Context: an optimization exercise on an open-source flow, tuned for small area and a short achievable clock period. The choices shown serve that exercise and are no tape-out recipe. Function was checked by simulation only, so behaviour that the tests miss may differ from the original. Some runs may be left out. An edit can pass the tests and still lose a function that they never use.

File: flow/design.v
module vector_alu #(
    parameter DATA_WIDTH = 16,
    parameter IMG_WIDTH = 224,
    parameter IMG_HEIGHT = 224
)(
    input  logic                  clk,
    input  logic                  rst_n,
    input  logic [DATA_WIDTH-1:0] in_data,
    input  logic                  in_valid,
    output logic                  in_ready,
    output logic [DATA_WIDTH-1:0] out_data,
    output logic                  out_valid,
    input  logic                  out_ready,
    input  logic                  enable_bn,
    input  logic [15:0]           current_channel
);
    logic [DATA_WIDTH-1:0] bn_mean;
    logic [DATA_WIDTH-1:0] bn_var;
    logic [DATA_WIDTH-1:0] bn_gamma;
    logic [DATA_WIDTH-1:0] bn_beta;
    logic [DATA_WIDTH-1:0] weights [8:0];
    typedef enum logic [1:0] {
        IDLE,
        LOAD_PARAMS,
        PROCESS,
        FINISH
    } alu_state_t;
    alu_state_t current_state, next_state;
    logic [3:0] param_counter;
    logic [3:0] weight_counter;
    logic processing_valid;
    logic [DATA_WIDTH-1:0] result_q;   
    logic params_loaded;   
    logic [31:0] conv_result;
    logic [31:0] bn_result;
    always_comb begin
        conv_result = '0;
        bn_result = '0;
        if (in_valid && current_state == PROCESS) begin
            conv_result = $signed(in_data) * $signed(weights[4]);
            if (enable_bn) begin
                bn_result = $signed(conv_result - bn_mean);
                bn_result = $signed(bn_result * bn_gamma / 256);  
                bn_result = $signed(bn_result + bn_beta);
            end else begin
                bn_result = conv_result;
            end
        end
    end
    always_ff @(posedge clk or negedge rst_n) begin
        if (!rst_n) begin
            current_state <= IDLE;
            param_counter <= '0;
            weight_counter <= '0;
            bn_mean <= '0;
            bn_var <= '0;
            bn_gamma <= '0;
            bn_beta <= '0;
            params_loaded <= 1'b0;
            out_data <= '0;
            out_valid <= 1'b0;
            processing_valid <= 1'b0;
            result_q <= '0;
            for (int i = 0; i < 9; i++) begin
                weights[i] <= '0;
            end
        end else begin
            current_state <= next_state;
            if (current_state == LOAD_PARAMS && in_valid) begin
                if (param_counter < 4) begin
                    case (param_counter)
                        0: bn_mean <= in_data;
                        1: bn_var <= in_data;
                        2: bn_gamma <= in_data;
                        3: bn_beta <= in_data;
                    endcase
                    param_counter <= param_counter + 1;
                end else if (weight_counter < 9) begin
                    weights[weight_counter] <= in_data;
                    weight_counter <= weight_counter + 1;
                end
            end
            if (param_counter >= 4 && weight_counter >= 4) begin
                params_loaded <= 1'b1;
            end
            if (next_state == IDLE) begin
                param_counter <= '0;
                weight_counter <= '0;
                params_loaded <= 1'b0;
            end
            processing_valid <= (current_state == PROCESS) && in_valid;
            out_valid <= processing_valid;
            if ((current_state == PROCESS) && in_valid) begin
                if ($signed(bn_result) > $signed({1'b0, {(DATA_WIDTH-1){1'b1}}}))
                    result_q <= {1'b0, {(DATA_WIDTH-1){1'b1}}};  
                else if ($signed(bn_result) < $signed({1'b1, {(DATA_WIDTH-1){1'b0}}}))
                    result_q <= {1'b1, {(DATA_WIDTH-1){1'b0}}};  
                else
                    result_q <= bn_result[DATA_WIDTH-1:0];
            end
            if (processing_valid) begin
                out_data <= result_q;
            end
        end
    end
    always_comb begin
        next_state = current_state;
        case (current_state)
            IDLE: begin
                if (in_valid)
                    next_state = LOAD_PARAMS;
            end
            LOAD_PARAMS: begin
                if (params_loaded)
                    next_state = PROCESS;
            end
            PROCESS: begin
                if (!in_valid || !out_ready)
                    next_state = FINISH;
            end
            FINISH: begin
                if (!in_valid && !out_valid)
                    next_state = IDLE;
                else if (in_valid)
                    next_state = PROCESS;
            end
            default: next_state = IDLE;
        endcase
    end
    assign in_ready = (current_state == IDLE) || (current_state == LOAD_PARAMS) || 
                    ((current_state == PROCESS) && out_ready);
endmodule
module activation_unit #(
    parameter DATA_WIDTH = 16
)(
    input  logic                  clk,
    input  logic                  rst_n,
    input  logic [DATA_WIDTH-1:0] in_data,
    input  logic                  in_valid,
    output logic                  in_ready,
    output logic [DATA_WIDTH-1:0] out_data,
    output logic                  out_valid,
    input  logic                  out_ready,
    input  logic                  use_relu   
);
    logic [DATA_WIDTH-1:0] result_relu;
    logic [DATA_WIDTH-1:0] result_hswish;
    logic [DATA_WIDTH-1:0] x_plus_3;
    logic [DATA_WIDTH-1:0] relu6_result;
    logic [31:0] mult_result;
    always_comb begin
        result_relu = '0;
        result_hswish = '0;
        x_plus_3 = '0;
        relu6_result = '0;
        mult_result = '0;
        result_relu = (in_data[DATA_WIDTH-1]) ? '0 : in_data;  
        x_plus_3 = in_data + 16'h0300;  
        if (x_plus_3[DATA_WIDTH-1]) begin  
            relu6_result = '0;
        end else if ($signed(x_plus_3) > $signed(16'h0600)) begin  
            relu6_result = 16'h0600;  
        end else begin
            relu6_result = x_plus_3;
        end
        mult_result = $signed(in_data) * $signed(relu6_result);
        result_hswish = mult_result[DATA_WIDTH+8-1:8] / 6;
    end
    always_ff @(posedge clk or negedge rst_n) begin
        if (!rst_n) begin
            out_data <= '0;
            out_valid <= 1'b0;
        end else begin
            if (in_valid && in_ready) begin
                if (use_relu)
                    out_data <= result_relu;
                else
                    out_data <= result_hswish;
                out_valid <= 1'b1;
            end else if (out_valid && out_ready) begin
                out_valid <= 1'b0;
            end
        end
    end
    assign in_ready = !out_valid || out_ready;
endmodule
module conv_bn_act #(
    parameter DATA_WIDTH = 16
)(
    input  logic                  clk,
    input  logic                  rst_n,
    input  logic [DATA_WIDTH-1:0] in_data,
    input  logic                  in_valid,
    output logic                  in_ready,
    output logic [DATA_WIDTH-1:0] out_data,
    output logic                  out_valid,
    input  logic                  enable_bn,
    input  logic                  use_relu          
);
    logic [DATA_WIDTH-1:0] valu_out_data;
    logic                  valu_out_valid;
    logic                  act_ready;
    vector_alu #(
        .DATA_WIDTH(DATA_WIDTH)
    ) valu_inst (
        .clk            (clk),
        .rst_n          (rst_n),
        .in_data        (in_data),
        .in_valid       (in_valid),
        .in_ready       (in_ready),
        .out_data       (valu_out_data),
        .out_valid      (valu_out_valid),
        .out_ready      (act_ready),
        .enable_bn      (enable_bn),
        .current_channel(16'd0)
    );
    activation_unit #(
        .DATA_WIDTH(DATA_WIDTH)
    ) act_inst (
        .clk      (clk),
        .rst_n    (rst_n),
        .in_data  (valu_out_data),
        .in_valid (valu_out_valid),
        .in_ready (act_ready),
        .out_data (out_data),
        .out_valid(out_valid),
        .out_ready(1'b1),
        .use_relu (use_relu)
    );
endmodule
File: flow/run.sh
#!/bin/bash
# synth_recipe.tcl (not shown) runs the flow's synth.tcl, then flattens the netlist and writes it again
# the make line also repeats each setting of config.mk as NAME=value (left out here)
make -C /OpenROAD-flow-scripts/flow DESIGN_CONFIG=/design/flow/config.mk WORK_HOME=/design/flow/orfs CLKGATE_MAP_FILE= SYNTH_SCRIPT=/design/flow/synth_recipe.tcl finish
File: flow/config.mk
export PLATFORM = sky130hd
export DESIGN_NAME = conv_bn_act
export DESIGN_NICKNAME = conv_bn_act
export VERILOG_FILES = /design/flow/design.v
export SDC_FILE = /design/flow/constraint.sdc
export NUM_CORES = 4
export LEC_CHECK = 0
export CAP_MARGIN = 20
export CORE_MARGIN = 2
export CORE_UTILIZATION = 40
export SLEW_MARGIN = 20
File: flow/constraint.sdc
create_clock -name core_clock -period 18.0 [get_ports {clk}]
set_input_delay 3.6000 -clock core_clock [delete_from_list [all_inputs] [get_ports {clk}]]
set_output_delay 3.6000 -clock core_clock [all_outputs]
set_load 0.01 [all_outputs]
Fig. 1: run 1, met3 routing
Scale: 1.5 px per um.
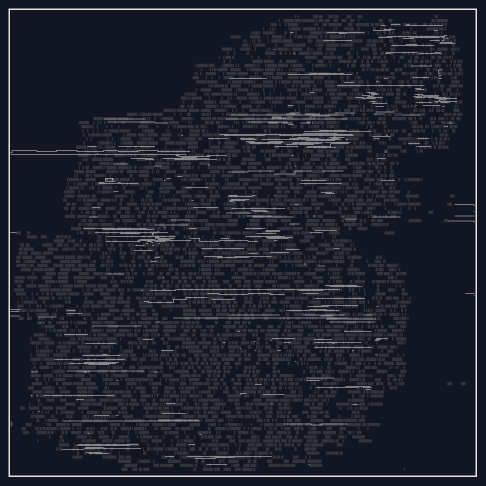
share of all routed wire: 5.1%
main direction: horizontal
nets with wire on the layer: 228
wire length on this layer: 5,060 um
routed vias: 29,000
WL final: 99,000 um
met3 Use GR: 3.19%

Fig. 2: run 1, signal wires by layer
Scale: 1.5 px per um.
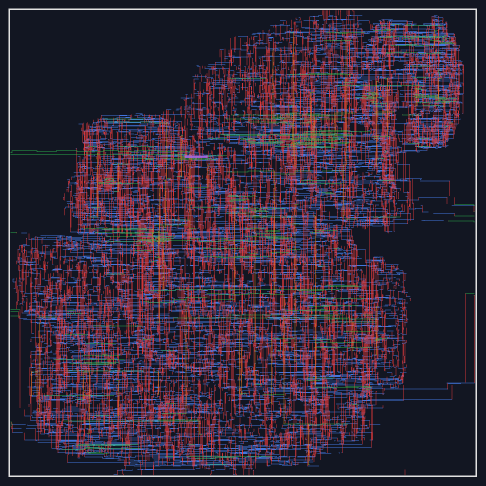
[green] met3 | wire length: 5,060 um
[purple] met5 | wire length: 13.8 um
[orange] met4 | wire length: 1,900 um
[red] met2 | wire length: 48.4 mm
[blue] met1 | wire length: 43.6 mm
wire per inst: 17.3 um
Overall Global Routing Usage: 21.9%

Fig. 3: run 1, clock nets
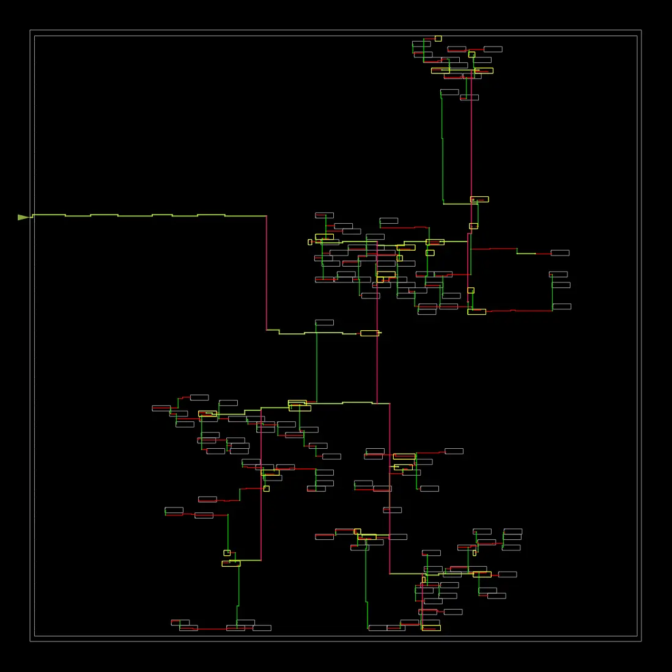
Seq cells: 125

-- run 1: layout by cell type (no fill, tap or decap), drive strengths merged, types with 42 or more instances in the layout --
cell type    n
a21oi      115
and2       270
and3        51
buf        308
conb        44
dfrtp      125
fa         745
ha         246
inv        862
mux2        78
nand2      561
nand3       42
nor2       183
nor2b       45
nor3        57
o21ai       97
xnor2      120
-- run 1: layout make-up --
type                    instances  share of cell area, %
flip-flops and latches        125                   7.44
repair buffers                344                   6.52
well taps                    1254                   3.73
clock buffers                  19                   1.03
inverters                     857                   7.64
clock inverters                13                  0.369
multi-input cells            3102                   73.3
-- run 1: kinds of logic after synthesis --
family,Yosys count,synth area share (%)
other cells,2,0.0200
compound gates,466,8.54
buf+inv,1055,10.6
xor+xnor,168,4.30
simple gates,1336,17.3
flops,125,8.33
mux,97,2.95
fa+ha+maj,991,47.9
-- run 1: layer usage --
layer	GRT usage [%]	wire [um]	vias up
met5	0	13	-
met4	4.76	1900	2
met3	3.19	5060	118
met2	37.2	48400	690
met1	29.6	43600	14700
li1	-	-	13500
-- run 1: final timing paths --
kind,endpoint,depth (start not counted),slack (ns)
setup reg to reg,act_inst.out_data[0],42,2.24
max in group asynchronous,valu_inst.weights[4][4],2,13.66
hold reg to reg,valu_inst.result_q[15],2,0.48
hold / removal,valu_inst.result_q[15],2,0.48
min in group asynchronous,valu_inst.out_data[12],1,3.20
setup / recovery,valu_inst.result_q[6],55,0.55
-- run 1: flip-flops by register name, indices dropped and copies added, names as in the netlist --
register / flops
act_inst.out_data: 15
act_inst.out_valid: 1
valu_inst.bn_beta: 16
valu_inst.bn_gamma: 16
valu_inst.bn_mean: 16
valu_inst.current_state: 2
valu_inst.out_data: 16
valu_inst.out_valid: 1
valu_inst.param_counter: 4
valu_inst.params_loaded: 1
valu_inst.processing_valid: 1
valu_inst.result_q: 16
valu_inst.weight_counter: 4
valu_inst.weights: 16
-- run 1: critical path, delay by kind of cell --
family | cells | cell delay (ns)
fa+ha+maj | 16 | 7.14
simple gates | 11 | 3.25
buf+inv | 14 | 1.68
compound gates | 10 | 1.36
xor+xnor | 4 | 0.73
==> out/metrics.cfg, run 1 <==
[run_status]
status=complete, no violations

[worst_setup_path]
path_class=in -> reg
crit_path_max_fanout=18
cp-startpoint=in_data[11]
worst_path_max_delay_cell=fa_1
critical-path-max-stage-delay_ns=0.55

[die]
die_area_mm2=0.0963
ios=39
rows=112
die_h_um=310
design.core.area_mm2=0.0932

[final_layout]
fin_area_mm2=0.0421
antennaDiodeCount=0
final_cell_count_no_fill=5714
syn_to_final_growth_pct=12.1

[yosys]
yosys.cell_types.count=107
synthesis.area_mm2=0.0375
ys_async_sr_fraction_pct=100
synth_ff_type=dfrtp_1
yosys.area.top_type=fa_1
yosysMostFrequentCell=inv_1
yosys_warnings=3
ys_ff_latch=125
synth_commonest_cells=855 x inv_1, 745 x fa_1, 559 x nand2_1, 269 x and2_1, 246 x ha_1

[timing]
max_slew.worst_pin.slew_ns=1.14
fin_crit_ns=17.45
post-route-period-util_pct=96.9
fmax_ghz=0.0573
hold_slack_ns=0.476
hold_viol=0

[route]
antenna_left=0
drtIter0Drc=2023
first_pass_iters=6

[placement]
pre_cts_ws_ns=-0.730
dp_cells=5664
portBuffers=37
place_area_mm2=0.0411
place_hpwl_um=79700

[clocking]
ctsResizeCount=7
postCtsHoldBufs=0
clk_latency_ns=0.50
cts_root_buffer=clkbuf_16

[global_routing]
antenna_found_initial=2
gr-total-overflow=0
grt_start_max_net_pins=88
grt_pass1_vias=30800

--- run 2 (changed files replaced; the others as in run 1) ---
==> flow/design.v <==
module vector_alu (
    input  logic        clk,
    input  logic        rst_n,
    input  logic [15:0] in_data,
    input  logic        in_valid,
    output logic        in_ready,
    output logic [15:0] out_data,
    output logic        out_valid,
    input  logic        enable_bn
);
    localparam logic [1:0] IDLE = 2'd0, LOAD_PARAMS = 2'd1, PROCESS = 2'd2, FINISH = 2'd3;
    logic [1:0]  current_state, next_state;
    logic [3:0]  load_count;
    logic        params_loaded;
    logic [15:0] bn_mean, bn_gamma, bn_beta, w4;
    logic        take;
    logic        processing_valid;
    logic        bn_q;
    logic [31:0] r1_q;
    assign take     = (current_state == PROCESS) && in_valid;
    assign in_ready = (current_state != FINISH);
    always_comb begin
        next_state = current_state;
        case (current_state)
            IDLE:        if (in_valid) next_state = LOAD_PARAMS;
            LOAD_PARAMS: if (params_loaded) next_state = PROCESS;
            PROCESS:     if (!in_valid) next_state = FINISH;
            default: begin
                if (in_valid) next_state = PROCESS;
                else if (!out_valid) next_state = IDLE;
            end
        endcase
    end
    always_ff @(posedge clk or negedge rst_n) begin
        if (!rst_n) begin
            current_state    <= IDLE;
            load_count       <= '0;
            params_loaded    <= 1'b0;
            w4               <= '0;
            processing_valid <= 1'b0;
            out_valid        <= 1'b0;
        end else begin
            current_state <= next_state;
            if (current_state == LOAD_PARAMS && in_valid && load_count != 4'd9)
                load_count <= load_count + 4'd1;
            if (current_state == LOAD_PARAMS && in_valid && load_count == 4'd8)
                w4 <= in_data;
            if (load_count[3])
                params_loaded <= 1'b1;
            if (next_state == IDLE) begin
                load_count    <= '0;
                params_loaded <= 1'b0;
            end
            processing_valid <= take;
            out_valid        <= processing_valid;
        end
    end
    always_ff @(posedge clk) begin
        if (current_state == LOAD_PARAMS && in_valid) begin
            if (load_count == 4'd0) bn_mean  <= in_data;
            if (load_count == 4'd2) bn_gamma <= in_data;
            if (load_count == 4'd3) bn_beta  <= in_data;
        end
    end
    logic signed [31:0] conv;
    assign conv = $signed(in_data) * $signed(w4);
    always_ff @(posedge clk) begin
        if (take) begin
            r1_q <= conv - (enable_bn ? {16'd0, bn_mean} : 32'd0);
            bn_q <= enable_bn;
        end
    end
    logic [31:0] prod;
    logic [15:0] lo;
    logic        bn_sat, conv_ovf;
    logic [15:0] y;
    assign prod     = r1_q * {16'd0, bn_gamma};
    assign lo       = {1'b0, prod[22:8]} + {1'b0, bn_beta[14:0]};
    assign bn_sat   = (|prod[31:23]) | bn_beta[15] | lo[15];
    assign conv_ovf = ~((&r1_q[31:15]) | ~(|r1_q[31:15]));
    always_comb begin
        if (bn_q)
            y = bn_sat ? 16'h7fff : {1'b0, lo[14:0]};
        else if (conv_ovf)
            y = r1_q[31] ? 16'h8000 : 16'h7fff;
        else
            y = r1_q[15:0];
    end
    always_ff @(posedge clk) begin
        if (processing_valid) out_data <= y;
    end
endmodule
module activation_unit (
    input  logic        clk,
    input  logic        rst_n,
    input  logic [15:0] in_data,
    input  logic        in_valid,
    output logic [15:0] out_data,
    output logic        out_valid,
    input  logic        use_relu
);
    logic signed [15:0] y;
    assign y = $signed(in_data);
    logic        n, mid, hi;
    assign n   = y[15];
    assign mid = (y >= -16'sd767) && (y <= 16'sd768);
    assign hi  = (y >= 16'sd769) && (y <= 16'sd31999);
    logic signed [10:0] u;
    logic        [19:0] sq;
    logic        [9:0]  ua;
    assign u  = y[10:0] + 11'sd128;
    assign ua = u[10] ? -u[9:0] : u[9:0];
    assign sq = ua * ua;
    logic [11:0] wq;    
    assign wq = sq[19:9] - 12'd32 + y[11:0] + (n ? 12'd290 : 12'd0);
    logic [9:0] d3;
    assign d3 = wq / 12'd3;
    logic [15:0] q_mid, q_hi, hsw;
    assign q_mid = {6'd0, d3} + (n ? 16'd10826 : 16'd0);
    assign q_hi  = in_data - ((y >= 16'sd21846) ? 16'd21846 : (y >= 16'sd10923) ? 16'd10923 : 16'd0);
    assign hsw   = mid ? q_mid : (hi ? q_hi : 16'd0);
    always_ff @(posedge clk) begin
        out_data <= use_relu ? (n ? 16'd0 : in_data) : hsw;
    end
    always_ff @(posedge clk or negedge rst_n) begin
        if (!rst_n) out_valid <= 1'b0;
        else        out_valid <= in_valid;
    end
endmodule
module conv_bn_act #(
    parameter DATA_WIDTH = 16
)(
    input  logic                  clk,
    input  logic                  rst_n,
    input  logic [DATA_WIDTH-1:0] in_data,
    input  logic                  in_valid,
    output logic                  in_ready,
    output logic [DATA_WIDTH-1:0] out_data,
    output logic                  out_valid,
    input  logic                  enable_bn,
    input  logic                  use_relu          
);
    logic [15:0] valu_out_data;
    logic        valu_out_valid;
    vector_alu valu_inst (
        .clk      (clk),
        .rst_n    (rst_n),
        .in_data  (in_data),
        .in_valid (in_valid),
        .in_ready (in_ready),
        .out_data (valu_out_data),
        .out_valid(valu_out_valid),
        .enable_bn(enable_bn)
    );
    activation_unit act_inst (
        .clk      (clk),
        .rst_n    (rst_n),
        .in_data  (valu_out_data),
        .in_valid (valu_out_valid),
        .out_data (out_data),
        .out_valid(out_valid),
        .use_relu (use_relu)
    );
endmodule
==> run 2 against run 1 <==
Compared with the run above: final area is 17% lower; fmax rose by 23%; worst setup slack improved by 3.2 ns; global-route usage is 1.6 points lower; clock skew grew 0.0014 ns; largest cell class unchanged.
==> out/metrics.cfg, run 2 <==
[placement]
portBuffers=38  ; +2.7%
place_area_mm2=0.0344  ; -16%
place_hpwl_um=62600  ; -21%

[global_routing]
groute.layer.met2.usage_pct=36.6  ; -0.67 points
antenna_found_initial=0  ; -2
gr-total-overflow=0  ; unchanged
globalRouteMet3Util_pct=2.34  ; -0.85 points
grt_pass1_vias=25100  ; -18%
grt.busiest_layer=met2
grt_start_max_net_pins=35  ; -60%
met1_usage_pct=26.1  ; -3.5 points

[yosys]
synth_top_family_by_area=adder cells
synth_ff_type=edfxtp_1
yosys.area.top_type=fa_1
yosys.cell_types.count=89  ; -17%
ys_ff_latch=139  ; +11%
synthesis.area_mm2=0.0329  ; -12%
synth_adder_area_share_pct=49.2  ; +1.3 points
yosysMostFrequentCell=inv_1
synthXorXnorAreaFrac_pct=4.29  ; -0.0085 points
yosys_warnings=2  ; -1
synth_commonest_cells=741 x inv_1, 629 x fa_1, 425 x nand2_1, 334 x and2_1, 287 x ha_1
syn_inst=3562
synthSimpleGateAreaFrac_pct=16.2  ; -1.2 points
synth_compound_area_share_pct=7.44  ; -1.1 points
ys_async_sr_fraction_pct=18.7  ; -81 points
synth_mux_area_share_pct=0.890  ; -2.1 points

[die]
die_h_um=291  ; -6.3%
rows=105  ; -6.3%
design.core.area_mm2=0.0817  ; -12%
die_area_mm2=0.0845  ; -12%
ios=39  ; unchanged

[route]
wl_um=82200  ; -17%
first_pass_iters=6  ; unchanged
drtIter0Drc=1355  ; -33%
antenna_left=0  ; unchanged

[timing]
fin_crit_ns=14.23  ; -3.22 ns
hold_viol=0  ; unchanged
fmax_ghz=0.0703  ; +23%
post-route-period-util_pct=79.0  ; -18 points

[final_layout]
drive_gt1_share_pct=3.79
layout_commonest_cell=inv_1
top_register=valu_inst.r1_q
largest_reg_flops=32
antennaDiodeCount=0  ; unchanged
final_cell_mix=741 x inv_1, 629 x fa_1, 425 x nand2_1
fin_area_mm2=0.0351  ; -17%

[clocking]
cts_root_buffer=clkbuf_16
postCtsHoldBufs=0  ; unchanged
cts.sinks=139
ctsResizeCount=0  ; -7
clk_latency_ns=0.46  ; -0.04 ns

[worst_setup_path]
critical-path-max-stage-delay_ns=0.62  ; +0.07 ns
worst_path_max_delay_cell=o41ai_1
path_class=reg -> reg
crit_buf_inv=6  ; -8
path_delay_family=adder cells
crit_path_start_kind=register

[run_status]
status=complete, no violations

[run 2: changes by cell type after synthesis, moves of 60 or more]
cell,before,now
mux2_2,78,18
dfrtp_1,125,26
inv_1,855,741
fa_1,745,629
nand2_1,559,425
and2_1,269,334
edfxtp_1,0,97
[run 2: through the flow]
stage	utilization [%]	hold WS, ns	setup slack, ns
6_report	42.9	0.461	3.77
3_5_place_dp	42.1	0.461	3.81
2_1_floorplan	-	0.375	5.76
5_1_grt	42.9	0.496	2.73
4_1_cts	42.9	0.476	3.77
3_3_place_gp	42.1	0.460	4.01
[run 2: path summary, 6_finish.rpt]
path                                       startpoint              endpoint  slack (ns)  depth (start not counted)
min in group asynchronous                       rst_n      valu_inst.w4[14]        3.53                          2
worst max-delay path            valu_inst.out_data[0]  act_inst.out_data[5]        3.77                         50
max in group asynchronous                       rst_n   valu_inst.out_valid       14.12                          2
worst max register to register  valu_inst.out_data[0]  act_inst.out_data[5]        3.77                         50
worst min register to register    valu_inst.out_valid    act_inst.out_valid        0.46                          0
worst min-delay path              valu_inst.out_valid    act_inst.out_valid        0.46                          0
[run 2: layout make-up]
type	count	share of cell area [%]
multi-input combinational	2535	73.2
sequential	139	11.1
inverter	741	7.93
tap	1070	3.82
timing repair buffer	89	2.18
clock buffer	19	1.23
clock inverter	13	0.521
[run 2: kinds of logic after synthesis]
logic type,after synthesis
buf+inv,888
xor+xnor,154
fa+ha+maj,916
flops,139
mux,27
simple gates,1074
compound gates,364
[run 2: layer usage]
layer	vias to the layer above	share of wire, %
met5	-	0
met4	0	2.1
met3	100	4.5
met2	558	51
met1	12000	42
li1	10900	-
[run 2: worst reg2reg max path, delay by kind of cell, from the launching register on]
| kind | cells | cell delay [ns] |
|---|---|---|
| fa+ha+maj | 13 | 4.82 |
| compound gates | 19 | 4.72 |
| simple gates | 7 | 1.74 |
| xor+xnor | 4 | 1.23 |
| buf+inv | 6 | 0.66 |
| flops | 1 | 0.54 |
| mux | 1 | 0.41 |
Fig. 4: run 2, clock nets
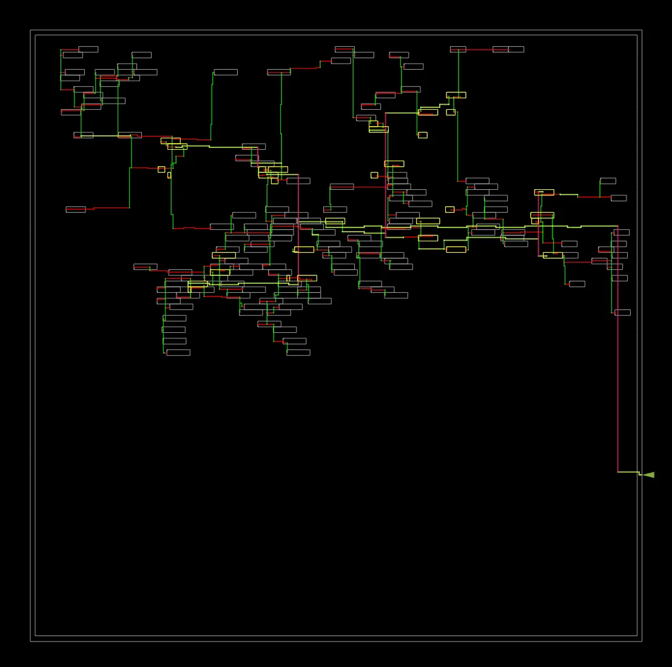
clock skew: 0.0249 ns
Num CTS Buffers: 17

Fig. 5: run 2, signal metal coverage by tile
Scale: 1 px per um. The die is cut into 29 by 29 equal tiles; black is low, pale yellow is high, scaled to the fullest tile. Values are wire area over tile area, all layers added.
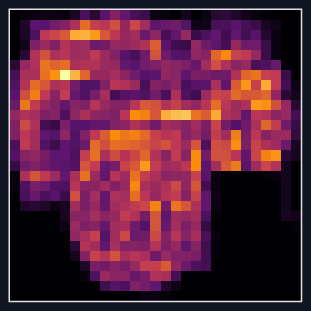
fullest tile: 0.54
nearly empty tiles: 25%
mean over tiles: 0.15
tiles over half the peak: 18%
densest ninth of the die: middle
routed vias: 23,600
wire per inst: 17.8 um
Overall Global Routing Usage: 20.3%

--- run 3 (changed files replaced; the others as in run 2) ---
==> flow/design.v <==
module vector_alu (
    input  logic        clk,
    input  logic        rst_n,
    input  logic [15:0] in_data,
    input  logic        in_valid,
    output logic        in_ready,
    output logic [15:0] y,
    output logic        y_valid,
    input  logic        enable_bn
);
    localparam logic [1:0] IDLE = 2'd0, LOAD_PARAMS = 2'd1, PROCESS = 2'd2, FINISH = 2'd3;
    logic [1:0]  current_state, next_state;
    logic [3:0]  load_count;
    logic        params_loaded;
    logic [15:0] bn_gamma, bn_beta, w4;
    logic [31:0] bn_g;      
    logic [31:0] bn_m;      
    logic        loading, take;
    logic        processing_valid;
    assign loading  = (current_state == LOAD_PARAMS);
    assign take     = (current_state == PROCESS) && in_valid;
    assign in_ready = (current_state != FINISH);
    always_comb begin
        next_state = current_state;
        case (current_state)
            IDLE:        if (in_valid) next_state = LOAD_PARAMS;
            LOAD_PARAMS: if (params_loaded) next_state = PROCESS;
            PROCESS:     if (!in_valid) next_state = FINISH;
            default: begin
                if (in_valid) next_state = PROCESS;
                else if (!y_valid) next_state = IDLE;
            end
        endcase
    end
    logic cnt3, take_w0, take_w4, op_g, op_m;
    assign cnt3    = loading && (load_count == 4'd3);
    assign take_w0 = loading && in_valid && (load_count == 4'd4);
    assign take_w4 = loading && in_valid && (load_count == 4'd8);
    always_ff @(posedge clk or negedge rst_n) begin
        if (!rst_n) begin
            current_state    <= IDLE;
            load_count       <= '0;
            params_loaded    <= 1'b0;
            w4               <= '0;
            processing_valid <= 1'b0;
            y_valid          <= 1'b0;
            op_g             <= 1'b0;
            op_m             <= 1'b0;
        end else begin
            current_state <= next_state;
            if (loading && in_valid && load_count != 4'd9)
                load_count <= load_count + 4'd1;
            if (take_w4)
                w4 <= in_data;
            if (load_count[3])
                params_loaded <= 1'b1;
            if (next_state == IDLE) begin
                load_count    <= '0;
                params_loaded <= 1'b0;
            end
            processing_valid <= take;
            y_valid          <= processing_valid;
            op_g             <= cnt3 || take_w4;
            op_m             <= take_w0;
        end
    end
    always_ff @(posedge clk) begin
        if (loading && in_valid) begin
            if (load_count == 4'd2) bn_gamma   <= in_data;
            if (load_count == 4'd3) bn_beta    <= in_data;
        end
    end
    logic [16:0] x_q;
    logic [31:0] bb_q, mt, prod, p_q;
    logic        bn_q, bn2_q;
    always_ff @(posedge clk) begin
        if (cnt3)         x_q <= {w4[15], w4};
        else if (take_w0) x_q <= {1'b0, bn_m[15:0]};
        else              x_q <= {in_data[15], in_data};
        if (cnt3 || take_w0 || take_w4) bb_q <= {16'd0, bn_gamma};
        else if (enable_bn)             bb_q <= op_g ? prod : bn_g;
        else                            bb_q <= {{16{w4[15]}}, w4};
        bn_q <= take && enable_bn;
    end
    assign mt   = bn_q ? bn_m : 32'd0;
    assign prod = x_q[15:0] * bb_q - (x_q[16] ? {bb_q[15:0], 16'd0} : 32'd0) - mt;
    always_ff @(posedge clk) begin
        if (op_g) bn_g <= prod;
        if (op_m) bn_m <= prod;
        else if (loading && in_valid && load_count == 4'd0) bn_m <= {16'd0, in_data};
        p_q   <= prod;
        bn2_q <= bn_q;
    end
    logic [15:0] lo;
    logic        bn_sat, conv_ovf;
    assign lo       = {1'b0, p_q[22:8]} + {1'b0, bn_beta[14:0]};
    assign bn_sat   = (|p_q[31:23]) | bn_beta[15] | lo[15];
    assign conv_ovf = ~((&p_q[31:15]) | ~(|p_q[31:15]));
    always_comb begin
        if (bn2_q)
            y = bn_sat ? 16'h7fff : {1'b0, lo[14:0]};
        else if (conv_ovf)
            y = p_q[31] ? 16'h8000 : 16'h7fff;
        else
            y = p_q[15:0];
    end
endmodule
module activation_unit (
    input  logic        clk,
    input  logic        rst_n,
    input  logic [15:0] in_data,
    input  logic        in_valid,
    output logic [15:0] out_data,
    output logic        out_valid,
    input  logic        use_relu
);
    logic signed [15:0] y;
    assign y = $signed(in_data);
    logic n, mid, hi;
    assign n   = y[15];
    assign mid = (y >= -16'sd767) && (y <= 16'sd768);
    assign hi  = (y >= 16'sd769) && (y <= 16'sd31999);
    logic [9:0]  a;
    logic [20:0] sq, s;
    assign a = y[9:0];
    always_comb begin
        sq = '0;
        for (int i = 0; i < 10; i++) begin
            sq = sq + ({20'd0, a[i]} << (2 * i));
            for (int j = 0; j < 10; j++)
                if (j > i) sq = sq + ({20'd0, a[i] & a[j]} << (i + j + 1));
        end
    end
    assign s = sq + ({11'd0, a} << 9) + ({11'd0, a} << 8)
             - (n ? ({11'd0, a} << 11) : 21'd0) + {1'b0, n, 19'd0};
    logic [15:0] q_hi;
    assign q_hi = in_data - ((y >= 16'sd21846) ? 16'd21846 : (y >= 16'sd10923) ? 16'd10923 : 16'd0);
    logic [11:0] w_q;
    logic [15:0] v_q;
    logic        msel_q, n_q;
    always_ff @(posedge clk) begin
        w_q    <= s[20:9];
        n_q    <= n;
        msel_q <= !use_relu && mid;
        v_q    <= use_relu ? (n ? 16'd0 : in_data) : (hi ? q_hi : 16'd0);
    end
    always_ff @(posedge clk or negedge rst_n) begin
        if (!rst_n) out_valid <= 1'b0;
        else        out_valid <= in_valid;
    end
    logic [1:0] t [5][13];   
    logic [1:0] r [13];      
    logic [9:0] d3;
    function automatic logic [1:0] add3(input logic [1:0] p, input logic [1:0] q);
        add3[0] = (~p[1] & ~p[0] & q[0]) | (p[0] & ~q[1] & ~q[0]) | (p[1] & q[1]);
        add3[1] = (~p[1] & ~p[0] & q[1]) | (p[1] & ~q[1] & ~q[0]) | (p[0] & q[0]);
    endfunction
    always_comb begin
        for (int i = 0; i < 13; i++)
            t[0][i] = (i == 12) ? 2'd0 : (i % 2) ? {w_q[i], 1'b0} : {1'b0, w_q[i]};
        for (int l = 1; l < 5; l++)
            for (int i = 0; i < 13; i++)
                t[l][i] = (i + (1 << (l - 1)) < 13) ? add3(t[l-1][i], t[l-1][(i + (1 << (l - 1))) % 13]) : t[l-1][i];
        for (int i = 0; i < 13; i++)
            r[i] = (i % 2) ? {t[4][i][0], t[4][i][1]} : t[4][i];
        for (int i = 0; i < 10; i++)
            d3[i] = r[i+1][1] | (r[i+1][0] & w_q[i]);
    end
    assign out_data = msel_q ? {n_q ? 6'h0a : 6'h00, n_q ? 2'b10 : d3[9:8], d3[7:0]} : v_q;
endmodule
module conv_bn_act #(
    parameter DATA_WIDTH = 16
)(
    input  logic                  clk,
    input  logic                  rst_n,
    input  logic [DATA_WIDTH-1:0] in_data,
    input  logic                  in_valid,
    output logic                  in_ready,
    output logic [DATA_WIDTH-1:0] out_data,
    output logic                  out_valid,
    input  logic                  enable_bn,
    input  logic                  use_relu          
);
    logic [15:0] valu_y;
    logic        valu_y_valid;
    vector_alu valu_inst (
        .clk      (clk),
        .rst_n    (rst_n),
        .in_data  (in_data),
        .in_valid (in_valid),
        .in_ready (in_ready),
        .y        (valu_y),
        .y_valid  (valu_y_valid),
        .enable_bn(enable_bn)
    );
    activation_unit act_inst (
        .clk      (clk),
        .rst_n    (rst_n),
        .in_data  (valu_y),
        .in_valid (valu_y_valid),
        .out_data (out_data),
        .out_valid(out_valid),
        .use_relu (use_relu)
    );
endmodule
==> flow/config.mk <==
export PLATFORM = sky130hd
export DESIGN_NAME = conv_bn_act
export DESIGN_NICKNAME = conv_bn_act
export VERILOG_FILES = /design/flow/design.v
export SDC_FILE = /design/flow/constraint.sdc
export NUM_CORES = 4
export LEC_CHECK = 0
export CAP_MARGIN = 20
export CORE_MARGIN = 2
export CORE_UTILIZATION = 60
export SLEW_MARGIN = 20
==> run 3 against run 2 <==
Compared with the run above: clock skew down 0.011 ns; die area down 46%; still clean on timing, DRC and antenna; critical path depth down 39; final cell count down 24%; highest routed layer unchanged; first-iteration DRC count up 6.4%.
==> out/metrics.cfg, run 3 <==
[die]
die_h_um=214  ; -26%
ios=39  ; unchanged
rows=76  ; -28%
die_w_um=214

[clocking]
clk_latency_ns=0.58  ; +0.12 ns
postCtsHoldBufs=0  ; unchanged
cts_root_buffer=clkbuf_16
cts_buffers=26  ; +9
cts.sinks=237  ; +71%
ctsResizeCount=0  ; unchanged

[worst_setup_path]
r2r.worst_path.cells=24  ; -52%
crit_path_start_kind=register
worstReg2RegStart=valu_inst.bb_q[10]
reg2reg_to=valu_inst.bb_q[30]
critical-path-max-stage-delay_ns=0.58  ; -0.04 ns
path_class=reg -> out
worst_path_max_delay_cell=dfxtp_1
rrSetupSlack_ns=10.75  ; +6.98 ns

[route]
drtIter0Drc=1442  ; +6.4%
wl_met2_um=32100  ; -24%
wl_met3_um=5620  ; +54%
wire_per_inst_um=20.2  ; +13%
top_layer=met4
first_pass_iters=5  ; -1
antenna_left=0  ; unchanged
m1WireLength_um=30700  ; -11%

[yosys]
yosys_warnings=4  ; +2
syn_inst=2883  ; -19%
yosysMostFrequentCell=inv_1
yosys.cell_types.count=76  ; -15%
ys_async_sr_fraction_pct=11.8  ; -6.9 points
synth_commonest_cells=563 x inv_1, 464 x nand2_1, 408 x fa_1, 182 x ha_1, 145 x dfxtp_1
synth_area_leaders=fa_1 31%, dfxtp_1 11%, ha_1 8.6%
synthesis.area_mm2=0.0265  ; -19%
ys_ff_latch=237  ; +71%

[final_layout]
drive_gt1_share_pct=6.11  ; +2.3 points
final_cell_mix=563 x inv_1, 464 x nand2_1, 408 x fa_1
fin_area_mm2=0.0283  ; -19%
layout_commonest_cell=inv_1
final_cell_count_no_fill=3483
fin_util_pct=65.4  ; +22 points

[timing]
hold_viol=0  ; unchanged
post-route-period-util_pct=41.3  ; -38 points
fmax_ghz=0.134  ; +91%
fin_crit_ns=7.44  ; -6.79 ns

[global_routing]
grt_start_max_net_pins=38  ; +8.6%
gr-total-overflow=0  ; unchanged
grt_pass1_vias=20700  ; -17%

[placement]
portBuffers=38  ; unchanged
place_hpwl_um=53700  ; -14%

[hold_path]
whs_endpoint=valu_inst.y_valid
hp-start=valu_inst.processing_valid
holdPathStages=0  ; unchanged

[run_status]
status=complete, no violations

==> run 3: changes by cell type in the layout (fill, tap and decap cells not counted), moves of 39 or more <==
cell	change
nand2_1	+39
and2_1	-215
fa_1	-221
inv_1	-178
ha_1	-105
dfxtp_1	+129
mux2_2	+41
==> run 3: worst max-delay path by stage <==
stage | to | depth (start not counted) | slack [ns] | startpoint
2_1_floorplan | valu_inst.bb_q[30] | 24 | 11.36 | valu_inst.x_q[3]
3_3_place_gp | valu_inst.bb_q[30] | 24 | 10.96 | valu_inst.bb_q[10]
3_5_place_dp | valu_inst.bb_q[30] | 24 | 10.87 | valu_inst.bb_q[10]
4_1_cts | out_data[2] | 11 | 10.62 | act_inst.w_q[10]
5_1_grt | act_inst.v_q[14] | 28 | 10.28 | valu_inst.bn_beta[0]
6_report | out_data[2] | 11 | 10.56 | act_inst.w_q[10]
==> run 3: critical path, delay by kind of cell (launching register included) <==
family,cells,cell delay (ns)
AOI/OAI and AO/OA,4,0.69
buffers and inverters,2,0.85
adders and majority gates,1,0.37
muxes,1,0.33
DFF,1,0.58
and+or+nand+nor,3,0.45
==> run 3: routing by layer <==
metal	global-route usage, %	up-vias
met3	5.30	129
met5	0	-
met2	50.9	721
met1	45.3	9816
li1	-	8960
met4	8.40	0
==> run 3: cells by family (layout without fill, tap and decap cells) <==
| family | Yosys count | count (layout) | share of synthesized area [%] |
|---|---|---|---|
| muxes | 96 | 96 | 3.91 |
| xor gates and xnor gates | 99 | 99 | 3.27 |
| DFF | 237 | 237 | 20.9 |
| and+or+nand+nor | 830 | 830 | 14.0 |
| AOI/OAI and AO/OA | 353 | 353 | 8.84 |
| adders and majority gates | 590 | 590 | 39.4 |
| buffers and inverters | 678 | 693 | 9.66 |
==> run 3: area by class of cell <==
class | count | area, um^2 | share of cell area, %
Multi-Input combinational cell | 1968 | 18400 | 65.0
Inverter | 569 | 2140 | 7.54
Sequential cell | 237 | 5530 | 19.5
Clock inverter | 16 | 181 | 0.640
Tap cell | 585 | 732 | 2.58
Clock buffer | 32 | 683 | 2.41
Timing Repair Buffer | 76 | 666 | 2.35
==> run 3: through the flow <==
step           setup slack (ns)  hold WS (ns)
2_1_floorplan             11.36         0.331
3_3_place_gp              10.96         0.335
3_5_place_dp              10.87         0.339
4_1_cts                   10.62         0.354
5_1_grt                   10.28         0.356
6_report                  10.56         0.350
Fig. 6: run 3, met3 routing
Scale: 2 px per um.
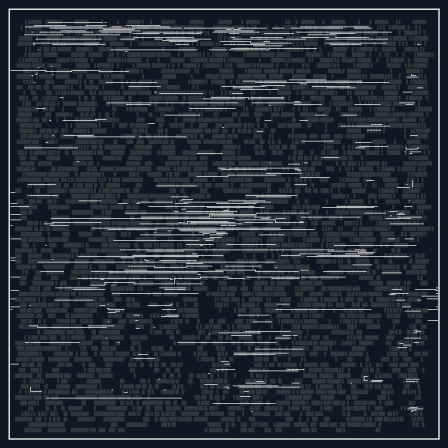
wire length on this layer: 5,620 um
longest straight run: 119 um
met3 Use GR: 5.30%
routed vias: 19,600

Fig. 7: run 3, signal metal coverage by tile
Scale: 1.5 px per um. The die is cut into 21 by 21 equal tiles; black is low, pale yellow is high, scaled to the fullest tile. Values are wire area over tile area, all layers added.
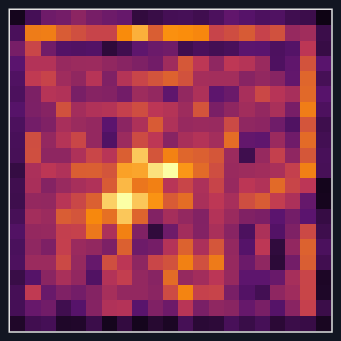
mean over tiles: 0.25
fullest tile: 0.62
densest ninth of the die: middle
tiles over half the peak: 27%
WL final: 70,400 um
Overall Global Routing Usage: 31.8%

==> run 4, diff against run 3 <==
--- a/flow/config.mk
+++ b/flow/config.mk
@@ -9,3 +9,3 @@
 export CORE_MARGIN = 2
-export CORE_UTILIZATION = 60
+export CORE_UTILIZATION = 75
 export SLEW_MARGIN = 20
==> run 4 against run 3 <==
Compared with the run above: critical endpoint is now valu_inst.bb_q[31]; non-clock buffer count fell by 6; still clean on timing, DRC and antenna; synthesized area did not move; routed wire length rose by 0.37%; clock-buffer cell count did not move; die area fell by 20%; final area fell by 1.0%; largest cell class unchanged; critical path depth rose by 14; register-to-register slack got worse by 0.43 ns.
==> out/metrics.cfg, run 4 <==
[route]
antenna_left=0  ; unchanged
first_pass_iters=6  ; +1
drtIter0Drc=1810  ; +26%

[global_routing]
grt_pass1_vias=21300  ; +3.0%
met1_usage_pct=54.7  ; +9.4 points
gr-total-overflow=0  ; unchanged

[die]
die_h_um=192  ; -10%
die_w_um=192  ; -10%
ios=39  ; unchanged

[worst_setup_path]
cp-startpoint=valu_inst.x_q[5]
reg2reg_to=valu_inst.bb_q[31]
r2r.worst_path.cells=25  ; +4.2%
worstReg2RegStart=valu_inst.x_q[5]
crit_path_start_kind=register
path_class=reg -> reg

[clocking]
cts_buffers=24  ; -7.7%
cts.sinks=237  ; unchanged
cts_root_buffer=clkbuf_16
postCtsHoldBufs=0  ; unchanged
ctsResizeCount=0  ; unchanged

[hold_path]
whs_endpoint=valu_inst.y_valid
holdPathStages=0  ; unchanged

[yosys]
synth_adder_area_share_pct=39.4  ; unchanged
synth_mux_area_share_pct=3.91  ; unchanged
synth_top_family_by_area=adder cells
synth_area_leaders=fa_1 31%, dfxtp_1 11%, ha_1 8.6%
ys_async_sr_fraction_pct=11.8  ; unchanged
syn_inst=2883  ; unchanged
yosys_warnings=4  ; unchanged
synthSimpleGateAreaFrac_pct=14.0  ; unchanged
synthesis.area_mm2=0.0265  ; unchanged
synth_compound_area_share_pct=8.84  ; unchanged
ys_ff_latch=237  ; unchanged
yosys.cell_types.count=76  ; unchanged
synth_commonest_cells=563 x inv_1, 464 x nand2_1, 408 x fa_1, 182 x ha_1, 145 x dfxtp_1
synthXorXnorAreaFrac_pct=3.27  ; unchanged

[placement]
portBuffers=38  ; unchanged
place_hpwl_um=54300  ; +1.0%

[final_layout]
final_cell_mix=563 x inv_1, 464 x nand2_1, 408 x fa_1
fin_util_pct=81.0  ; +16 points
multi_input_area_mm2=0.0184  ; unchanged

[timing]
fmax_ghz=0.130  ; -3.1%
post-route-period-util_pct=42.6  ; +1.3 points

[run_status]
status=complete, no violations

[run 4: worst max-delay path, stage by stage (launching register included)]
cell and delay (ns):
dfxtp_1 0.91, buf_4 0.35, nand2_1 0.12, fa_1 0.56, inv_1 0.06, fa_1 0.52, inv_1 0.05, fa_1 0.51
inv_1 0.06, fa_1 0.46, fa_1 0.53, inv_1 0.05, fa_1 0.48, inv_1 0.05, ha_1 0.37, a21o_1 0.23
a21oi_1 0.15, nor2b_1 0.06, o21ai_0 0.21, nand2_1 0.09, a32oi_1 0.36, a21oi_1 0.20, a31oi_1 0.31, xnor2_1 0.30
mux2_2 0.37, o21ba_2 0.20
[run 4: layer usage]
| layer | routed length (um) | part of all wire [%] | vias up |
|---|---|---|---|
| li1 | - | - | 8930 |
| met1 | 27200 | 38 | 10100 |
| met2 | 32500 | 46 | 1135 |
| met3 | 7870 | 11 | 217 |
| met4 | 3110 | 4.4 | 0 |
| met5 | 0 | 0 | - |
[run 4: metrics by stage]
step	setup slack, ns	instances	area (um^2)
CTS	10.53	3343	28000
detailed placement	10.58	3299	27300
floorplan	11.36	2883	26500
finish	10.32	3344	28000
global route	10.19	3343	28000
global placement	10.72	3299	27300
[run 4: layout make-up]
type | instances | share of cell area, %
multi-input cells | 1968 | 65.7
flip-flops and latches | 237 | 19.7
inverters | 569 | 7.62
clock buffers | 32 | 2.36
repair buffers | 70 | 2.21
well taps | 455 | 2.03
clock inverters | 12 | 0.401
diodes | 1 | 0.00892
[run 4: worst max path at each step]
| stage | slack, ns | endpoint |
|---|---|---|
| 3_5_place_dp | 10.58 | valu_inst.bb_q[30] |
| 4_1_cts | 10.53 | valu_inst.bb_q[31] |
| 2_1_floorplan | 11.36 | valu_inst.bb_q[30] |
| 3_3_place_gp | 10.72 | valu_inst.bb_q[30] |
| 6_report | 10.32 | valu_inst.bb_q[31] |
| 5_1_grt | 10.19 | valu_inst.bb_q[31] |
Fig. 8: run 4, signal metal coverage by tile
Scale: 2 px per um. The die is cut into 38 by 38 equal tiles; black is low, pale yellow is high, scaled to the fullest tile. Values are wire area over tile area, all layers added.
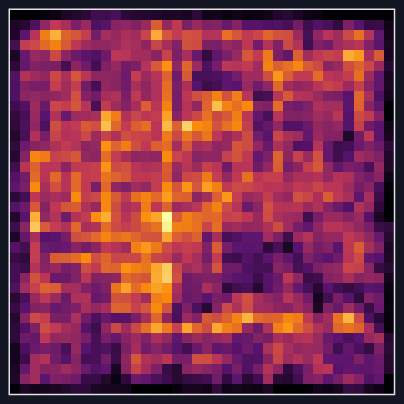
nearly empty tiles: 2.1%
mean over tiles: 0.33
tiles over half the peak: 28%
fullest tile: 0.84
wire per inst: 21.1 um
Overall Global Routing Usage: 40.5%
routed vias: 20,300

Fig. 9: run 4, met3 routing
Scale: 2 px per um.
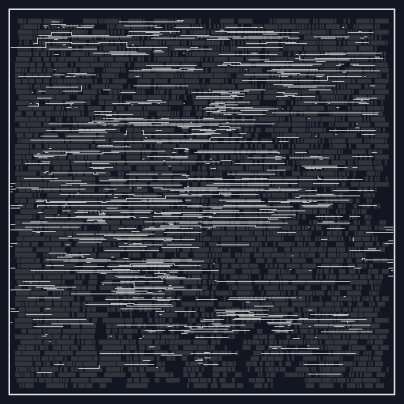
met3 Use GR: 8.44%
WL final: 70,700 um

==> run 5, diff against run 4 <==
--- a/flow/config.mk
+++ b/flow/config.mk
@@ -9,3 +9,3 @@
 export CORE_MARGIN = 2
-export CORE_UTILIZATION = 75
+export CORE_UTILIZATION = 40
 export SLEW_MARGIN = 20
==> run 5 against run 4 <==
Compared with the run above: flip-flop and latch count stayed put; clock skew fell by 0.015 ns; still clean; via count fell by 4.2%; die area rose by 85%; global-route usage decreased by 19 points; first-iteration DRC count fell by 35%; critical endpoint is now act_inst.v_q[14].
==> out/metrics.cfg, run 5 <==
[worst_setup_path]
critical-path-max-stage-delay_ns=0.73  ; -0.18 ns
r2r.worst_path.cells=28  ; +12%
worst_path_max_delay_cell=o22ai_1
crit_path_start_kind=register
path_common_cell=a21o_1
path_class=reg -> reg

[placement]
dp_cells=3698  ; +12%
place_hpwl_um=54200  ; -0.20%
portBuffers=38  ; unchanged

[clocking]
cts_root_buffer=clkbuf_16
max-clock-path-buffers=3
cts.htree.levels=1
cts_buffers=26  ; +8.3%
postCtsHoldBufs=0  ; unchanged
ctsResizeCount=0  ; unchanged

[run_status]
status=complete, no violations

[yosys]
yosys_warnings=4  ; unchanged
syn_avg_cell_area_um2=9.19
yosys.cell_types.count=76  ; unchanged
synth_area_leaders=fa_1 31%, dfxtp_1 11%, ha_1 8.6%
ys_ff_latch=237  ; unchanged
synthesis.area_mm2=0.0265  ; unchanged
synth_commonest_cells=563 x inv_1, 464 x nand2_1, 408 x fa_1, 182 x ha_1, 145 x dfxtp_1
syn_inst=2883  ; unchanged
ys_async_sr_fraction_pct=11.8  ; unchanged

[die]
rows=94
die_h_um=261  ; +36%
die_w_um=261  ; +36%
ios=39  ; unchanged

[global_routing]
globalRouteMet3Util_pct=2.62  ; -5.8 points
gr-total-overflow=0  ; unchanged
met1_usage_pct=28.8  ; -26 points
grt_pass1_vias=20600  ; -3.7%
track_usage_pct=21.1  ; -19 points

[final_layout]
final_cell_count_no_fill=3747  ; +12%
multi_input_area_mm2=0.0184  ; about the same
final_cell_mix=563 x inv_1, 464 x nand2_1, 408 x fa_1

[timing]
post-route-period-util_pct=41.3  ; -1.3 points
finClkSkew_ns=0.0116
fin_setup_tns_ns=0
fmax_ghz=0.134  ; +3.2%
max_slew.worst_pin.slew_ns=1.15

[hold_path]
holdPathStages=0  ; unchanged

[route]
drtIter0Drc=1171  ; -35%
first_pass_iters=5  ; -1
antenna_left=0  ; unchanged

==> run 5: cell count changes in the layout (fill, tap and decap cells not counted), sizes merged <==
cell      before  now
clkbuf        32   39
clkinvlp       0    2
clkinv        13    8
buf           32   22
==> run 5: worst paths after layout <==
check / slack (ns) / to / start
min in group asynchronous: 3.47 / valu_inst.w4[1] / rst_n
worst max register to register: 10.56 / act_inst.v_q[14] / valu_inst.bn_beta[0]
worst min-delay path: 0.35 / valu_inst.y_valid / valu_inst.processing_valid
worst min register to register: 0.35 / valu_inst.y_valid / valu_inst.processing_valid
max in group asynchronous: 14.16 / valu_inst.load_count[1] / rst_n
worst max-delay path: 10.56 / act_inst.v_q[14] / valu_inst.bn_beta[0]
==> run 5: metrics by stage <==
step           setup slack, ns  utilization [%]  instance area [um^2]
2_1_floorplan            11.36                -                 26500
3_3_place_gp             10.45             42.2                 27700
3_5_place_dp             10.71             42.2                 27700
4_1_cts                  10.66             43.6                 28600
5_1_grt                  10.17             43.6                 28600
6_report                 10.56             43.6                 28600
==> run 5: cell type report <==
class	instances	area share, %
multi-input combinational	1968	64.4
inverter	569	7.48
timing repair buffer	60	1.91
clock buffer	39	2.77
clock inverter	9	0.293
tap	864	3.78
antenna	1	0.00875
sequential	237	19.4
==> run 5: cell families (layout without fill, tap and decap cells) <==
logic type	after synthesis	in the layout	synth area share, %
AO/OA/AOI/OAI	353	353	8.84
XOR/XNOR	99	99	3.27
adder cells (fa/ha/maj)	590	590	39.4
buffers and inverters	678	677	9.66
flip-flops	237	237	20.9
multiplexers	96	96	3.91
other	0	1	0
AND/OR/NAND/NOR	830	830	14.0
==> run 5: routing by layer <==
layer	vias to the layer above	wire, um
li1	8922	-
met5	-	0
met4	0	1680
met2	528	33900
met1	9939	30700
met3	103	3880
==> run 5: worst max-delay path: cells and delay by family (launching register included) <==
family | cells | cell delay [ns]
xor gates and xnor gates | 1 | 0.19
DFF | 1 | 0.37
AOI/OAI and AO/OA | 19 | 4.67
buffers and inverters | 2 | 0.46
adders and majority gates | 4 | 1.29
and+or+nand+nor | 2 | 0.30
Fig. 10: run 5, clock nets
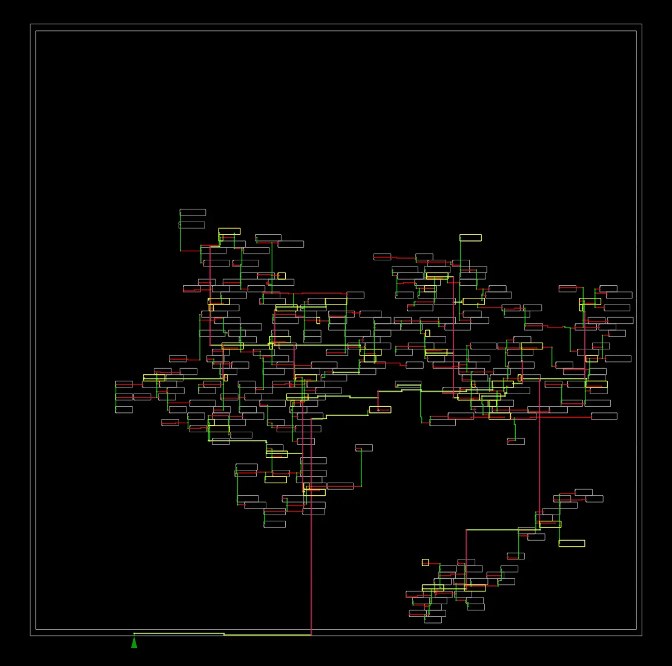
CTS sink cnt: 237
Clock Buffer Count: 39
Clk Latency, worst-skew pair: 0.54 ns

Fig. 11: run 5, signal wires by layer
Scale: 2 px per um.
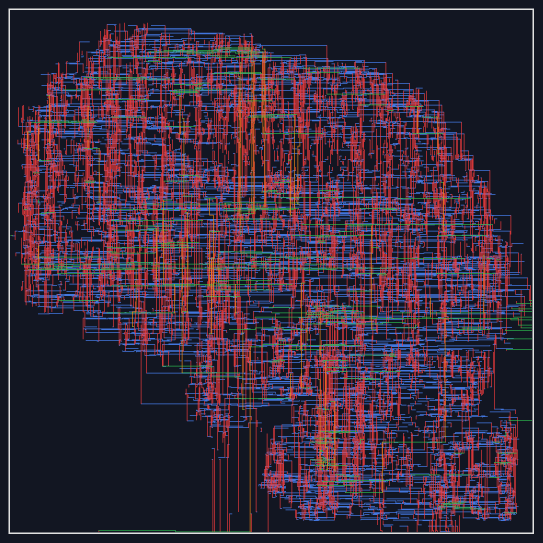
routed vias: 19,500
WL final: 70,200 um
wire per inst: 18.7 um

==> run 6, diff against run 5 <==
==> flow/flow/run.sh (new file) <==
#!/bin/bash
# Standard synthesis, then inverters around full adders folded into the adders'
# polarity (flow/invfold.py), then the standard layout from floorplan on.
set -euo pipefail
here=$(pwd)
bash standard.sh synth > "$here/synth.log" 2>&1
R=orfs/results/${FLOW_PLATFORM}/conv_bn_act/base
cp "$R/1_2_yosys.v" "$here/1_2_yosys.std.v"
python3 flow/invfold.py "$here/1_2_yosys.std.v" "$R/1_2_yosys.v" > "$here/invfold.log" 2>&1
rm -f "$R/1_synth.odb" "$R/1_synth.sdc"
bash standard.sh > "$here/layout.log" 2>&1
==> flow/flow/invfold.py (new file) <==
#!/usr/bin/env python3
"""Remove inverters around sky130 full adders by flipping adder polarity.

A full adder is self-dual: inverting its three inputs inverts both outputs.
When flipping an adder lets more inverters go than it needs, the adder is
flipped. usage: invfold.py IN.v OUT.v
"""
import re, sys, collections

src = open(sys.argv[1]).read()
cell_re = re.compile(r'^\s*(sky130_fd_sc_hd__\w+)\s+(\S+)\s*\((.*?)\);\n', re.S | re.M)
pin_re = re.compile(r'\.(\w+)\(([^()]*)\)')
OUTS = {'X', 'Y', 'Q', 'Q_N', 'SUM', 'COUT', 'HI', 'LO'}

cells = collections.OrderedDict()
first = None
last = None
for m in cell_re.finditer(src):
    if first is None:
        first = m.start()
    last = m.end()
    cells[m.group(2)] = {'type': m.group(1),
                         'pins': collections.OrderedDict((p, n.strip()) for p, n in pin_re.findall(m.group(3)))}
head = src[:first]
# drop attribute lines just before the first cell
head = re.sub(r'(\s*\(\*[^\n]*\*\)\s*)+$', '\n', head)
tail = src[last:]
tail = tail[tail.index('endmodule'):]
body_between = src[first:last]
assert 'assign' not in body_between

ports = set()
for m in re.finditer(r'^\s*(input|output)\s+(?:\[[^\]]*\]\s*)?(\S+);', head, re.M):
    ports.add(m.group(2))
def is_port(n):
    return n.split('[')[0].strip() in ports or n.startswith("1'") 

drv = {}
loads = collections.defaultdict(set)
def index(name):
    c = cells[name]
    for p, n in c['pins'].items():
        if p in OUTS:
            drv[n] = (name, p)
        else:
            loads[n].add((name, p))
def unindex(name):
    c = cells[name]
    for p, n in c['pins'].items():
        if p in OUTS:
            if drv.get(n) == (name, p):
                del drv[n]
        else:
            loads[n].discard((name, p))
for name in cells:
    index(name)

def is_inv(name):
    return cells[name]['type'].startswith('sky130_fd_sc_hd__inv_')

newid = [0]
def fresh_net():
    newid[0] += 1
    return '_ifold_n%d_' % newid[0]
def fresh_cell():
    newid[0] += 1
    return '_ifold_c%d_' % newid[0]
new_wires = []

def inv_of(n):
    """an existing inverter whose input is n, or None"""
    for (c, p) in loads[n]:
        if is_inv(c) and p == 'A':
            return c
    return None

def plan(fa):
    """gain of flipping adder fa"""
    c = cells[fa]
    gain = 0
    freed = collections.Counter()
    need = set()
    for p in ('A', 'B', 'CIN'):
        n = c['pins'][p]
        d = drv.get(n)
        if d and is_inv(d[0]):
            freed[d[0]] += 1
        elif inv_of(n) is None:
            need.add(n)
    for j, k in freed.items():
        # inverter j goes if all its loads are pins of this adder
        if len(loads[cells[j]['pins']['Y']]) == k and not is_port(cells[j]['pins']['Y']):
            gain += 1
    gain -= len(need)
    for p in ('SUM', 'COUT'):
        o = c['pins'][p]
        invs = [cc for (cc, pp) in loads[o] if is_inv(cc) and pp == 'A']
        others = [x for x in loads[o] if not (is_inv(x[0]) and x[1] == 'A')]
        if is_port(o):
            others.append(('port', ''))
        gain += len(invs)
        if others:
            gain -= 1
        if sum(1 for j in invs if is_port(cells[j]['pins']['Y'])) > 1:
            return -99
    return gain

def add_inv(a, y):
    name = fresh_cell()
    cells[name] = {'type': 'sky130_fd_sc_hd__inv_1', 'pins': collections.OrderedDict([('A', a), ('Y', y)])}
    index(name)
    return name

def rename_loads(old, new):
    for (cc, pp) in list(loads[old]):
        unindex(cc)
        cells[cc]['pins'][pp] = new
        index(cc)

def remove_cell(name):
    unindex(name)
    del cells[name]

def flip(fa):
    c = cells[fa]
    # inputs
    for p in ('A', 'B', 'CIN'):
        n = c['pins'][p]
        d = drv.get(n)
        if d and is_inv(d[0]):
            z = cells[d[0]]['pins']['A']
        else:
            j = inv_of(n)
            if j is None:
                z = fresh_net(); new_wires.append(z)
                add_inv(n, z)
            else:
                z = cells[j]['pins']['Y']
        unindex(fa); c['pins'][p] = z; index(fa)
        if d and is_inv(d[0]) and not loads[n] and not is_port(n):
            remove_cell(d[0])
    # outputs
    for p in ('SUM', 'COUT'):
        o = c['pins'][p]
        invs = [cc for (cc, pp) in loads[o] if is_inv(cc) and pp == 'A']
        invs.sort(key=lambda j: not is_port(cells[j]['pins']['Y']))
        if invs:
            w = cells[invs[0]]['pins']['Y']
            for j in invs:
                wj = cells[j]['pins']['Y']
                remove_cell(j)
                if wj != w:
                    rename_loads(wj, w)
            target = w
        else:
            target = fresh_net(); new_wires.append(target)
        unindex(fa); c['pins'][p] = target; index(fa)
        if loads[o] or is_port(o):
            add_inv(target, o)

changed = True
total = 0
while changed:
    changed = False
    for fa in list(cells):
        if fa in cells and cells[fa]['type'].startswith('sky130_fd_sc_hd__fa_'):
            g = plan(fa)
            if g > 0:
                flip(fa)
                total += g
                changed = True

out = [head.rstrip('\n') + '\n']
for w in new_wires:
    out.append('  wire %s;\n' % w)
for name, c in cells.items():
    pins = ',\n'.join('    .%s(%s)' % (p, n if not n.startswith('\\') else n + ' ') for p, n in c['pins'].items())
    nm = name if not name.startswith('\\') else name
    out.append('  %s %s (\n%s\n  );\n' % (c['type'], nm, pins))
out.append(tail)
open(sys.argv[2], 'w').write(''.join(out))
ninv = sum(1 for c in cells.values() if c['type'].startswith('sky130_fd_sc_hd__inv_'))
print('invfold: removed %d inverters net, %d inverters left' % (total, ninv), file=sys.stderr)
==> flow/standard.sh (new file) <==
#!/bin/bash
# synth_recipe.tcl (not shown) runs the flow's synth.tcl, then flattens the netlist and writes it again
# the make line also repeats each setting of config.mk as NAME=value (left out here)
make -C /OpenROAD-flow-scripts/flow DESIGN_CONFIG=/design/flow/config.mk WORK_HOME=/design/flow/orfs CLKGATE_MAP_FILE= SYNTH_SCRIPT=/design/flow/synth_recipe.tcl "${@:-finish}"
removed: flow/run.sh
==> run 6 against run 5 <==
Compared with the run above: final cell count down 10%; still clean; highest routed layer is now met5; first-iteration DRC count up 5.0%; critical path type is now reg -> out; worst hold slack better by 0.0039 ns; routed wire length decreased by 5.4%.
==> out/metrics.cfg, run 6 <==
[timing]
finalSetupViolCount=0
slew_headroom_pct=24.2
fmax_ghz=0.132  ; -1.7%
finClkSkew_ns=0.0133  ; +0.00174 ns
rsz0062_at_grt=false
fin_setup_tns_ns=0  ; unchanged
post-route-period-util_pct=42.0  ; +0.70 points
max_slew.worst_pin.slew_ns=1.14  ; -0.0180 ns

[route]
first_pass_iters=5  ; unchanged
drtIter0Drc=1230  ; +5.0%
wire_per_inst_um=19.7  ; +5.2%
antenna_left=0  ; unchanged

[worst_setup_path]
r2r.worst_path.cells=20  ; -29%
path_class=reg -> out
crit_path_start_kind=register
critPathCaptureType=output pin
crit_required_ns=14.40
crit_path_max_fanout=6

[final_layout]
fin_util_pct=44.1  ; +0.53 points
final_cell_mix=464 x nand2_1, 408 x fa_1, 217 x inv_1
layout_commonest_cell=nand2_1

[placement]
portBuffers=38  ; unchanged
gp_congestion=0.900
place_hpwl_um=52500  ; -3.1%

[die]
die_w_um=255  ; -2.4%
die_h_um=255  ; -2.4%
die_area_mm2=0.0650
rows=91  ; -3.2%
ios=39  ; unchanged

[clocking]
cts_buffers=25  ; -3.8%
ctsResizeCount=0  ; unchanged
post_cts_buffers=0
cts_root_buffer=clkbuf_16
postCtsHoldBufs=0  ; unchanged
clk_latency_ns=0.55  ; about the same
cts.htree.levels=1  ; unchanged
max-clock-path-buffers=3  ; unchanged
cts.sinks=237  ; unchanged

[global_routing]
gr-total-overflow=0  ; unchanged
groute.layer.met2.usage_pct=37.4
grt_pass1_wl_um=109000
track_usage_pct=21.4  ; +0.33 points
grt_pass1_vias=20000  ; -2.6%
met1_usage_pct=28.0  ; -0.87 points

[yosys]
syn_avg_cell_area_um2=9.93  ; +8.1%
syn_inst=2537  ; -12%
synthesis.area_mm2=0.0252  ; -4.9%
yosys_warnings=4  ; unchanged

[run_status]
status=complete, no violations

[hold_path]
holdPathStages=0  ; unchanged

-- run 6: metrics by stage --
stage	instances	area [um^2]	setup slack [ns]	hold WS [ns]
after floorplan	2537	25200	11.50	0.331
after global placement	3324	26400	10.70	0.335
after detailed placement	3324	26400	10.74	0.344
after CTS	3370	27300	10.42	0.358
after global routing	3370	27300	10.25	0.360
final	3371	27300	10.44	0.355
-- run 6: final cells by class --
type	instances	area [um^2]
Timing Repair Buffer	59	538
Sequential cell	237	5530
Multi-Input combinational cell	1968	18400
Antenna cell	1	2.50
Clock buffer	28	657
Clock inverter	18	288
Inverter	223	840
Tap cell	837	1050
Fill cell	5930	34600
-- run 6: per-layer routing --
layer / vias to the layer above / routed length, um
li1: 8227 / -
met1: 9325 / 28700
met2: 480 / 33000
met3: 122 / 2940
met4: 2 / 1820
met5: - / 13
-- run 6: path summary, 6_finish.rpt --
| path | slack [ns] | startpoint | end |
|---|---|---|---|
| min | 0.35 | valu_inst.processing_valid | valu_inst.y_valid |
| min reg2reg | 0.35 | valu_inst.processing_valid | valu_inst.y_valid |
| max | 10.44 | act_inst.w_q[7] | out_data[1] |
| max reg2reg | 10.78 | valu_inst.x_q[9] | valu_inst.bb_q[30] |
| min in group asynchronous | 3.48 | rst_n | valu_inst.w4[15] |
| max in group asynchronous | 14.17 | rst_n | valu_inst.w4[1] |
-- run 6: critical path: stages (launching register included) --
cell	delay [ns]
dfxtp_1	0.41
inv_1	0.10
ha_1	0.32
a22o_1	0.21
a21oi_1	0.38
nand2_1	0.16
or2_2	0.33
o221ai_1	0.15
nand3b_1	0.16
a21oi_1	0.08
a311oi_1	0.48
a21oi_1	0.14
clkdlybuf4s50_1	0.52
Fig. 12: run 6, met3 routing
Scale: 2 px per um.
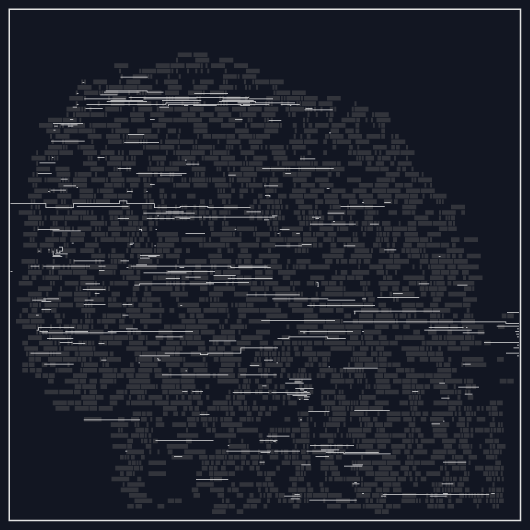
wire length on this layer: 2,940 um
nets with wire on the layer: 154
longest straight run: 81.2 um
routed vias: 18,200
WL final: 66,500 um
met3 Use GR: 2.63%

Fig. 13: run 6, cell sizes after repair
Scale: 1.5 px per um.
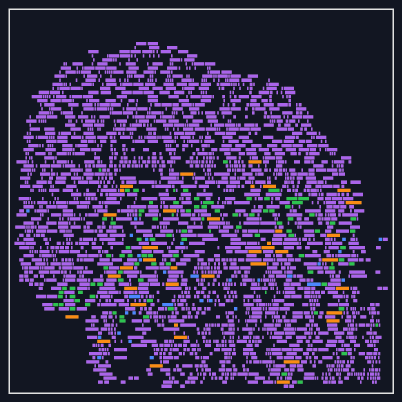
[blue] drive 3 to 4 | cells: 30 | share: 1.2% | most used: buf_4
[green] drive 2 | cells: 99 | share: 3.9% | most used: mux2_2
[orange] drive 6 and up | cells: 38 | share: 1.5% | most used: clkbuf_16
[purple] drive 1 or less | cells: 2,366 | share: 93% | most used: nand2_1
Area growth syn-to-layout: 8.48%
Non-Clock Buffer Count: 59

==> run 7, diff against run 6 <==
--- a/flow/flow/run.sh
+++ b/flow/flow/run.sh
@@ -4,2 +4,3 @@
 set -euo pipefail
+export SETUP_SLACK_MARGIN=10.5
 here=$(pwd)
==> run 7 against run 6 <==
Compared with the run above: still clean; clock-buffer cell count unchanged; register-to-register slack improved by 0.08 ns; via count rose by 0.17%; synthesized area unchanged; core utilization is essentially flat; critical path type unchanged; highest routed layer unchanged.
==> out/metrics.cfg, run 7 <==
[worst_setup_path]
path_class=reg -> out
crit_required_ns=14.40  ; about the same
crit_cells=11  ; -1
reg2reg_to=valu_inst.bb_q[30]
cp-startpoint=act_inst.w_q[7]
crit_path_max_fanout=6  ; unchanged
path_delay_family=compound AO/OA/AOI/OAI gates
critical-path-max-stage-delay_ns=0.52  ; about the same
r2r.worst_path.cells=20  ; unchanged
crit_end=out_data[1]
critPathCaptureType=output pin
crit_buf_inv=2  ; unchanged
worst_path_max_delay_cell=clkdlybuf4s50_1

[yosys]
syn_avg_cell_area_um2=9.93  ; unchanged
yosys_warnings=4  ; unchanged

[die]
rows=91  ; unchanged
die_w_um=255  ; unchanged
die_area_mm2=0.0650  ; unchanged

[placement]
gp_congestion=0.900  ; unchanged
place_hpwl_um=52500  ; unchanged

[timing]
max_slew.worst_pin.slew_ns=1.11  ; -0.0275 ns
rsz0062_at_grt=false
fmax_ghz=0.138  ; +4.3%
fin_setup_tns_ns=0  ; unchanged
hold_slack_ns=0.355  ; -0.00000200 ns

[route]
first_pass_iters=6  ; +1

[final_layout]
final_cell_count_no_fill=3371  ; unchanged
syn_to_final_growth_pct=8.58  ; about the same
num-fill-cells=5928  ; -0.034%
fin_area_mm2=0.0273  ; about the same

[clocking]
max-clock-path-buffers=3  ; unchanged
post_cts_buffers=0  ; unchanged
cts.htree.levels=1  ; unchanged

[run_status]
status=complete, no violations

[global_routing]
grt_pass1_wl_um=109000  ; about the same
gr-total-overflow=0  ; unchanged
grt_pass1_vias=20000  ; -0.020%

[run 7: per-stage QoR]
step           setup slack (ns)
6_report                  10.75
3_5_place_dp              10.74
5_1_grt                   10.55
4_1_cts                   10.56
3_3_place_gp              10.70
2_1_floorplan             11.50
[run 7: what timing repair did]
action / in CTS / in global routing
setup endpoints to repair: 1 / 4
pin swaps: 0 / 0
cloned: 0 / 0
hold buffers: 0 / 0
gates resized for setup: 1 / 6
[run 7: layout make-up]
type	count	area (um^2)	area share (%)
Clock inverter	18	288	1.05
Timing Repair Buffer	59	538	1.97
Multi-Input combinational cell	1968	18400	67.4
Tap cell	837	1050	3.83
Sequential cell	237	5530	20.2
Antenna cell	1	2.50	0.00915
Inverter	223	843	3.08
Clock buffer	28	657	2.40
[run 7: worst min path at each step]
| stage | depth (start not counted) | from | slack (ns) | endpoint |
|---|---|---|---|---|
| finish | 0 | valu_inst.processing_valid | 0.35 | valu_inst.y_valid |
| global route | 0 | valu_inst.processing_valid | 0.36 | valu_inst.y_valid |
| CTS | 0 | valu_inst.processing_valid | 0.36 | valu_inst.y_valid |
| detailed placement | 0 | valu_inst.processing_valid | 0.34 | valu_inst.y_valid |
| global placement | 0 | valu_inst.processing_valid | 0.34 | valu_inst.y_valid |
| floorplan | 0 | valu_inst.processing_valid | 0.33 | valu_inst.y_valid |
[run 7: routing by layer]
layer  track usage, %  vias up  wire, um  share of wire [%]
met4             5.88        2      1920                2.9
met5                0        -        19              0.029
met2             37.4      454     33000                 50
met3             2.63      128      2870                4.3
li1                 -     8227         -                  -
met1             28.0     9375     28800                 43
Fig. 14: run 7, clock nets
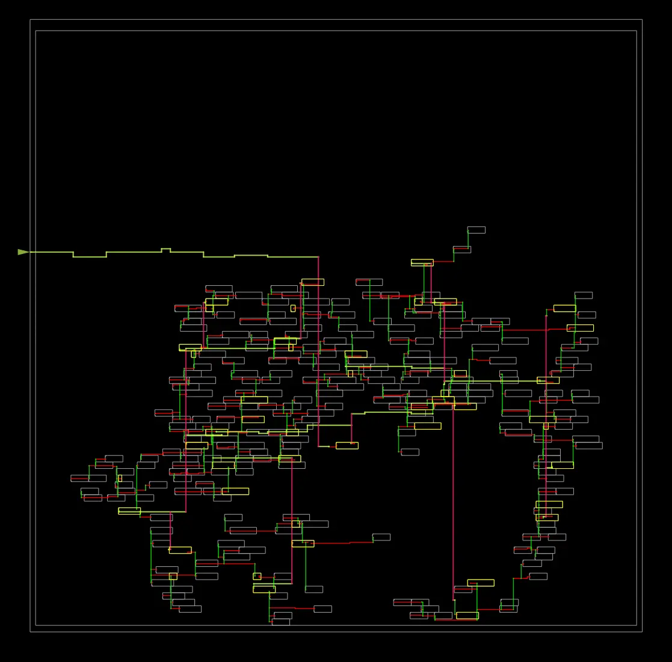
clock skew: 0.0114 ns
Seq cells: 237
Num CTS Buffers: 25
Clock Buffer Count: 28

Fig. 15: run 7, signal metal coverage by tile
Scale: 1.5 px per um. The die is cut into 25 by 25 equal tiles; black is low, pale yellow is high, scaled to the fullest tile. Values are wire area over tile area, all layers added.
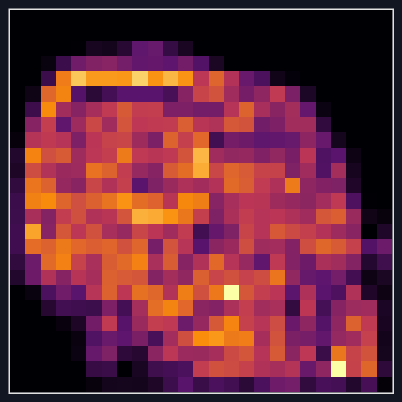
nearly empty tiles: 23%
mean over tiles: 0.16
fullest tile: 0.50
emptiest ninth of the die: top right
WL final: 66,500 um
routed vias: 18,200
Overall Global Routing Usage: 21.4%
wire per inst: 19.7 um

==> run 8, diff against run 7 <==
--- a/flow/flow/run.sh
+++ b/flow/flow/run.sh
@@ -4,3 +4,3 @@
 set -euo pipefail
-export SETUP_SLACK_MARGIN=10.5
+export SETUP_SLACK_MARGIN=11.5
 here=$(pwd)
==> run 8 against run 7 <==
Compared with the run above: final area grew 3.1%; first-iteration DRC count increased by 6.2%; routed wire length grew 3.9%; clock-buffer cell count is 2 higher; worst hold slack gained 0.0068 ns; synthesized area is the same; clock skew rose by 0.0080 ns; global-route usage up 0.25 points; critical endpoint is now out_data[2].
==> out/metrics.cfg, run 8 <==
[final_layout]
nClkBuffers=30  ; +7.1%
antennaDiodeCount=1  ; unchanged
inverters_excl_clock=223  ; unchanged
multi_input_area_mm2=0.0187  ; +1.7%
num-fill-cells=5881  ; -0.79%
multi_input_area_share_pct=66.5  ; -0.94 points
seq_share_pct=20.1  ; -0.17 points

[global_routing]
track_usage_pct=21.6  ; +0.25 points
grt_pass1_vias=19700  ; -1.8%

[worst_setup_path]
crit_path_max_fanout=10  ; +4

[run_status]
status=complete, no violations

[die]
die_w_um=255  ; unchanged
die_area_mm2=0.0650  ; unchanged
rows=91  ; unchanged

[timing]
max_slew.worst_pin.slew_ns=1.08  ; -0.0312 ns
rsz0062_at_grt=true

[yosys]
syn_avg_cell_area_um2=9.93  ; unchanged

[clocking]
cts_buffers=25  ; unchanged

[route]
wl_met3_um=3990  ; +39%

-- run 8: changes by cell type in the layout (fill, tap and decap cells not counted), sizes merged --
cell           before  now
clkdlybuf4s50      38   32
buf                21   78
bufinv              7    1
clkinv             10   13
clkbuf             28   32
dlymetal6s2s        0    2
dlygate4sd2         0    2
-- run 8: final timing paths --
kind,from,end,slack [ns],cells past startpoint
max in group asynchronous,rst_n,valu_inst.w4[3],14.13,2
max,act_inst.w_q[10],out_data[2],11.45,11
min in group asynchronous,rst_n,valu_inst.w4[14],3.51,2
max reg2reg,valu_inst.bn_beta[10],act_inst.v_q[14],11.66,28
min reg2reg,valu_inst.processing_valid,valu_inst.y_valid,0.36,0
min,valu_inst.processing_valid,valu_inst.y_valid,0.36,0
-- run 8: what timing repair did --
| item | CTS | global route |
|---|---|---|
| resized for setup | 116 | 67 |
| pin swaps | 3 | 17 |
| setup endpoints to repair | 69 | 28 |
| setup buffers | 21 | 36 |
| hold buffers | 0 | 0 |
-- run 8: per-stage QoR --
stage / cell area (um^2) / setup slack (ns)
after global routing: 28200 / 11.33
after CTS: 27600 / 11.33
after floorplan: 25200 / 11.55
after detailed placement: 26400 / 10.65
final: 28200 / 11.45
after global placement: 26400 / 10.74
-- run 8: per-layer routing --
| metal | vias to the layer above | track usage, % |
|---|---|---|
| met2 | 522 | 37.6 |
| li1 | 8345 | - |
| met3 | 123 | 3.37 |
| met5 | - | 0 |
| met1 | 9405 | 28.4 |
| met4 | 0 | 4.96 |
-- run 8: worst max-delay path: stages, from the launching register on --
cell	delay [ns]
dfxtp_4	0.42
clkinv_4	0.12
ha_2	0.24
nor2_1	0.12
nand2_1	0.08
and2_4	0.16
a21oi_1	0.14
o21ai_0	0.11
a211oi_1	0.32
a21oi_2	0.13
mux2_2	0.29
dlygate4sd2_1	0.28
Fig. 16: run 8, met3 routing
Scale: 2 px per um.
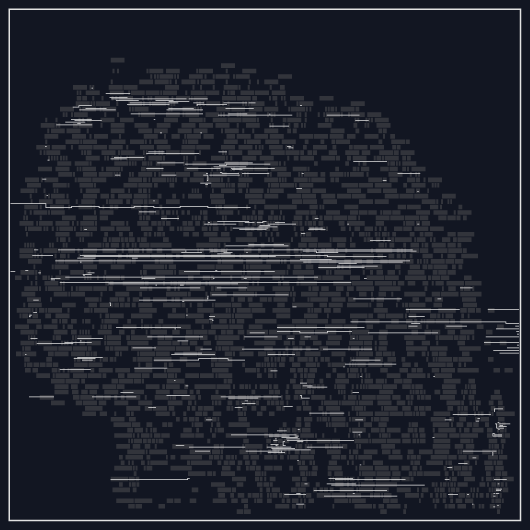
share of all routed wire: 5.8%
main direction: horizontal
longest straight run: 177 um
routed vias: 18,400
met3 Use GR: 3.37%
WL final: 69,100 um

Fig. 17: run 8, cell sizes after repair
Scale: 1.5 px per um.
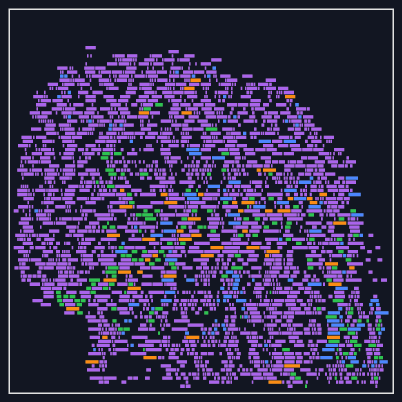
[orange] drive 6 and up | cells: 52 | share: 2.0% | most used: clkbuf_16
[blue] drive 3 to 4 | cells: 122 | share: 4.7% | most used: buf_4
[green] drive 2 | cells: 146 | share: 5.6% | most used: mux2_2
[purple] drive 1 or less | cells: 2,269 | share: 88% | most used: nand2_1
Final WS setup: 11.45 ns
final instance area: 0.0282 mm^2
Non-Clock Buffer Count: 116
Area growth syn-to-layout: 12.0%

==> run 9, diff against run 8 <==
--- a/flow/flow/run.sh
+++ b/flow/flow/run.sh
@@ -4,3 +4,3 @@
 set -euo pipefail
-export SETUP_SLACK_MARGIN=11.5
+export SETUP_SLACK_MARGIN=13.5
 here=$(pwd)
==> run 9 against run 8 <==
Compared with the run above: final area is 20% higher; largest cell class unchanged; register-to-register slack better by 0.03 ns; global-route usage is 4.5 points higher.
==> out/metrics.cfg, run 9 <==
[run_status]
status=complete, no violations

[die]
rows=91  ; unchanged
design.core.area_mm2=0.0619
die_h_um=255
die_w_um=255  ; unchanged
die_area_mm2=0.0650  ; unchanged

[timing]
finClkSkew_ns=0.0170
fin_setup_tns_ns=0
slew_headroom_pct=36.8
slew_viol_final=0
rsz0062_at_grt=true

[final_layout]
syn_to_final_growth_pct=34.1
drive_gt1_share_pct=34.0
final_cell_mix=428 x nand2_1, 389 x fa_1, 220 x buf_4
num-fill-cells=5201  ; -12%
multi_input_area_mm2=0.0215  ; +15%

[clocking]
cts_root_buffer=clkbuf_16
postCtsHoldBufs=0  ; unchanged
cts_buffers=25  ; unchanged

[global_routing]
grt_pass1_vias=22000  ; +12%
grt_start_max_net_pins=36
met1_usage_pct=32.2  ; +3.8 points
grt.busiest_layer=met2
groute.layer.met2.usage_pct=46.1  ; +8.5 points

[worst_setup_path]
path_class=reg -> out
crit_path_max_fanout=4  ; -6

[hold_path]
hold_class=reg -> reg

[route]
wl_met3_um=4850  ; +22%

[yosys]
syn_avg_cell_area_um2=9.93  ; unchanged

[run 9: path summary, 6_finish.rpt]
path / slack, ns / to / cells past startpoint / from
max: 11.64 / out_data[1] / 11 / act_inst.w_q[3]
min: 0.35 / valu_inst.y_valid / 0 / valu_inst.processing_valid
max reg2reg: 11.69 / valu_inst.bb_q[30] / 21 / valu_inst.x_q[4]
min reg2reg: 0.35 / valu_inst.y_valid / 0 / valu_inst.processing_valid
max in group asynchronous: 14.14 / valu_inst.current_state[1] / 2 / rst_n
min in group asynchronous: 3.49 / valu_inst.load_count[2] / 2 / rst_n
[run 9: final cells by class]
| cell class | instances | share of cell area (%) |
|---|---|---|
| clock inverter | 12 | 0.382 |
| tap | 837 | 3.10 |
| antenna | 1 | 0.00741 |
| multi-input combinational | 1972 | 63.7 |
| clock buffer | 34 | 2.16 |
| inverter | 223 | 2.63 |
| timing repair buffer | 379 | 11.1 |
| sequential | 237 | 16.9 |
[run 9: through the flow]
stage | cell area (um^2) | hold slack [ns] | cells | worst slack [ns]
detailed placement | 27200 | 0.339 | 3318 | 10.93
CTS | 32300 | 0.354 | 3622 | 11.69
global placement | 27200 | 0.335 | 3318 | 10.72
finish | 33800 | 0.350 | 3695 | 11.64
global route | 33800 | 0.367 | 3694 | 11.56
floorplan | 26600 | 0.331 | 2537 | 12.04
[run 9: worst max-delay path, cell delays in order, from the launching register on]
cell and delay [ns]:
dfxtp_4 0.40, inv_2 0.07, ha_4 0.24, a22o_1 0.22, a21oi_2 0.18, buf_4 0.14
o22ai_1 0.06, nor2_1 0.20, o21ai_1 0.10, a311oi_1 0.28, a21oi_1 0.13, buf_2 0.16
[run 9: what timing repair did]
action                                  CTS  global route
gates resized for setup                 483           199
endpoints found under the setup margin  263           160
cloned                                    7             3
buffers inserted                        251            69
pin swaps                               185           140
Fig. 18: run 9, signal metal coverage by tile
Scale: 1.5 px per um. The die is cut into 25 by 25 equal tiles; black is low, pale yellow is high, scaled to the fullest tile. Values are wire area over tile area, all layers added.
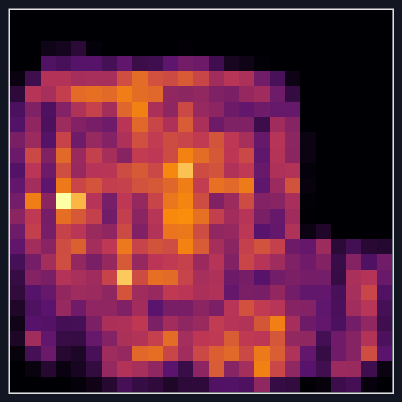
nearly empty tiles: 25%
tiles over half the peak: 22%
densest ninth of the die: middle
fullest tile: 0.71
emptiest ninth of the die: top right
Overall Global Routing Usage: 26.1%
WL final: 84,700 um
routed vias: 20,500

Fig. 19: run 9, met3 routing
Scale: 2 px per um.
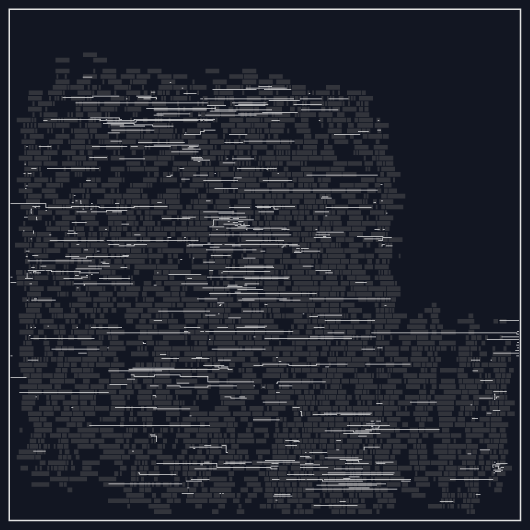
met3 Use GR: 3.03%

==> run 10, diff against run 9 <==
--- a/flow/flow/run.sh
+++ b/flow/flow/run.sh
@@ -4,3 +4,3 @@
 set -euo pipefail
-export SETUP_SLACK_MARGIN=13.5
+export SETUP_SLACK_MARGIN=12.5
 here=$(pwd)
==> run 10 against run 9 <==
Compared with the run above: still clean; global-route usage shrank 1.2 points; worst setup slack lost 0.13 ns; final cell count shrank 0.81%; clock-buffer cell count grew 6; sequential share of layout area grew 0.63 points; critical path type unchanged.
==> out/metrics.cfg, run 10 <==
[route]
drt-vias-per-instance=5.47
first_pass_iters=6

[timing]
finClkSkew_ns=0.0611  ; +0.0440 ns
fin_crit_ns=6.48
slew_viol_final=0  ; unchanged
max_slew.worst_pin.slew_ns=1.06
fin_setup_tns_ns=0  ; unchanged
slew_headroom_pct=29.2  ; -7.6 points
rsz0062_at_grt=true

[die]
die_w_um=255  ; unchanged
design.core.area_mm2=0.0619  ; unchanged
rows=91  ; unchanged
die_h_um=255  ; unchanged
die_area_mm2=0.0650  ; unchanged

[hold_path]
holdPathStages=0  ; unchanged
hold_class=reg -> reg
whs_endpoint=valu_inst.y_valid
hp-start=valu_inst.processing_valid

[clocking]
postCtsHoldBufs=0  ; unchanged
cts_buffers=28  ; +12%
cts_root_buffer=clkbuf_16

[final_layout]
syn_to_final_growth_pct=29.2
drive_gt1_share_pct=30.3  ; -3.7 points
final_cell_mix=434 x nand2_1, 381 x fa_1, 204 x buf_4
num-fill-cells=5376  ; +3.4%
final_cell_count_no_fill=3665  ; -0.81%

[placement]
dp_cells=3319  ; +0.030%
place_hpwl_um=54900

[global_routing]
grt_pass1_wl_um=124000
gr-total-overflow=0
track_usage_pct=24.9  ; -1.2 points
grt_start_max_net_pins=37  ; +2.8%
grt_pass1_vias=21400  ; -2.7%

[worst_setup_path]
crit_path_max_fanout=4  ; unchanged
r2r.worst_path.cells=22  ; +4.8%
rrSetupSlack_ns=11.65  ; -0.04 ns
reg2reg_to=valu_inst.bb_q[30]
path_class=reg -> out
worstReg2RegStart=valu_inst.bb_q[2]

[yosys]
syn_avg_cell_area_um2=9.93  ; unchanged
yosys_warnings=4

[run_status]
status=complete, no violations

## run 10: repair_timing
item / CTS / global route
gates cloned: 1 / 0
endpoints found under the setup margin: 122 / 115
pin swaps: 181 / 137
setup buffers: 235 / 57
resized for setup: 445 / 169
## run 10: how the worst max path moves through the flow
stage,startpoint,endpoint,slack (ns),depth (start not counted)
2_1_floorplan,valu_inst.x_q[13],valu_inst.bb_q[30],12.04,22
4_1_cts,act_inst.w_q[8],out_data[2],11.63,11
6_report,act_inst.w_q[4],out_data[2],11.52,11
3_5_place_dp,valu_inst.x_q[6],valu_inst.bb_q[24],10.87,19
3_3_place_gp,valu_inst.x_q[6],valu_inst.bb_q[24],10.95,19
5_1_grt,valu_inst.x_q[3],valu_inst.bb_q[30],11.48,22
## run 10: cell type report
type | instances | area [um^2] | share of cell area (%)
well taps | 837 | 1050 | 3.22
flip-flops and latches | 237 | 5700 | 17.5
clock buffers | 40 | 776 | 2.38
inverters | 223 | 876 | 2.69
multi-input cells | 1968 | 20800 | 63.8
clock inverters | 12 | 110 | 0.339
diodes | 1 | 2.50 | 0.00769
repair buffers | 347 | 3250 | 9.99
## run 10: critical path, stage by stage, from the launching register on
cell and delay [ns]:
dfxtp_4 0.38, inv_2 0.07, ha_4 0.24, a22o_1 0.24, a21oi_2 0.16, nor2_2 0.08, a22oi_1 0.20, o311ai_1 0.15
nor3_1 0.30, a21oi_2 0.11, mux2_4 0.28, buf_6 0.12
## run 10: routing by layer
| metal | global-route usage (%) | part of all wire, % |
|---|---|---|
| met1 | 32.2 | 41 |
| met2 | 41.9 | 49 |
| met3 | 4.64 | 6.6 |
| met4 | 8.45 | 3.3 |
| met5 | 0 | 0 |
## run 10: through the flow
step	area (um^2)	hold slack, ns	utilization [%]	setup WS (ns)
2_1_floorplan	26000	0.331	-	12.04
6_report	32500	0.354	52.5	11.52
3_5_place_dp	26800	0.345	43.3	10.87
3_3_place_gp	26800	0.336	43.3	10.95
5_1_grt	32500	0.363	52.5	11.48
4_1_cts	31400	0.359	50.7	11.63
Fig. 20: run 10, signal wires by layer
Scale: 2 px per um.
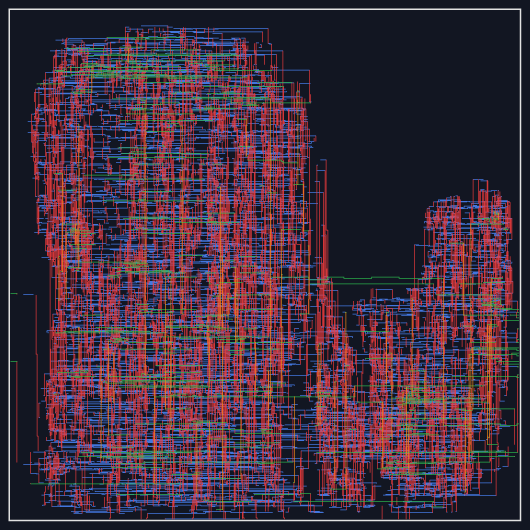
[red] met2 | wire length: 39.3 mm
[blue] met1 | wire length: 33.5 mm
[orange] met4 | wire length: 2,670 um
[green] met3 | wire length: 5,360 um
routed vias: 20,100
wire per inst: 22.0 um

Fig. 21: run 10, met3 routing
Scale: 2 px per um.
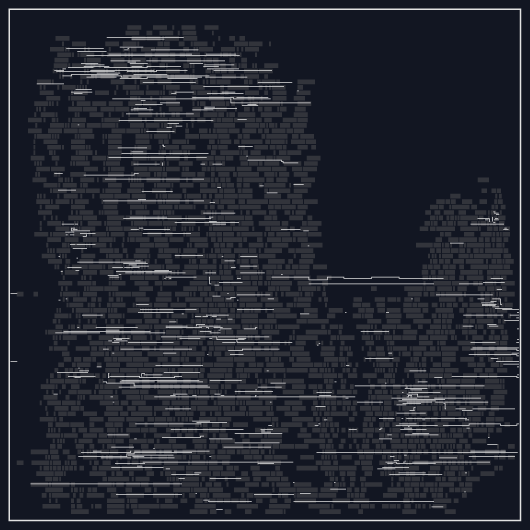
longest straight run: 100 um
wire length on this layer: 5,360 um
main direction: horizontal
WL final: 80,800 um
met3 Use GR: 4.64%

==> run 11, diff against run 10 <==
--- a/flow/design.v
+++ b/flow/design.v
@@ -135,4 +135,7 @@
              - (n ? ({11'd0, a} << 11) : 21'd0) + {1'b0, n, 19'd0};
+    logic [16:0] d1, d2;
     logic [15:0] q_hi;
-    assign q_hi = in_data - ((y >= 16'sd21846) ? 16'd21846 : (y >= 16'sd10923) ? 16'd10923 : 16'd0);
+    assign d1   = {1'b0, in_data} - 17'd10923;
+    assign d2   = {1'b0, in_data} - 17'd21846;
+    assign q_hi = !d2[16] ? d2[15:0] : !d1[16] ? d1[15:0] : in_data;
     logic [11:0] w_q;
--- a/flow/flow/run.sh
+++ b/flow/flow/run.sh
@@ -4,3 +4,3 @@
 set -euo pipefail
-export SETUP_SLACK_MARGIN=12.5
+export SETUP_SLACK_MARGIN=11.5
 here=$(pwd)
==> run 11 against run 10 <==
Compared with the run above: critical endpoint is now out_data[1]; final cell count fell by 4.8%; clock-buffer cell count is 6 lower; first-iteration DRC count decreased by 27%; core utilization fell by 6.5 points; routed wire length decreased by 9.9%.
==> out/metrics.cfg, run 11 <==
[global_routing]
grt_start_max_net_pins=37  ; unchanged
grt_pass1_wl_um=113000  ; -9.0%
grt_pass1_vias=20100  ; -6.1%

[route]
wl_met3_um=3920  ; -27%

[worst_setup_path]
crit_path_max_fanout=5  ; +1
reg2reg_to=valu_inst.bb_q[31]
rrSetupSlack_ns=11.54  ; -0.11 ns
r2r.worst_path.cells=23  ; +4.5%

[final_layout]
num-fill-cells=5934  ; +10%
antennaDiodeCount=0  ; -1
final-seq-area_mm2=0.00566  ; -0.75%
multi_input_area_mm2=0.0190  ; -8.5%

[die]
die_w_um=256  ; +0.25%
die_h_um=256  ; +0.25%

[timing]
finClkSkew_ns=0.0346  ; -0.0264 ns
slew_viol_final=0  ; unchanged
max_slew.worst_pin.slew_ns=1.06  ; -0.00654 ns

[yosys]
syn_avg_cell_area_um2=9.92  ; -0.11%

[clocking]
cts_buffers=26  ; -7.1%
cts_root_buffer=clkbuf_16

[placement]
dp_cells=3336  ; +0.51%

[run_status]
status=complete, no violations

==> run 11: repair_timing <==
action,in CTS,in global routing
endpoints found under the setup margin,67,37
setup buffers,34,71
pin swaps,11,33
resized for setup,128,97
==> run 11: how the worst min path moves through the flow <==
stage / to / depth (start not counted) / startpoint / slack (ns)
after floorplan: valu_inst.y_valid / 0 / valu_inst.processing_valid / 0.33
after global placement: valu_inst.y_valid / 0 / valu_inst.processing_valid / 0.34
after detailed placement: valu_inst.y_valid / 0 / valu_inst.processing_valid / 0.36
after CTS: valu_inst.y_valid / 0 / valu_inst.processing_valid / 0.36
after global routing: valu_inst.y_valid / 0 / valu_inst.processing_valid / 0.37
final: valu_inst.y_valid / 0 / valu_inst.processing_valid / 0.36
==> run 11: worst max-delay path, stage by stage, from the launching register on <==
cell,delay [ns]
dfxtp_4,0.37
inv_1,0.09
ha_2,0.22
a22o_1,0.27
a21oi_4,0.15
nand2_2,0.08
o22a_1,0.23
o21ai_2,0.09
buf_4,0.14
nor2_1,0.03
a221oi_1,0.28
a311oi_2,0.12
a21oi_1,0.15
buf_2,0.15
==> run 11: area by class of cell <==
| class | count | share of cell area [%] |
|---|---|---|
| multi-input cells | 1982 | 65.7 |
| clock buffers | 34 | 2.46 |
| inverters | 215 | 2.89 |
| well taps | 846 | 3.66 |
| repair buffers | 161 | 5.19 |
| flip-flops and latches | 237 | 19.6 |
| clock inverters | 14 | 0.498 |
==> run 11: routing by layer <==
metal | up-vias | track usage [%]
met5 | - | 0
met4 | 0 | 6.84
met3 | 142 | 2.72
met2 | 564 | 38.5
met1 | 9762 | 28.0
li1 | 8511 | -
==> run 11: per-stage QoR <==
step	cell area, um^2	hold slack (ns)	worst slack (ns)	util [%]
after floorplan	25300	0.331	11.55	-
after global placement	26400	0.337	10.68	42.0
after detailed placement	26400	0.356	10.57	42.0
after CTS	27900	0.363	11.42	44.4
after global routing	28900	0.367	11.34	46.0
final	28900	0.359	11.47	46.0
Fig. 22: run 11, cell sizes after repair
Scale: 1.5 px per um.
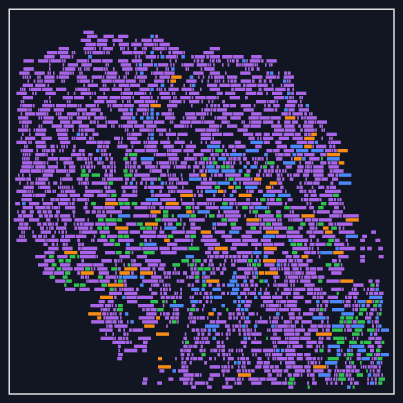
[purple] drive 1 or less | cells: 2,239 | share: 85% | most used: nand2_1
[green] drive 2 | cells: 170 | share: 6.4% | most used: mux2_2
[blue] drive 3 to 4 | cells: 173 | share: 6.5% | most used: buf_4
[orange] drive 6 and up | cells: 61 | share: 2.3% | most used: clkbuf_16
Non-Clock Buffer Count: 161
final instance area: 0.0289 mm^2
Area growth syn-to-layout: 14.2%
Final WS setup: 11.47 ns

Fig. 23: run 11, signal wires by layer
Scale: 2 px per um.
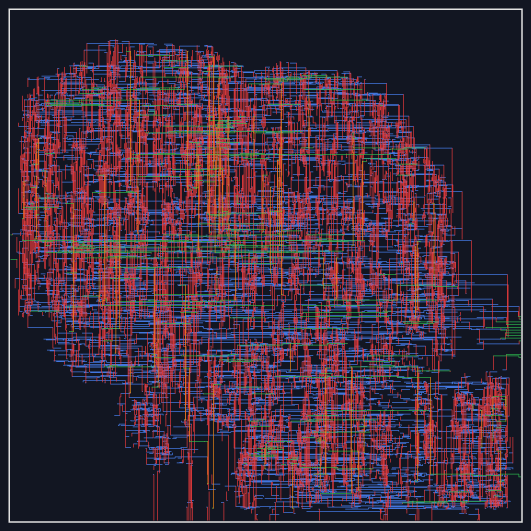
[orange] met4 | wire length: 2,350 um
[red] met2 | wire length: 36.4 mm
[blue] met1 | wire length: 30.0 mm
[green] met3 | wire length: 3,920 um
Overall Global Routing Usage: 21.9%
WL final: 72,800 um
routed vias: 19,000
wire per inst: 20.9 um

==> run 12, diff against run 11 <==
--- a/flow/design.v
+++ b/flow/design.v
@@ -72,9 +72,19 @@
     end
-    logic [16:0] x_q;
+    logic [16:0] xs;
+    logic [18:0] xe;
+    logic [8:0]  b_one, b_two, b_neg;
     logic [31:0] bb_q, mt, prod, p_q;
     logic        bn_q, bn2_q;
-    always_ff @(posedge clk) begin
-        if (cnt3)         x_q <= {w4[15], w4};
-        else if (take_w0) x_q <= {1'b0, bn_m[15:0]};
-        else              x_q <= {in_data[15], in_data};
+    always_comb begin
+        if (cnt3)         xs = {w4[15], w4};
+        else if (take_w0) xs = {1'b0, bn_m[15:0]};
+        else              xs = {in_data[15], in_data};
+    end
+    assign xe = {xs[16], xs, 1'b0};
+    always_ff @(posedge clk) begin
+        for (int j = 0; j < 9; j++) begin
+            b_one[j] <= xe[2*j+1] ^ xe[2*j];
+            b_two[j] <= (xe[2*j+2] & ~xe[2*j+1] & ~xe[2*j]) | (~xe[2*j+2] & xe[2*j+1] & xe[2*j]);
+            b_neg[j] <= xe[2*j+2];
+        end
         if (cnt3 || take_w0 || take_w4) bb_q <= {16'd0, bn_gamma};
@@ -84,4 +94,16 @@
     end
+    logic [31:0] rows [9];
+    logic [31:0] negs;
+    always_comb begin
+        negs = '0;
+        for (int j = 0; j < 9; j++) begin
+            rows[j] = '0;
+            for (int k = 2 * j; k < 32; k++)
+                rows[j][k] = ((b_one[j] & bb_q[k-2*j]) | (b_two[j] & ((k > 2 * j) ? bb_q[(k-2*j+31)%32] : 1'b0))) ^ b_neg[j];
+            negs[2*j] = b_neg[j];
+        end
+    end
     assign mt   = bn_q ? bn_m : 32'd0;
-    assign prod = x_q[15:0] * bb_q - (x_q[16] ? {bb_q[15:0], 16'd0} : 32'd0) - mt;
+    assign prod = rows[0] + rows[1] + rows[2] + rows[3] + rows[4] + rows[5] + rows[6]
+                + rows[7] + rows[8] + negs - mt;
     always_ff @(posedge clk) begin
==> run 12 against run 11 <==
Compared with the run above: still clean on timing, DRC and antenna; non-clock buffer count is 35 lower; first-iteration DRC count is 36% higher; critical path type unchanged.
==> out/metrics.cfg, run 12 <==
[timing]
finClkSkew_ns=0.0298  ; -0.00484 ns
hold_viol=0
max_slew.worst_pin.slew_ns=1.05  ; -0.00965 ns
slew_viol_final=0  ; unchanged
layout_setup_ws_ns=11.47  ; unchanged
fin_setup_tns_ns=0

[worst_setup_path]
crit_path_max_fanout=5  ; unchanged
r2r.worst_path.cells=23  ; unchanged
reg2reg_to=act_inst.w_q[11]
rrSetupSlack_ns=11.59  ; +0.05 ns

[final_layout]
fin_util_pct=46.1  ; +0.069 points
fin_area_mm2=0.0266  ; -8.1%
final_cell_mix=227 x fa_1, 202 x xnor2_1, 200 x a22oi_1

[global_routing]
grt_pass1_wl_um=107000  ; -5.2%
track_usage_pct=22.6  ; +0.72 points
grt_pass1_vias=18700  ; -7.1%
grt_start_max_net_pins=37  ; unchanged

[hold_path]
holdPathStages=0  ; unchanged
whs_endpoint=valu_inst.y_valid
hp-start=valu_inst.processing_valid

[placement]
place_area_mm2=0.0242  ; -8.3%
pre_cts_ws_ns=10.50  ; -0.0657 ns

[clocking]
cts_buffers=30  ; +15%
cts.htree.levels=1
path_clk_slew_ns=0.06
max-clock-path-buffers=3

[die]
die_h_um=245  ; -3.9%
die_w_um=245  ; -3.9%

[run_status]
status=complete, no violations

[yosys]
syn_avg_cell_area_um2=9.81  ; -1.0%

-- run 12: changes by cell type in the layout (fill, tap and decap cells not counted), sizes merged, moves of 14 or more --
cell | before | now
a22oi | 8 | 202
and2 | 120 | 37
buf | 124 | 89
fa | 407 | 227
inv | 210 | 136
nand2 | 456 | 176
o21a | 27 | 13
xnor2 | 72 | 203
xor2 | 15 | 90
-- run 12: per-stage QoR --
step / instances / hold slack [ns]
detailed placement: 3037 / 0.340
finish: 3159 / 0.358
floorplan: 2377 / 0.331
global placement: 3037 / 0.337
CTS: 3118 / 0.354
global route: 3158 / 0.367
-- run 12: final cells by class --
class | count | area (um^2)
repair buffers | 126 | 1160
clock buffers | 34 | 776
diodes | 1 | 2.50
fillers | 5404 | 31100
flip-flops and latches | 246 | 5860
clock inverters | 22 | 268
well taps | 765 | 957
inverters | 139 | 571
multi-input cells | 1826 | 17000
-- run 12: worst max-delay path by stage --
stage | end | slack (ns)
2_1_floorplan | act_inst.w_q[11] | 11.44
3_3_place_gp | valu_inst.bn_m[30] | 10.52
3_5_place_dp | valu_inst.bn_m[30] | 10.50
4_1_cts | out_data[2] | 11.46
5_1_grt | out_data[2] | 11.33
6_report | out_data[2] | 11.47
-- run 12: repair_timing --
item | 4_1_cts | 5_1_grt
gates cloned | 0 | 2
setup endpoints to repair | 69 | 31
gates resized for setup | 137 | 95
setup buffers | 25 | 38
pin swaps | 14 | 37
hold endpoints to repair | 0 | 0
-- run 12: worst max-delay path, stage by stage (launching register included) --
cell and delay, ns:
dfxtp_4 0.34, buf_4 0.15, ha_1 0.28, a22oi_1 0.23
nand2_1 0.15, a21oi_1 0.16, o21ai_0 0.10, a211oi_1 0.25
a21oi_1 0.14, mux2_4 0.29, dlygate4sd2_1 0.28
-- run 12: routing by layer --
layer | global-route usage, % | wire (um) | part of all wire (%)
met1 | 30.1 | 30100 | 43
met3 | 3.14 | 4040 | 5.8
met5 | 0 | 10 | 0.014
met4 | 5.74 | 1850 | 2.7
met2 | 38.5 | 33400 | 48
Fig. 24: run 12, signal metal coverage by tile
Scale: 1.5 px per um. The die is cut into 25 by 25 equal tiles; black is low, pale yellow is high, scaled to the fullest tile. Values are wire area over tile area, all layers added.
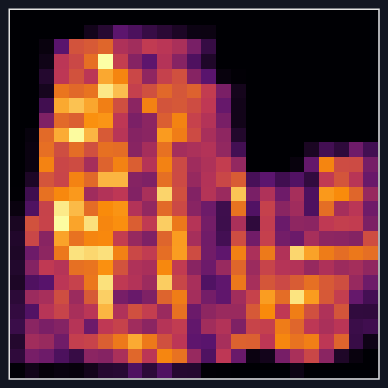
tiles over half the peak: 35%
fullest tile: 0.52
mean over tiles: 0.18
emptiest ninth of the die: top right
nearly empty tiles: 24%
WL final: 69,400 um
wire per inst: 22.0 um
routed vias: 18,100

Fig. 25: run 12, cell sizes after repair
Scale: 1.5 px per um.
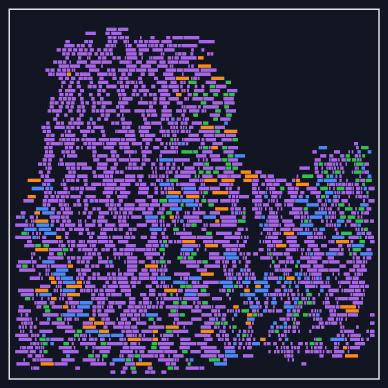
Area growth syn-to-layout: 14.0%
Non-Clock Buffer Count: 126

==> run 13, diff against run 12 <==
--- a/flow/flow/run.sh
+++ b/flow/flow/run.sh
@@ -2,3 +2,4 @@
 # Standard synthesis, then inverters around full adders folded into the adders'
-# polarity (flow/invfold.py), then the standard layout from floorplan on.
+# polarity (flow/invfold.py), then the standard layout from floorplan on, with
+# timing repair aiming at a setup slack of SETUP_SLACK_MARGIN.
 set -euo pipefail
==> run 13 against run 12 <==
Compared with the run above: non-clock buffer count is the same; clock skew stayed put; flip-flop and latch count unchanged; global-route usage stayed put; critical endpoint unchanged; largest cell class unchanged.
==> out/metrics.cfg, run 13 <==
[worst_setup_path]
path_common_cell=a21oi_1
critical-path-max-stage-delay_ns=0.34  ; about the same
path_delay_family=compound AO/OA/AOI/OAI gates
crit_required_ns=14.40
crit_buf_inv=2  ; unchanged
worst_path_max_delay_cell=dfxtp_4
cp_cell_sequence=buf_4 > ha_1 > a22oi_1 > nand2_1 > a21oi_1 > o21ai_0 > a211oi_1 > a21oi_1 > mux2_4 > dlygate4sd2_1
crit_path_max_fanout=5  ; unchanged

[final_layout]
syn_to_final_growth_pct=14.0  ; unchanged
final_cell_mix=227 x fa_1, 202 x xnor2_1, 200 x a22oi_1
fin_area_mm2=0.0266  ; unchanged

[clocking]
max-clock-path-buffers=3  ; unchanged
cts_root_buffer=clkbuf_16
cts.htree.levels=1  ; unchanged
path_clk_slew_ns=0.06  ; about the same
postCtsHoldBufs=0
cts_buffers=30  ; unchanged
cts.sinks=246

[run_status]
status=complete, no violations

[global_routing]
antenna_found_initial=2
grt_pass1_wl_um=107000  ; unchanged
grt_pass1_vias=18700  ; unchanged
grt_start_max_net_pins=37  ; unchanged

[placement]
pre_cts_ws_ns=10.50  ; unchanged
place_area_mm2=0.0242  ; unchanged

[timing]
max_slew.worst_pin.slew_ns=1.05  ; unchanged
layout_setup_ws_ns=11.47  ; unchanged
slew_viol_final=0  ; unchanged
post-route-period-util_pct=36.3
fin_setup_tns_ns=0  ; unchanged
hold_viol=0  ; unchanged

[yosys]
syn_avg_cell_area_um2=9.81  ; unchanged

[route]
vias=18100  ; unchanged
wire_per_inst_um=22.0  ; unchanged
first_pass_iters=7
wl_um=69400  ; unchanged

[die]
die_h_um=245  ; unchanged
die_w_um=245  ; unchanged

[hold_path]
hold_class=reg -> reg

==> run 13: path summary, 6_finish.rpt <==
kind                                     endpoint  slack [ns]  depth (start not counted)                       start
worst max-delay path                  out_data[2]       11.47                         10             act_inst.w_q[4]
worst min-delay path            valu_inst.y_valid        0.36                          0  valu_inst.processing_valid
worst max register to register   act_inst.w_q[11]       11.59                         23        valu_inst.bn_beta[1]
worst min register to register  valu_inst.y_valid        0.36                          0  valu_inst.processing_valid
max in group asynchronous         valu_inst.w4[9]       14.22                          2                       rst_n
min in group asynchronous        valu_inst.w4[10]        3.43                          2                       rst_n
==> run 13: per-stage QoR <==
step                      instances  hold WS, ns  utilization (%)
after floorplan                2377        0.331                -
after global placement         3037        0.337             42.0
after detailed placement       3037        0.340             42.0
after CTS                      3118        0.354             44.8
after global routing           3158        0.367             46.1
final                          3159        0.358             46.1
==> run 13: area by class of cell <==
cell class | count | area [um^2]
timing repair buffer | 126 | 1160
antenna | 1 | 2.50
clock inverter | 22 | 268
tap | 765 | 957
inverter | 139 | 571
clock buffer | 34 | 776
multi-input combinational | 1826 | 17000
sequential | 246 | 5860
fill | 5404 | 31100
==> run 13: repair_timing <==
action	CTS	global route
gates cloned	0	2
endpoints found under the setup margin	69	31
gates resized for setup	137	95
buffers inserted	25	38
pin swaps	14	37
==> run 13: worst register-to-register path, stage by stage, from the launching register on <==
cell      delay (ns)
edfxtp_1        0.43
ha_4            0.25
a211oi_4        0.27
o21ai_2         0.12
a211oi_4        0.33
o21ai_4         0.15
buf_4           0.17
a311oi_2        0.30
or2_4           0.24
buf_4           0.13
nor2_1          0.04
fa_1            0.49
fa_1            0.52
fa_1            0.54
fa_1            0.46
ha_4            0.27
and3_1          0.15
a21oi_1         0.15
o21ai_2         0.11
or4_4           0.45
a31oi_4         0.16
nor2b_1         0.10
o41ai_2         0.32
xnor2_1         0.11
==> run 13: routing by layer <==
| metal | GRT usage, % | wire [um] |
|---|---|---|
| met5 | 0 | 10 |
| met2 | 38.5 | 33400 |
| met4 | 5.74 | 1850 |
| met3 | 3.14 | 4040 |
| met1 | 30.1 | 30100 |
Fig. 26: run 13, signal wires by layer
Scale: 2 px per um.
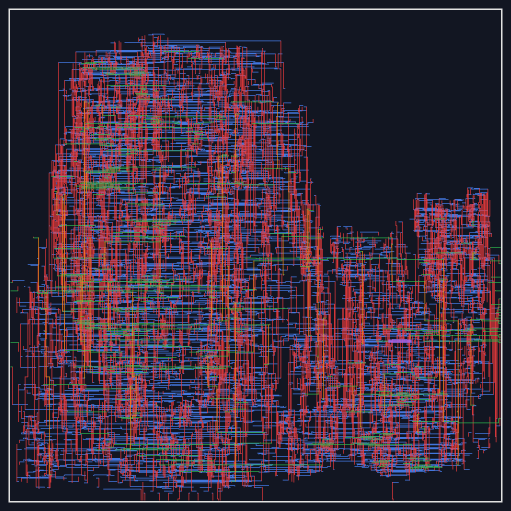
Overall Global Routing Usage: 22.6%

Fig. 27: run 13, clock nets
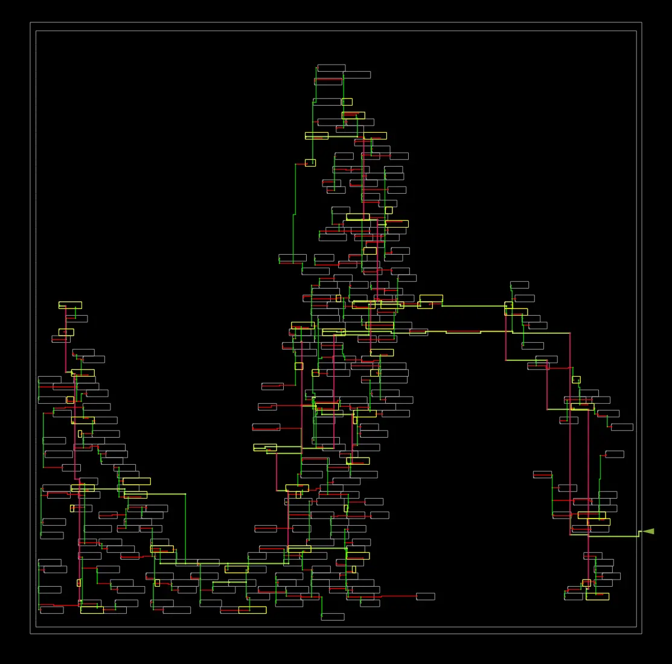
Clock Buffer Count: 34
clock skew: 0.0298 ns
Clk Latency, worst-skew pair: 0.59 ns
Seq cells: 246

==> run 14: too many edits to list; what changed since run 13 <==
flow/design.v: 230 -> 259 lines; modules unchanged: 0
  vector_alu: edited, 129 -> 133 lines
  activation_unit: edited, 66 -> 85 lines
  conv_bn_act: edited, 35 -> 41 lines
==> module conv_bn_act as of run 14 <==
module conv_bn_act #(
    parameter DATA_WIDTH = 16
)(
    input  logic                  clk,
    input  logic                  rst_n,
    input  logic [DATA_WIDTH-1:0] in_data,
    input  logic                  in_valid,
    output logic                  in_ready,
    output logic [DATA_WIDTH-1:0] out_data,
    output logic                  out_valid,
    input  logic                  enable_bn,
    input  logic                  use_relu          
);
    logic [15:0] valu_y;
    logic [9:0]  valu_y_lo;
    logic        valu_y_neg;
    logic        valu_y_valid;
    vector_alu valu_inst (
        .clk      (clk),
        .rst_n    (rst_n),
        .in_data  (in_data),
        .in_valid (in_valid),
        .in_ready (in_ready),
        .y        (valu_y),
        .y_lo     (valu_y_lo),
        .y_neg    (valu_y_neg),
        .y_valid  (valu_y_valid),
        .enable_bn(enable_bn)
    );
    activation_unit act_inst (
        .clk      (clk),
        .rst_n    (rst_n),
        .in_data  (valu_y),
        .in_lo    (valu_y_lo),
        .in_neg   (valu_y_neg),
        .in_valid (valu_y_valid),
        .out_data (out_data),
        .out_valid(out_valid),
        .use_relu (use_relu)
    );
endmodule
--- a/flow/flow/run.sh
+++ b/flow/flow/run.sh
@@ -4,5 +4,5 @@
 # timing repair aiming at a setup slack of SETUP_SLACK_MARGIN.
 set -euo pipefail
-export SETUP_SLACK_MARGIN=11.5
+export SETUP_SLACK_MARGIN=11.8
 here=$(pwd)
 bash standard.sh synth > "$here/synth.log" 2>&1
==> run 14 against run 13 <==
Compared with the run above: routed wire length rose by 0.60%; die area increased by 4.1%; final cell count increased by 2.6%; register-to-register slack better by 0.42 ns; sequential share of layout area increased by 0.87 points; highest routed layer is now met4; synthesized area grew 4.2%; fmax increased by 7.6%; global-route usage decreased by 0.49 points.
==> out/metrics.cfg, run 14 <==
[yosys]
syn_avg_cell_area_um2=9.86  ; +0.48%

[timing]
slew_viol_final=0  ; unchanged
max_slew.worst_pin.slew_ns=1.08  ; +0.0310 ns
fin_setup_tns_ns=0  ; unchanged
hold_viol=0  ; unchanged
finClkSkew_ns=0.0302  ; +0.000421 ns
post-route-period-util_pct=33.7  ; -2.6 points

[clocking]
cts_buffers=31  ; +3.3%
clk_latency_ns=0.60  ; about the same
path_clk_slew_ns=0.06  ; about the same
cts.htree.levels=1  ; unchanged
max-clock-path-buffers=3  ; unchanged
postCtsHoldBufs=0  ; unchanged
cts_root_buffer=clkbuf_16

[worst_setup_path]
path_delay_family=simple AND/OR/NAND/NOR gates
worst_path_max_delay_cell=or4b_2
reg2reg_to=valu_inst.bn_m[30]
critical-path-max-stage-delay_ns=0.69  ; +0.35 ns
r2r.worst_path.cells=21  ; -8.7%
crit_path_max_fanout=8  ; +3
crit_buf_inv=1  ; -1
crit_required_ns=14.40  ; about the same
cp-startpoint=act_inst.t2_q[10][1]

[run_status]
status=complete, no violations

[hold_path]
holdPathStages=0  ; unchanged
hold_class=reg -> reg
hp-start=valu_inst.processing_valid

[route]
first_pass_iters=6  ; -1

[die]
die_w_um=250  ; +2.0%
die_h_um=250  ; +2.0%

[global_routing]
grt_pass1_vias=19100  ; +2.1%
antenna_found_initial=2  ; unchanged
grt_start_max_net_pins=50  ; +35%
track_usage_pct=22.1  ; -0.49 points

[final_layout]
antennaDiodeCount=0  ; -1
num-fill-cells=5595  ; +3.5%

[run 14: cell type report]
class,instances,area (um^2),share of cell area (%)
flip-flops and latches,265,6220,22.9
repair buffers,104,1050,3.86
well taps,782,978,3.61
clock buffers,39,857,3.16
inverters,168,636,2.34
multi-input cells,1864,17200,63.5
clock inverters,18,169,0.622
[run 14: per-stage QoR]
stage	instances	worst slack [ns]	hold slack, ns	cell area (um^2)
after floorplan	2464	11.81	0.331	24300
after global placement	3141	10.92	0.336	25200
after CTS	3220	11.82	0.371	26600
final	3240	11.93	0.362	27100
after detailed placement	3141	10.85	0.359	25200
after global routing	3240	11.74	0.390	27100
[run 14: timing repair]
| item | in CTS | in global routing |
|---|---|---|
| pin swaps | 7 | 20 |
| gates cloned | 0 | 3 |
| endpoints found under the setup margin | 90 | 31 |
| buffers inserted | 22 | 16 |
| gates resized for setup | 75 | 92 |
[run 14: worst reg2reg max path, stage by stage (launching register included)]
cell       delay, ns
dfxtp_2         0.40
buf_12          0.19
and2_1          0.18
fa_1            0.55
inv_1           0.06
fa_1            0.49
ha_1            0.31
ha_1            0.30
ha_1            0.31
ha_2            0.21
fa_2            0.36
a21o_1          0.21
a211o_1         0.31
a2111o_1        0.40
nor3b_2         0.19
or2_4           0.26
a21o_1          0.20
o221ai_2        0.24
o2111ai_2       0.14
a21oi_2         0.20
xnor2_2         0.11
and2_1          0.16
[run 14: worst max path at each step]
stage                                endpoint  depth (start not counted)  slack [ns]
after global routing      act_inst.t2_q[7][1]                         23       11.74
after global placement     valu_inst.bn_m[30]                         20       10.92
final                             out_data[2]                          3       11.93
after CTS                  valu_inst.bb_q[31]                         19       11.82
after floorplan            valu_inst.bn_m[30]                         21       11.81
after detailed placement   valu_inst.bn_m[30]                         19       10.85
[run 14: layer usage]
layer  global-route usage [%]  vias to the layer above  wire length [um]
met3                     3.16                       98              4330
li1                         -                     8450                 -
met4                     5.51                        0              1700
met5                        0                        -                 0
met1                     29.0                     9266             29800
met2                     38.3                      642             34000
Fig. 28: run 14, signal wires by layer
Scale: 2 px per um.
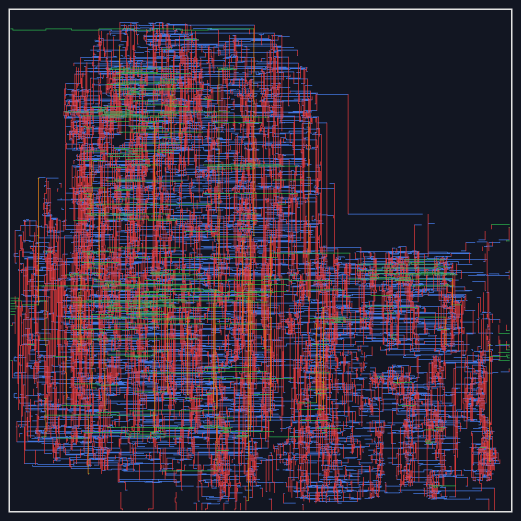
[blue] met1 | wire length: 29.8 mm
[orange] met4 | wire length: 1,700 um
[red] met2 | wire length: 34.0 mm
[green] met3 | wire length: 4,330 um
routed vias: 18,500
wire per inst: 21.5 um
WL final: 69,800 um

Fig. 29: run 14, met3 routing
Scale: 2 px per um.
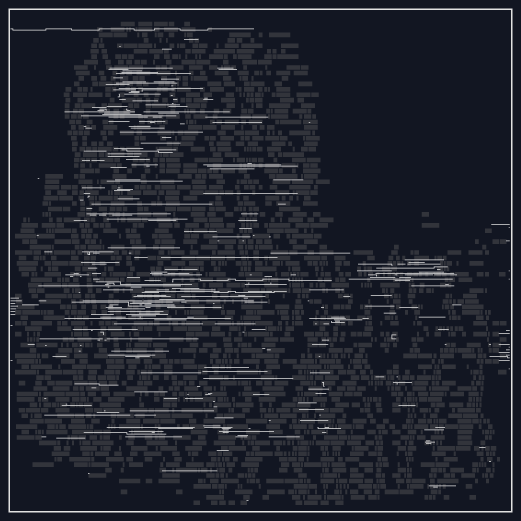
met3 Use GR: 3.16%


==> screenshots <==
Signal metal coverage by tile.
image #1
Scale: 1.5 px per um. The die is cut into 25 by 25 equal tiles; black is low, pale yellow is high, scaled to the fullest tile. Values are wire area over tile area, all layers added.
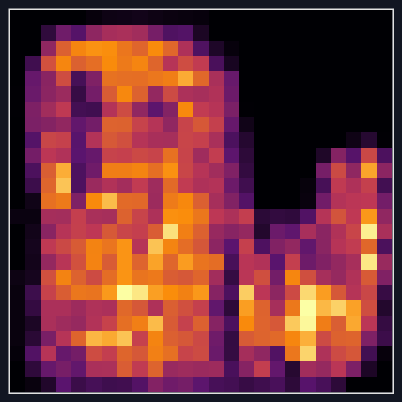
image #2
Scale: 1.5 px per um. The die is cut into 25 by 25 equal tiles; black is low, pale yellow is high, scaled to the fullest tile. Values are wire area over tile area, all layers added.
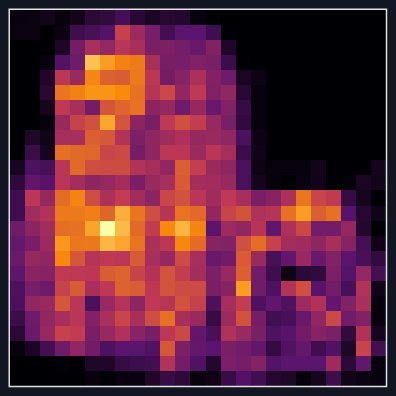
image #3
Scale: 1.5 px per um. The die is cut into 25 by 25 equal tiles; black is low, pale yellow is high, scaled to the fullest tile. Values are wire area over tile area, all layers added.
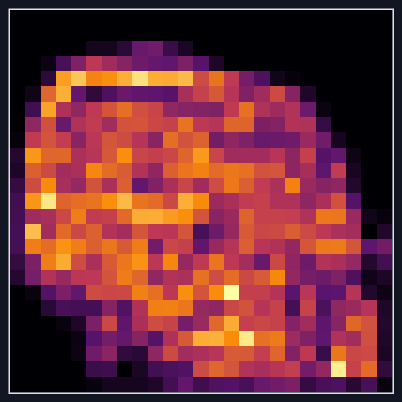
image #4
Scale: 1.5 px per um. The die is cut into 26 by 26 equal tiles; black is low, pale yellow is high, scaled to the fullest tile. Values are wire area over tile area, all layers added.
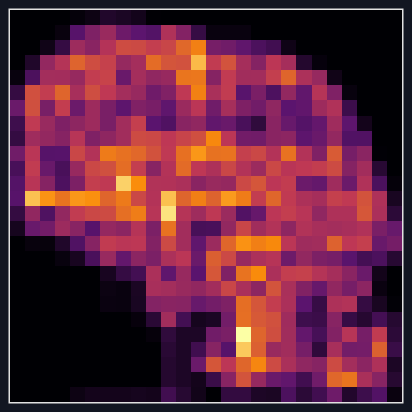
image #5
Scale: 1 px per um. The die is cut into 31 by 31 equal tiles; black is low, pale yellow is high, scaled to the fullest tile. Values are wire area over tile area, all layers added.
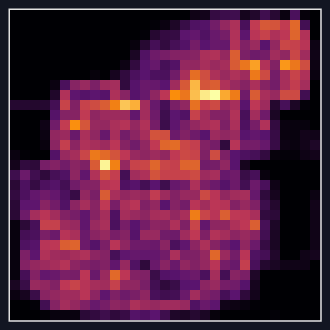
Run 6 is image #3.
Run 5 is image #4.
Run 14 is image #2.
Run 10 is image #1.
Run 1 is image #5.
Of these, largest die: image #5


## Gallery

Cell sizes after repair.
(a)
Scale: 1.5 px per um.
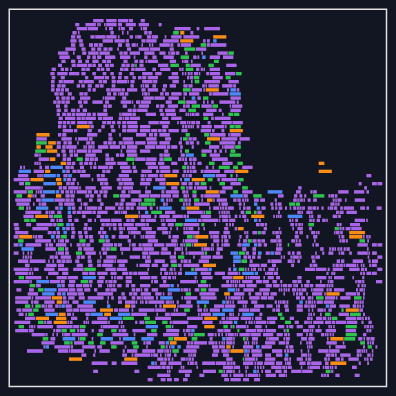
(b)
Scale: 1.5 px per um.
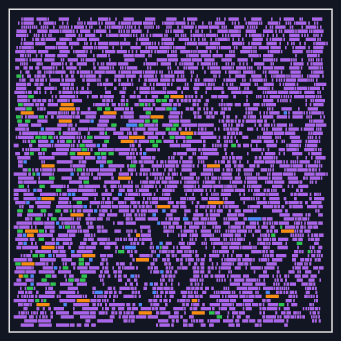
(c)
Scale: 1.5 px per um.
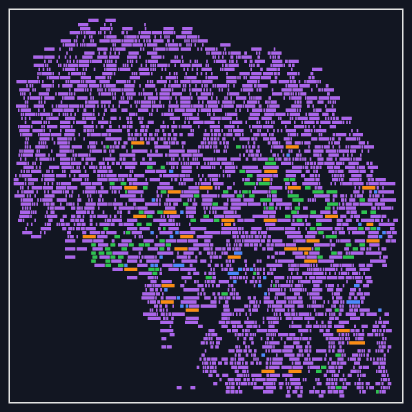
(d)
Scale: 2 px per um.
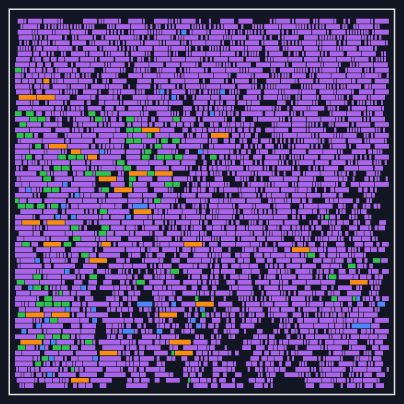
(e)
Scale: 1.5 px per um.
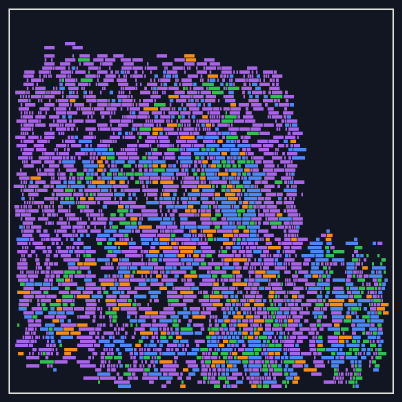
(f)
Scale: 1.5 px per um.
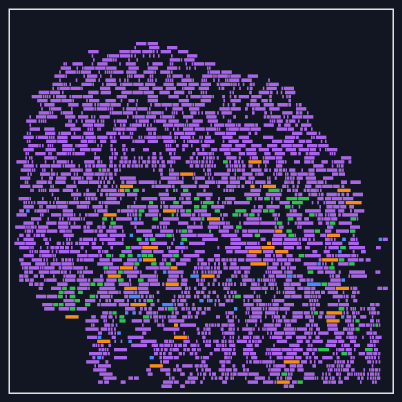
Of these, smallest die: (d)
(b): run 3
(d): run 4
(e): run 9
(f): run 7
(c): run 5
(a): run 14

Key to (d):
[orange] drive 6 and up | cells: 30 | share: 1.0% | most used: clkbuf_16
[green] drive 2 | cells: 97 | share: 3.4% | most used: mux2_2
[blue] drive 3 to 4 | cells: 40 | share: 1.4% | most used: buf_4
[purple] drive 1 or less | cells: 2,721 | share: 94% | most used: inv_1

## separate check: timing with driven ports
How much do the figures lean on ideal ports? The routed layouts below were timed once more, with nothing changed but the port constraints. Step 1 assumes that a clkbuf_16 drives the clock port and a buf_2 every other input. Step 2 also shifts input and output timing later by t, the mid clock arrival at the registers, as if the neighbouring blocks saw the same clock. Slacks: no drivers / after step 1 / after step 2; pairs: no drivers / after step 1.
run | t (ns) | setup WS [ns] | hold WS [ns] | worst register clock-pin slew, ns
run 1 | 0.549 | 0.552 / 0.589 / 0.040 | 0.476 / 0.476 / 0.476 | 0.08 / 0.08
run 2 | 0.517 | 3.771 / 3.771 / 3.771 | 0.461 / 0.461 / 0.461 | 0.09 / 0.09
run 3 | 0.628 | 10.564 / 10.503 / 10.750 | 0.350 / 0.350 / 0.350 | 0.07 / 0.07
run 4 | 0.598 | 10.324 / 10.324 / 10.324 | 0.342 / 0.342 / 0.342 | 0.07 / 0.07
run 5 | 0.579 | 10.563 / 10.563 / 10.563 | 0.351 / 0.351 / 0.351 | 0.07 / 0.07
run 6 | 0.600 | 10.437 / 10.376 / 10.783 | 0.355 / 0.355 / 0.355 | 0.07 / 0.07
run 7 | 0.599 | 10.750 / 10.689 / 10.863 | 0.355 / 0.355 / 0.355 | 0.07 / 0.07
run 8 | 0.593 | 11.447 / 11.390 / 11.665 | 0.362 / 0.362 / 0.362 | 0.07 / 0.07
run 9 | 0.615 | 11.645 / 11.585 / 11.689 | 0.350 / 0.350 / 0.350 | 0.07 / 0.07
run 10 | 0.625 | 11.516 / 11.459 / 11.648 | 0.354 / 0.354 / 0.354 | 0.07 / 0.07
run 11 | 0.597 | 11.473 / 11.417 / 11.544 | 0.359 / 0.359 / 0.359 | 0.07 / 0.07
run 12 | 0.629 | 11.473 / 11.414 / 11.291 | 0.358 / 0.358 / 0.358 | 0.07 / 0.07
run 13 | 0.629 | 11.473 / 11.414 / 11.291 | 0.358 / 0.358 / 0.358 | 0.07 / 0.07
run 14 | 0.643 | 11.932 / 11.871 / 11.797 | 0.362 / 0.362 / 0.362 | 0.07 / 0.07
After both steps setup and hold are still met in every run listed. For run 1, which loses most, drivers alone change the setup slack by +0.037 ns; drivers and shift together by -0.512 ns.
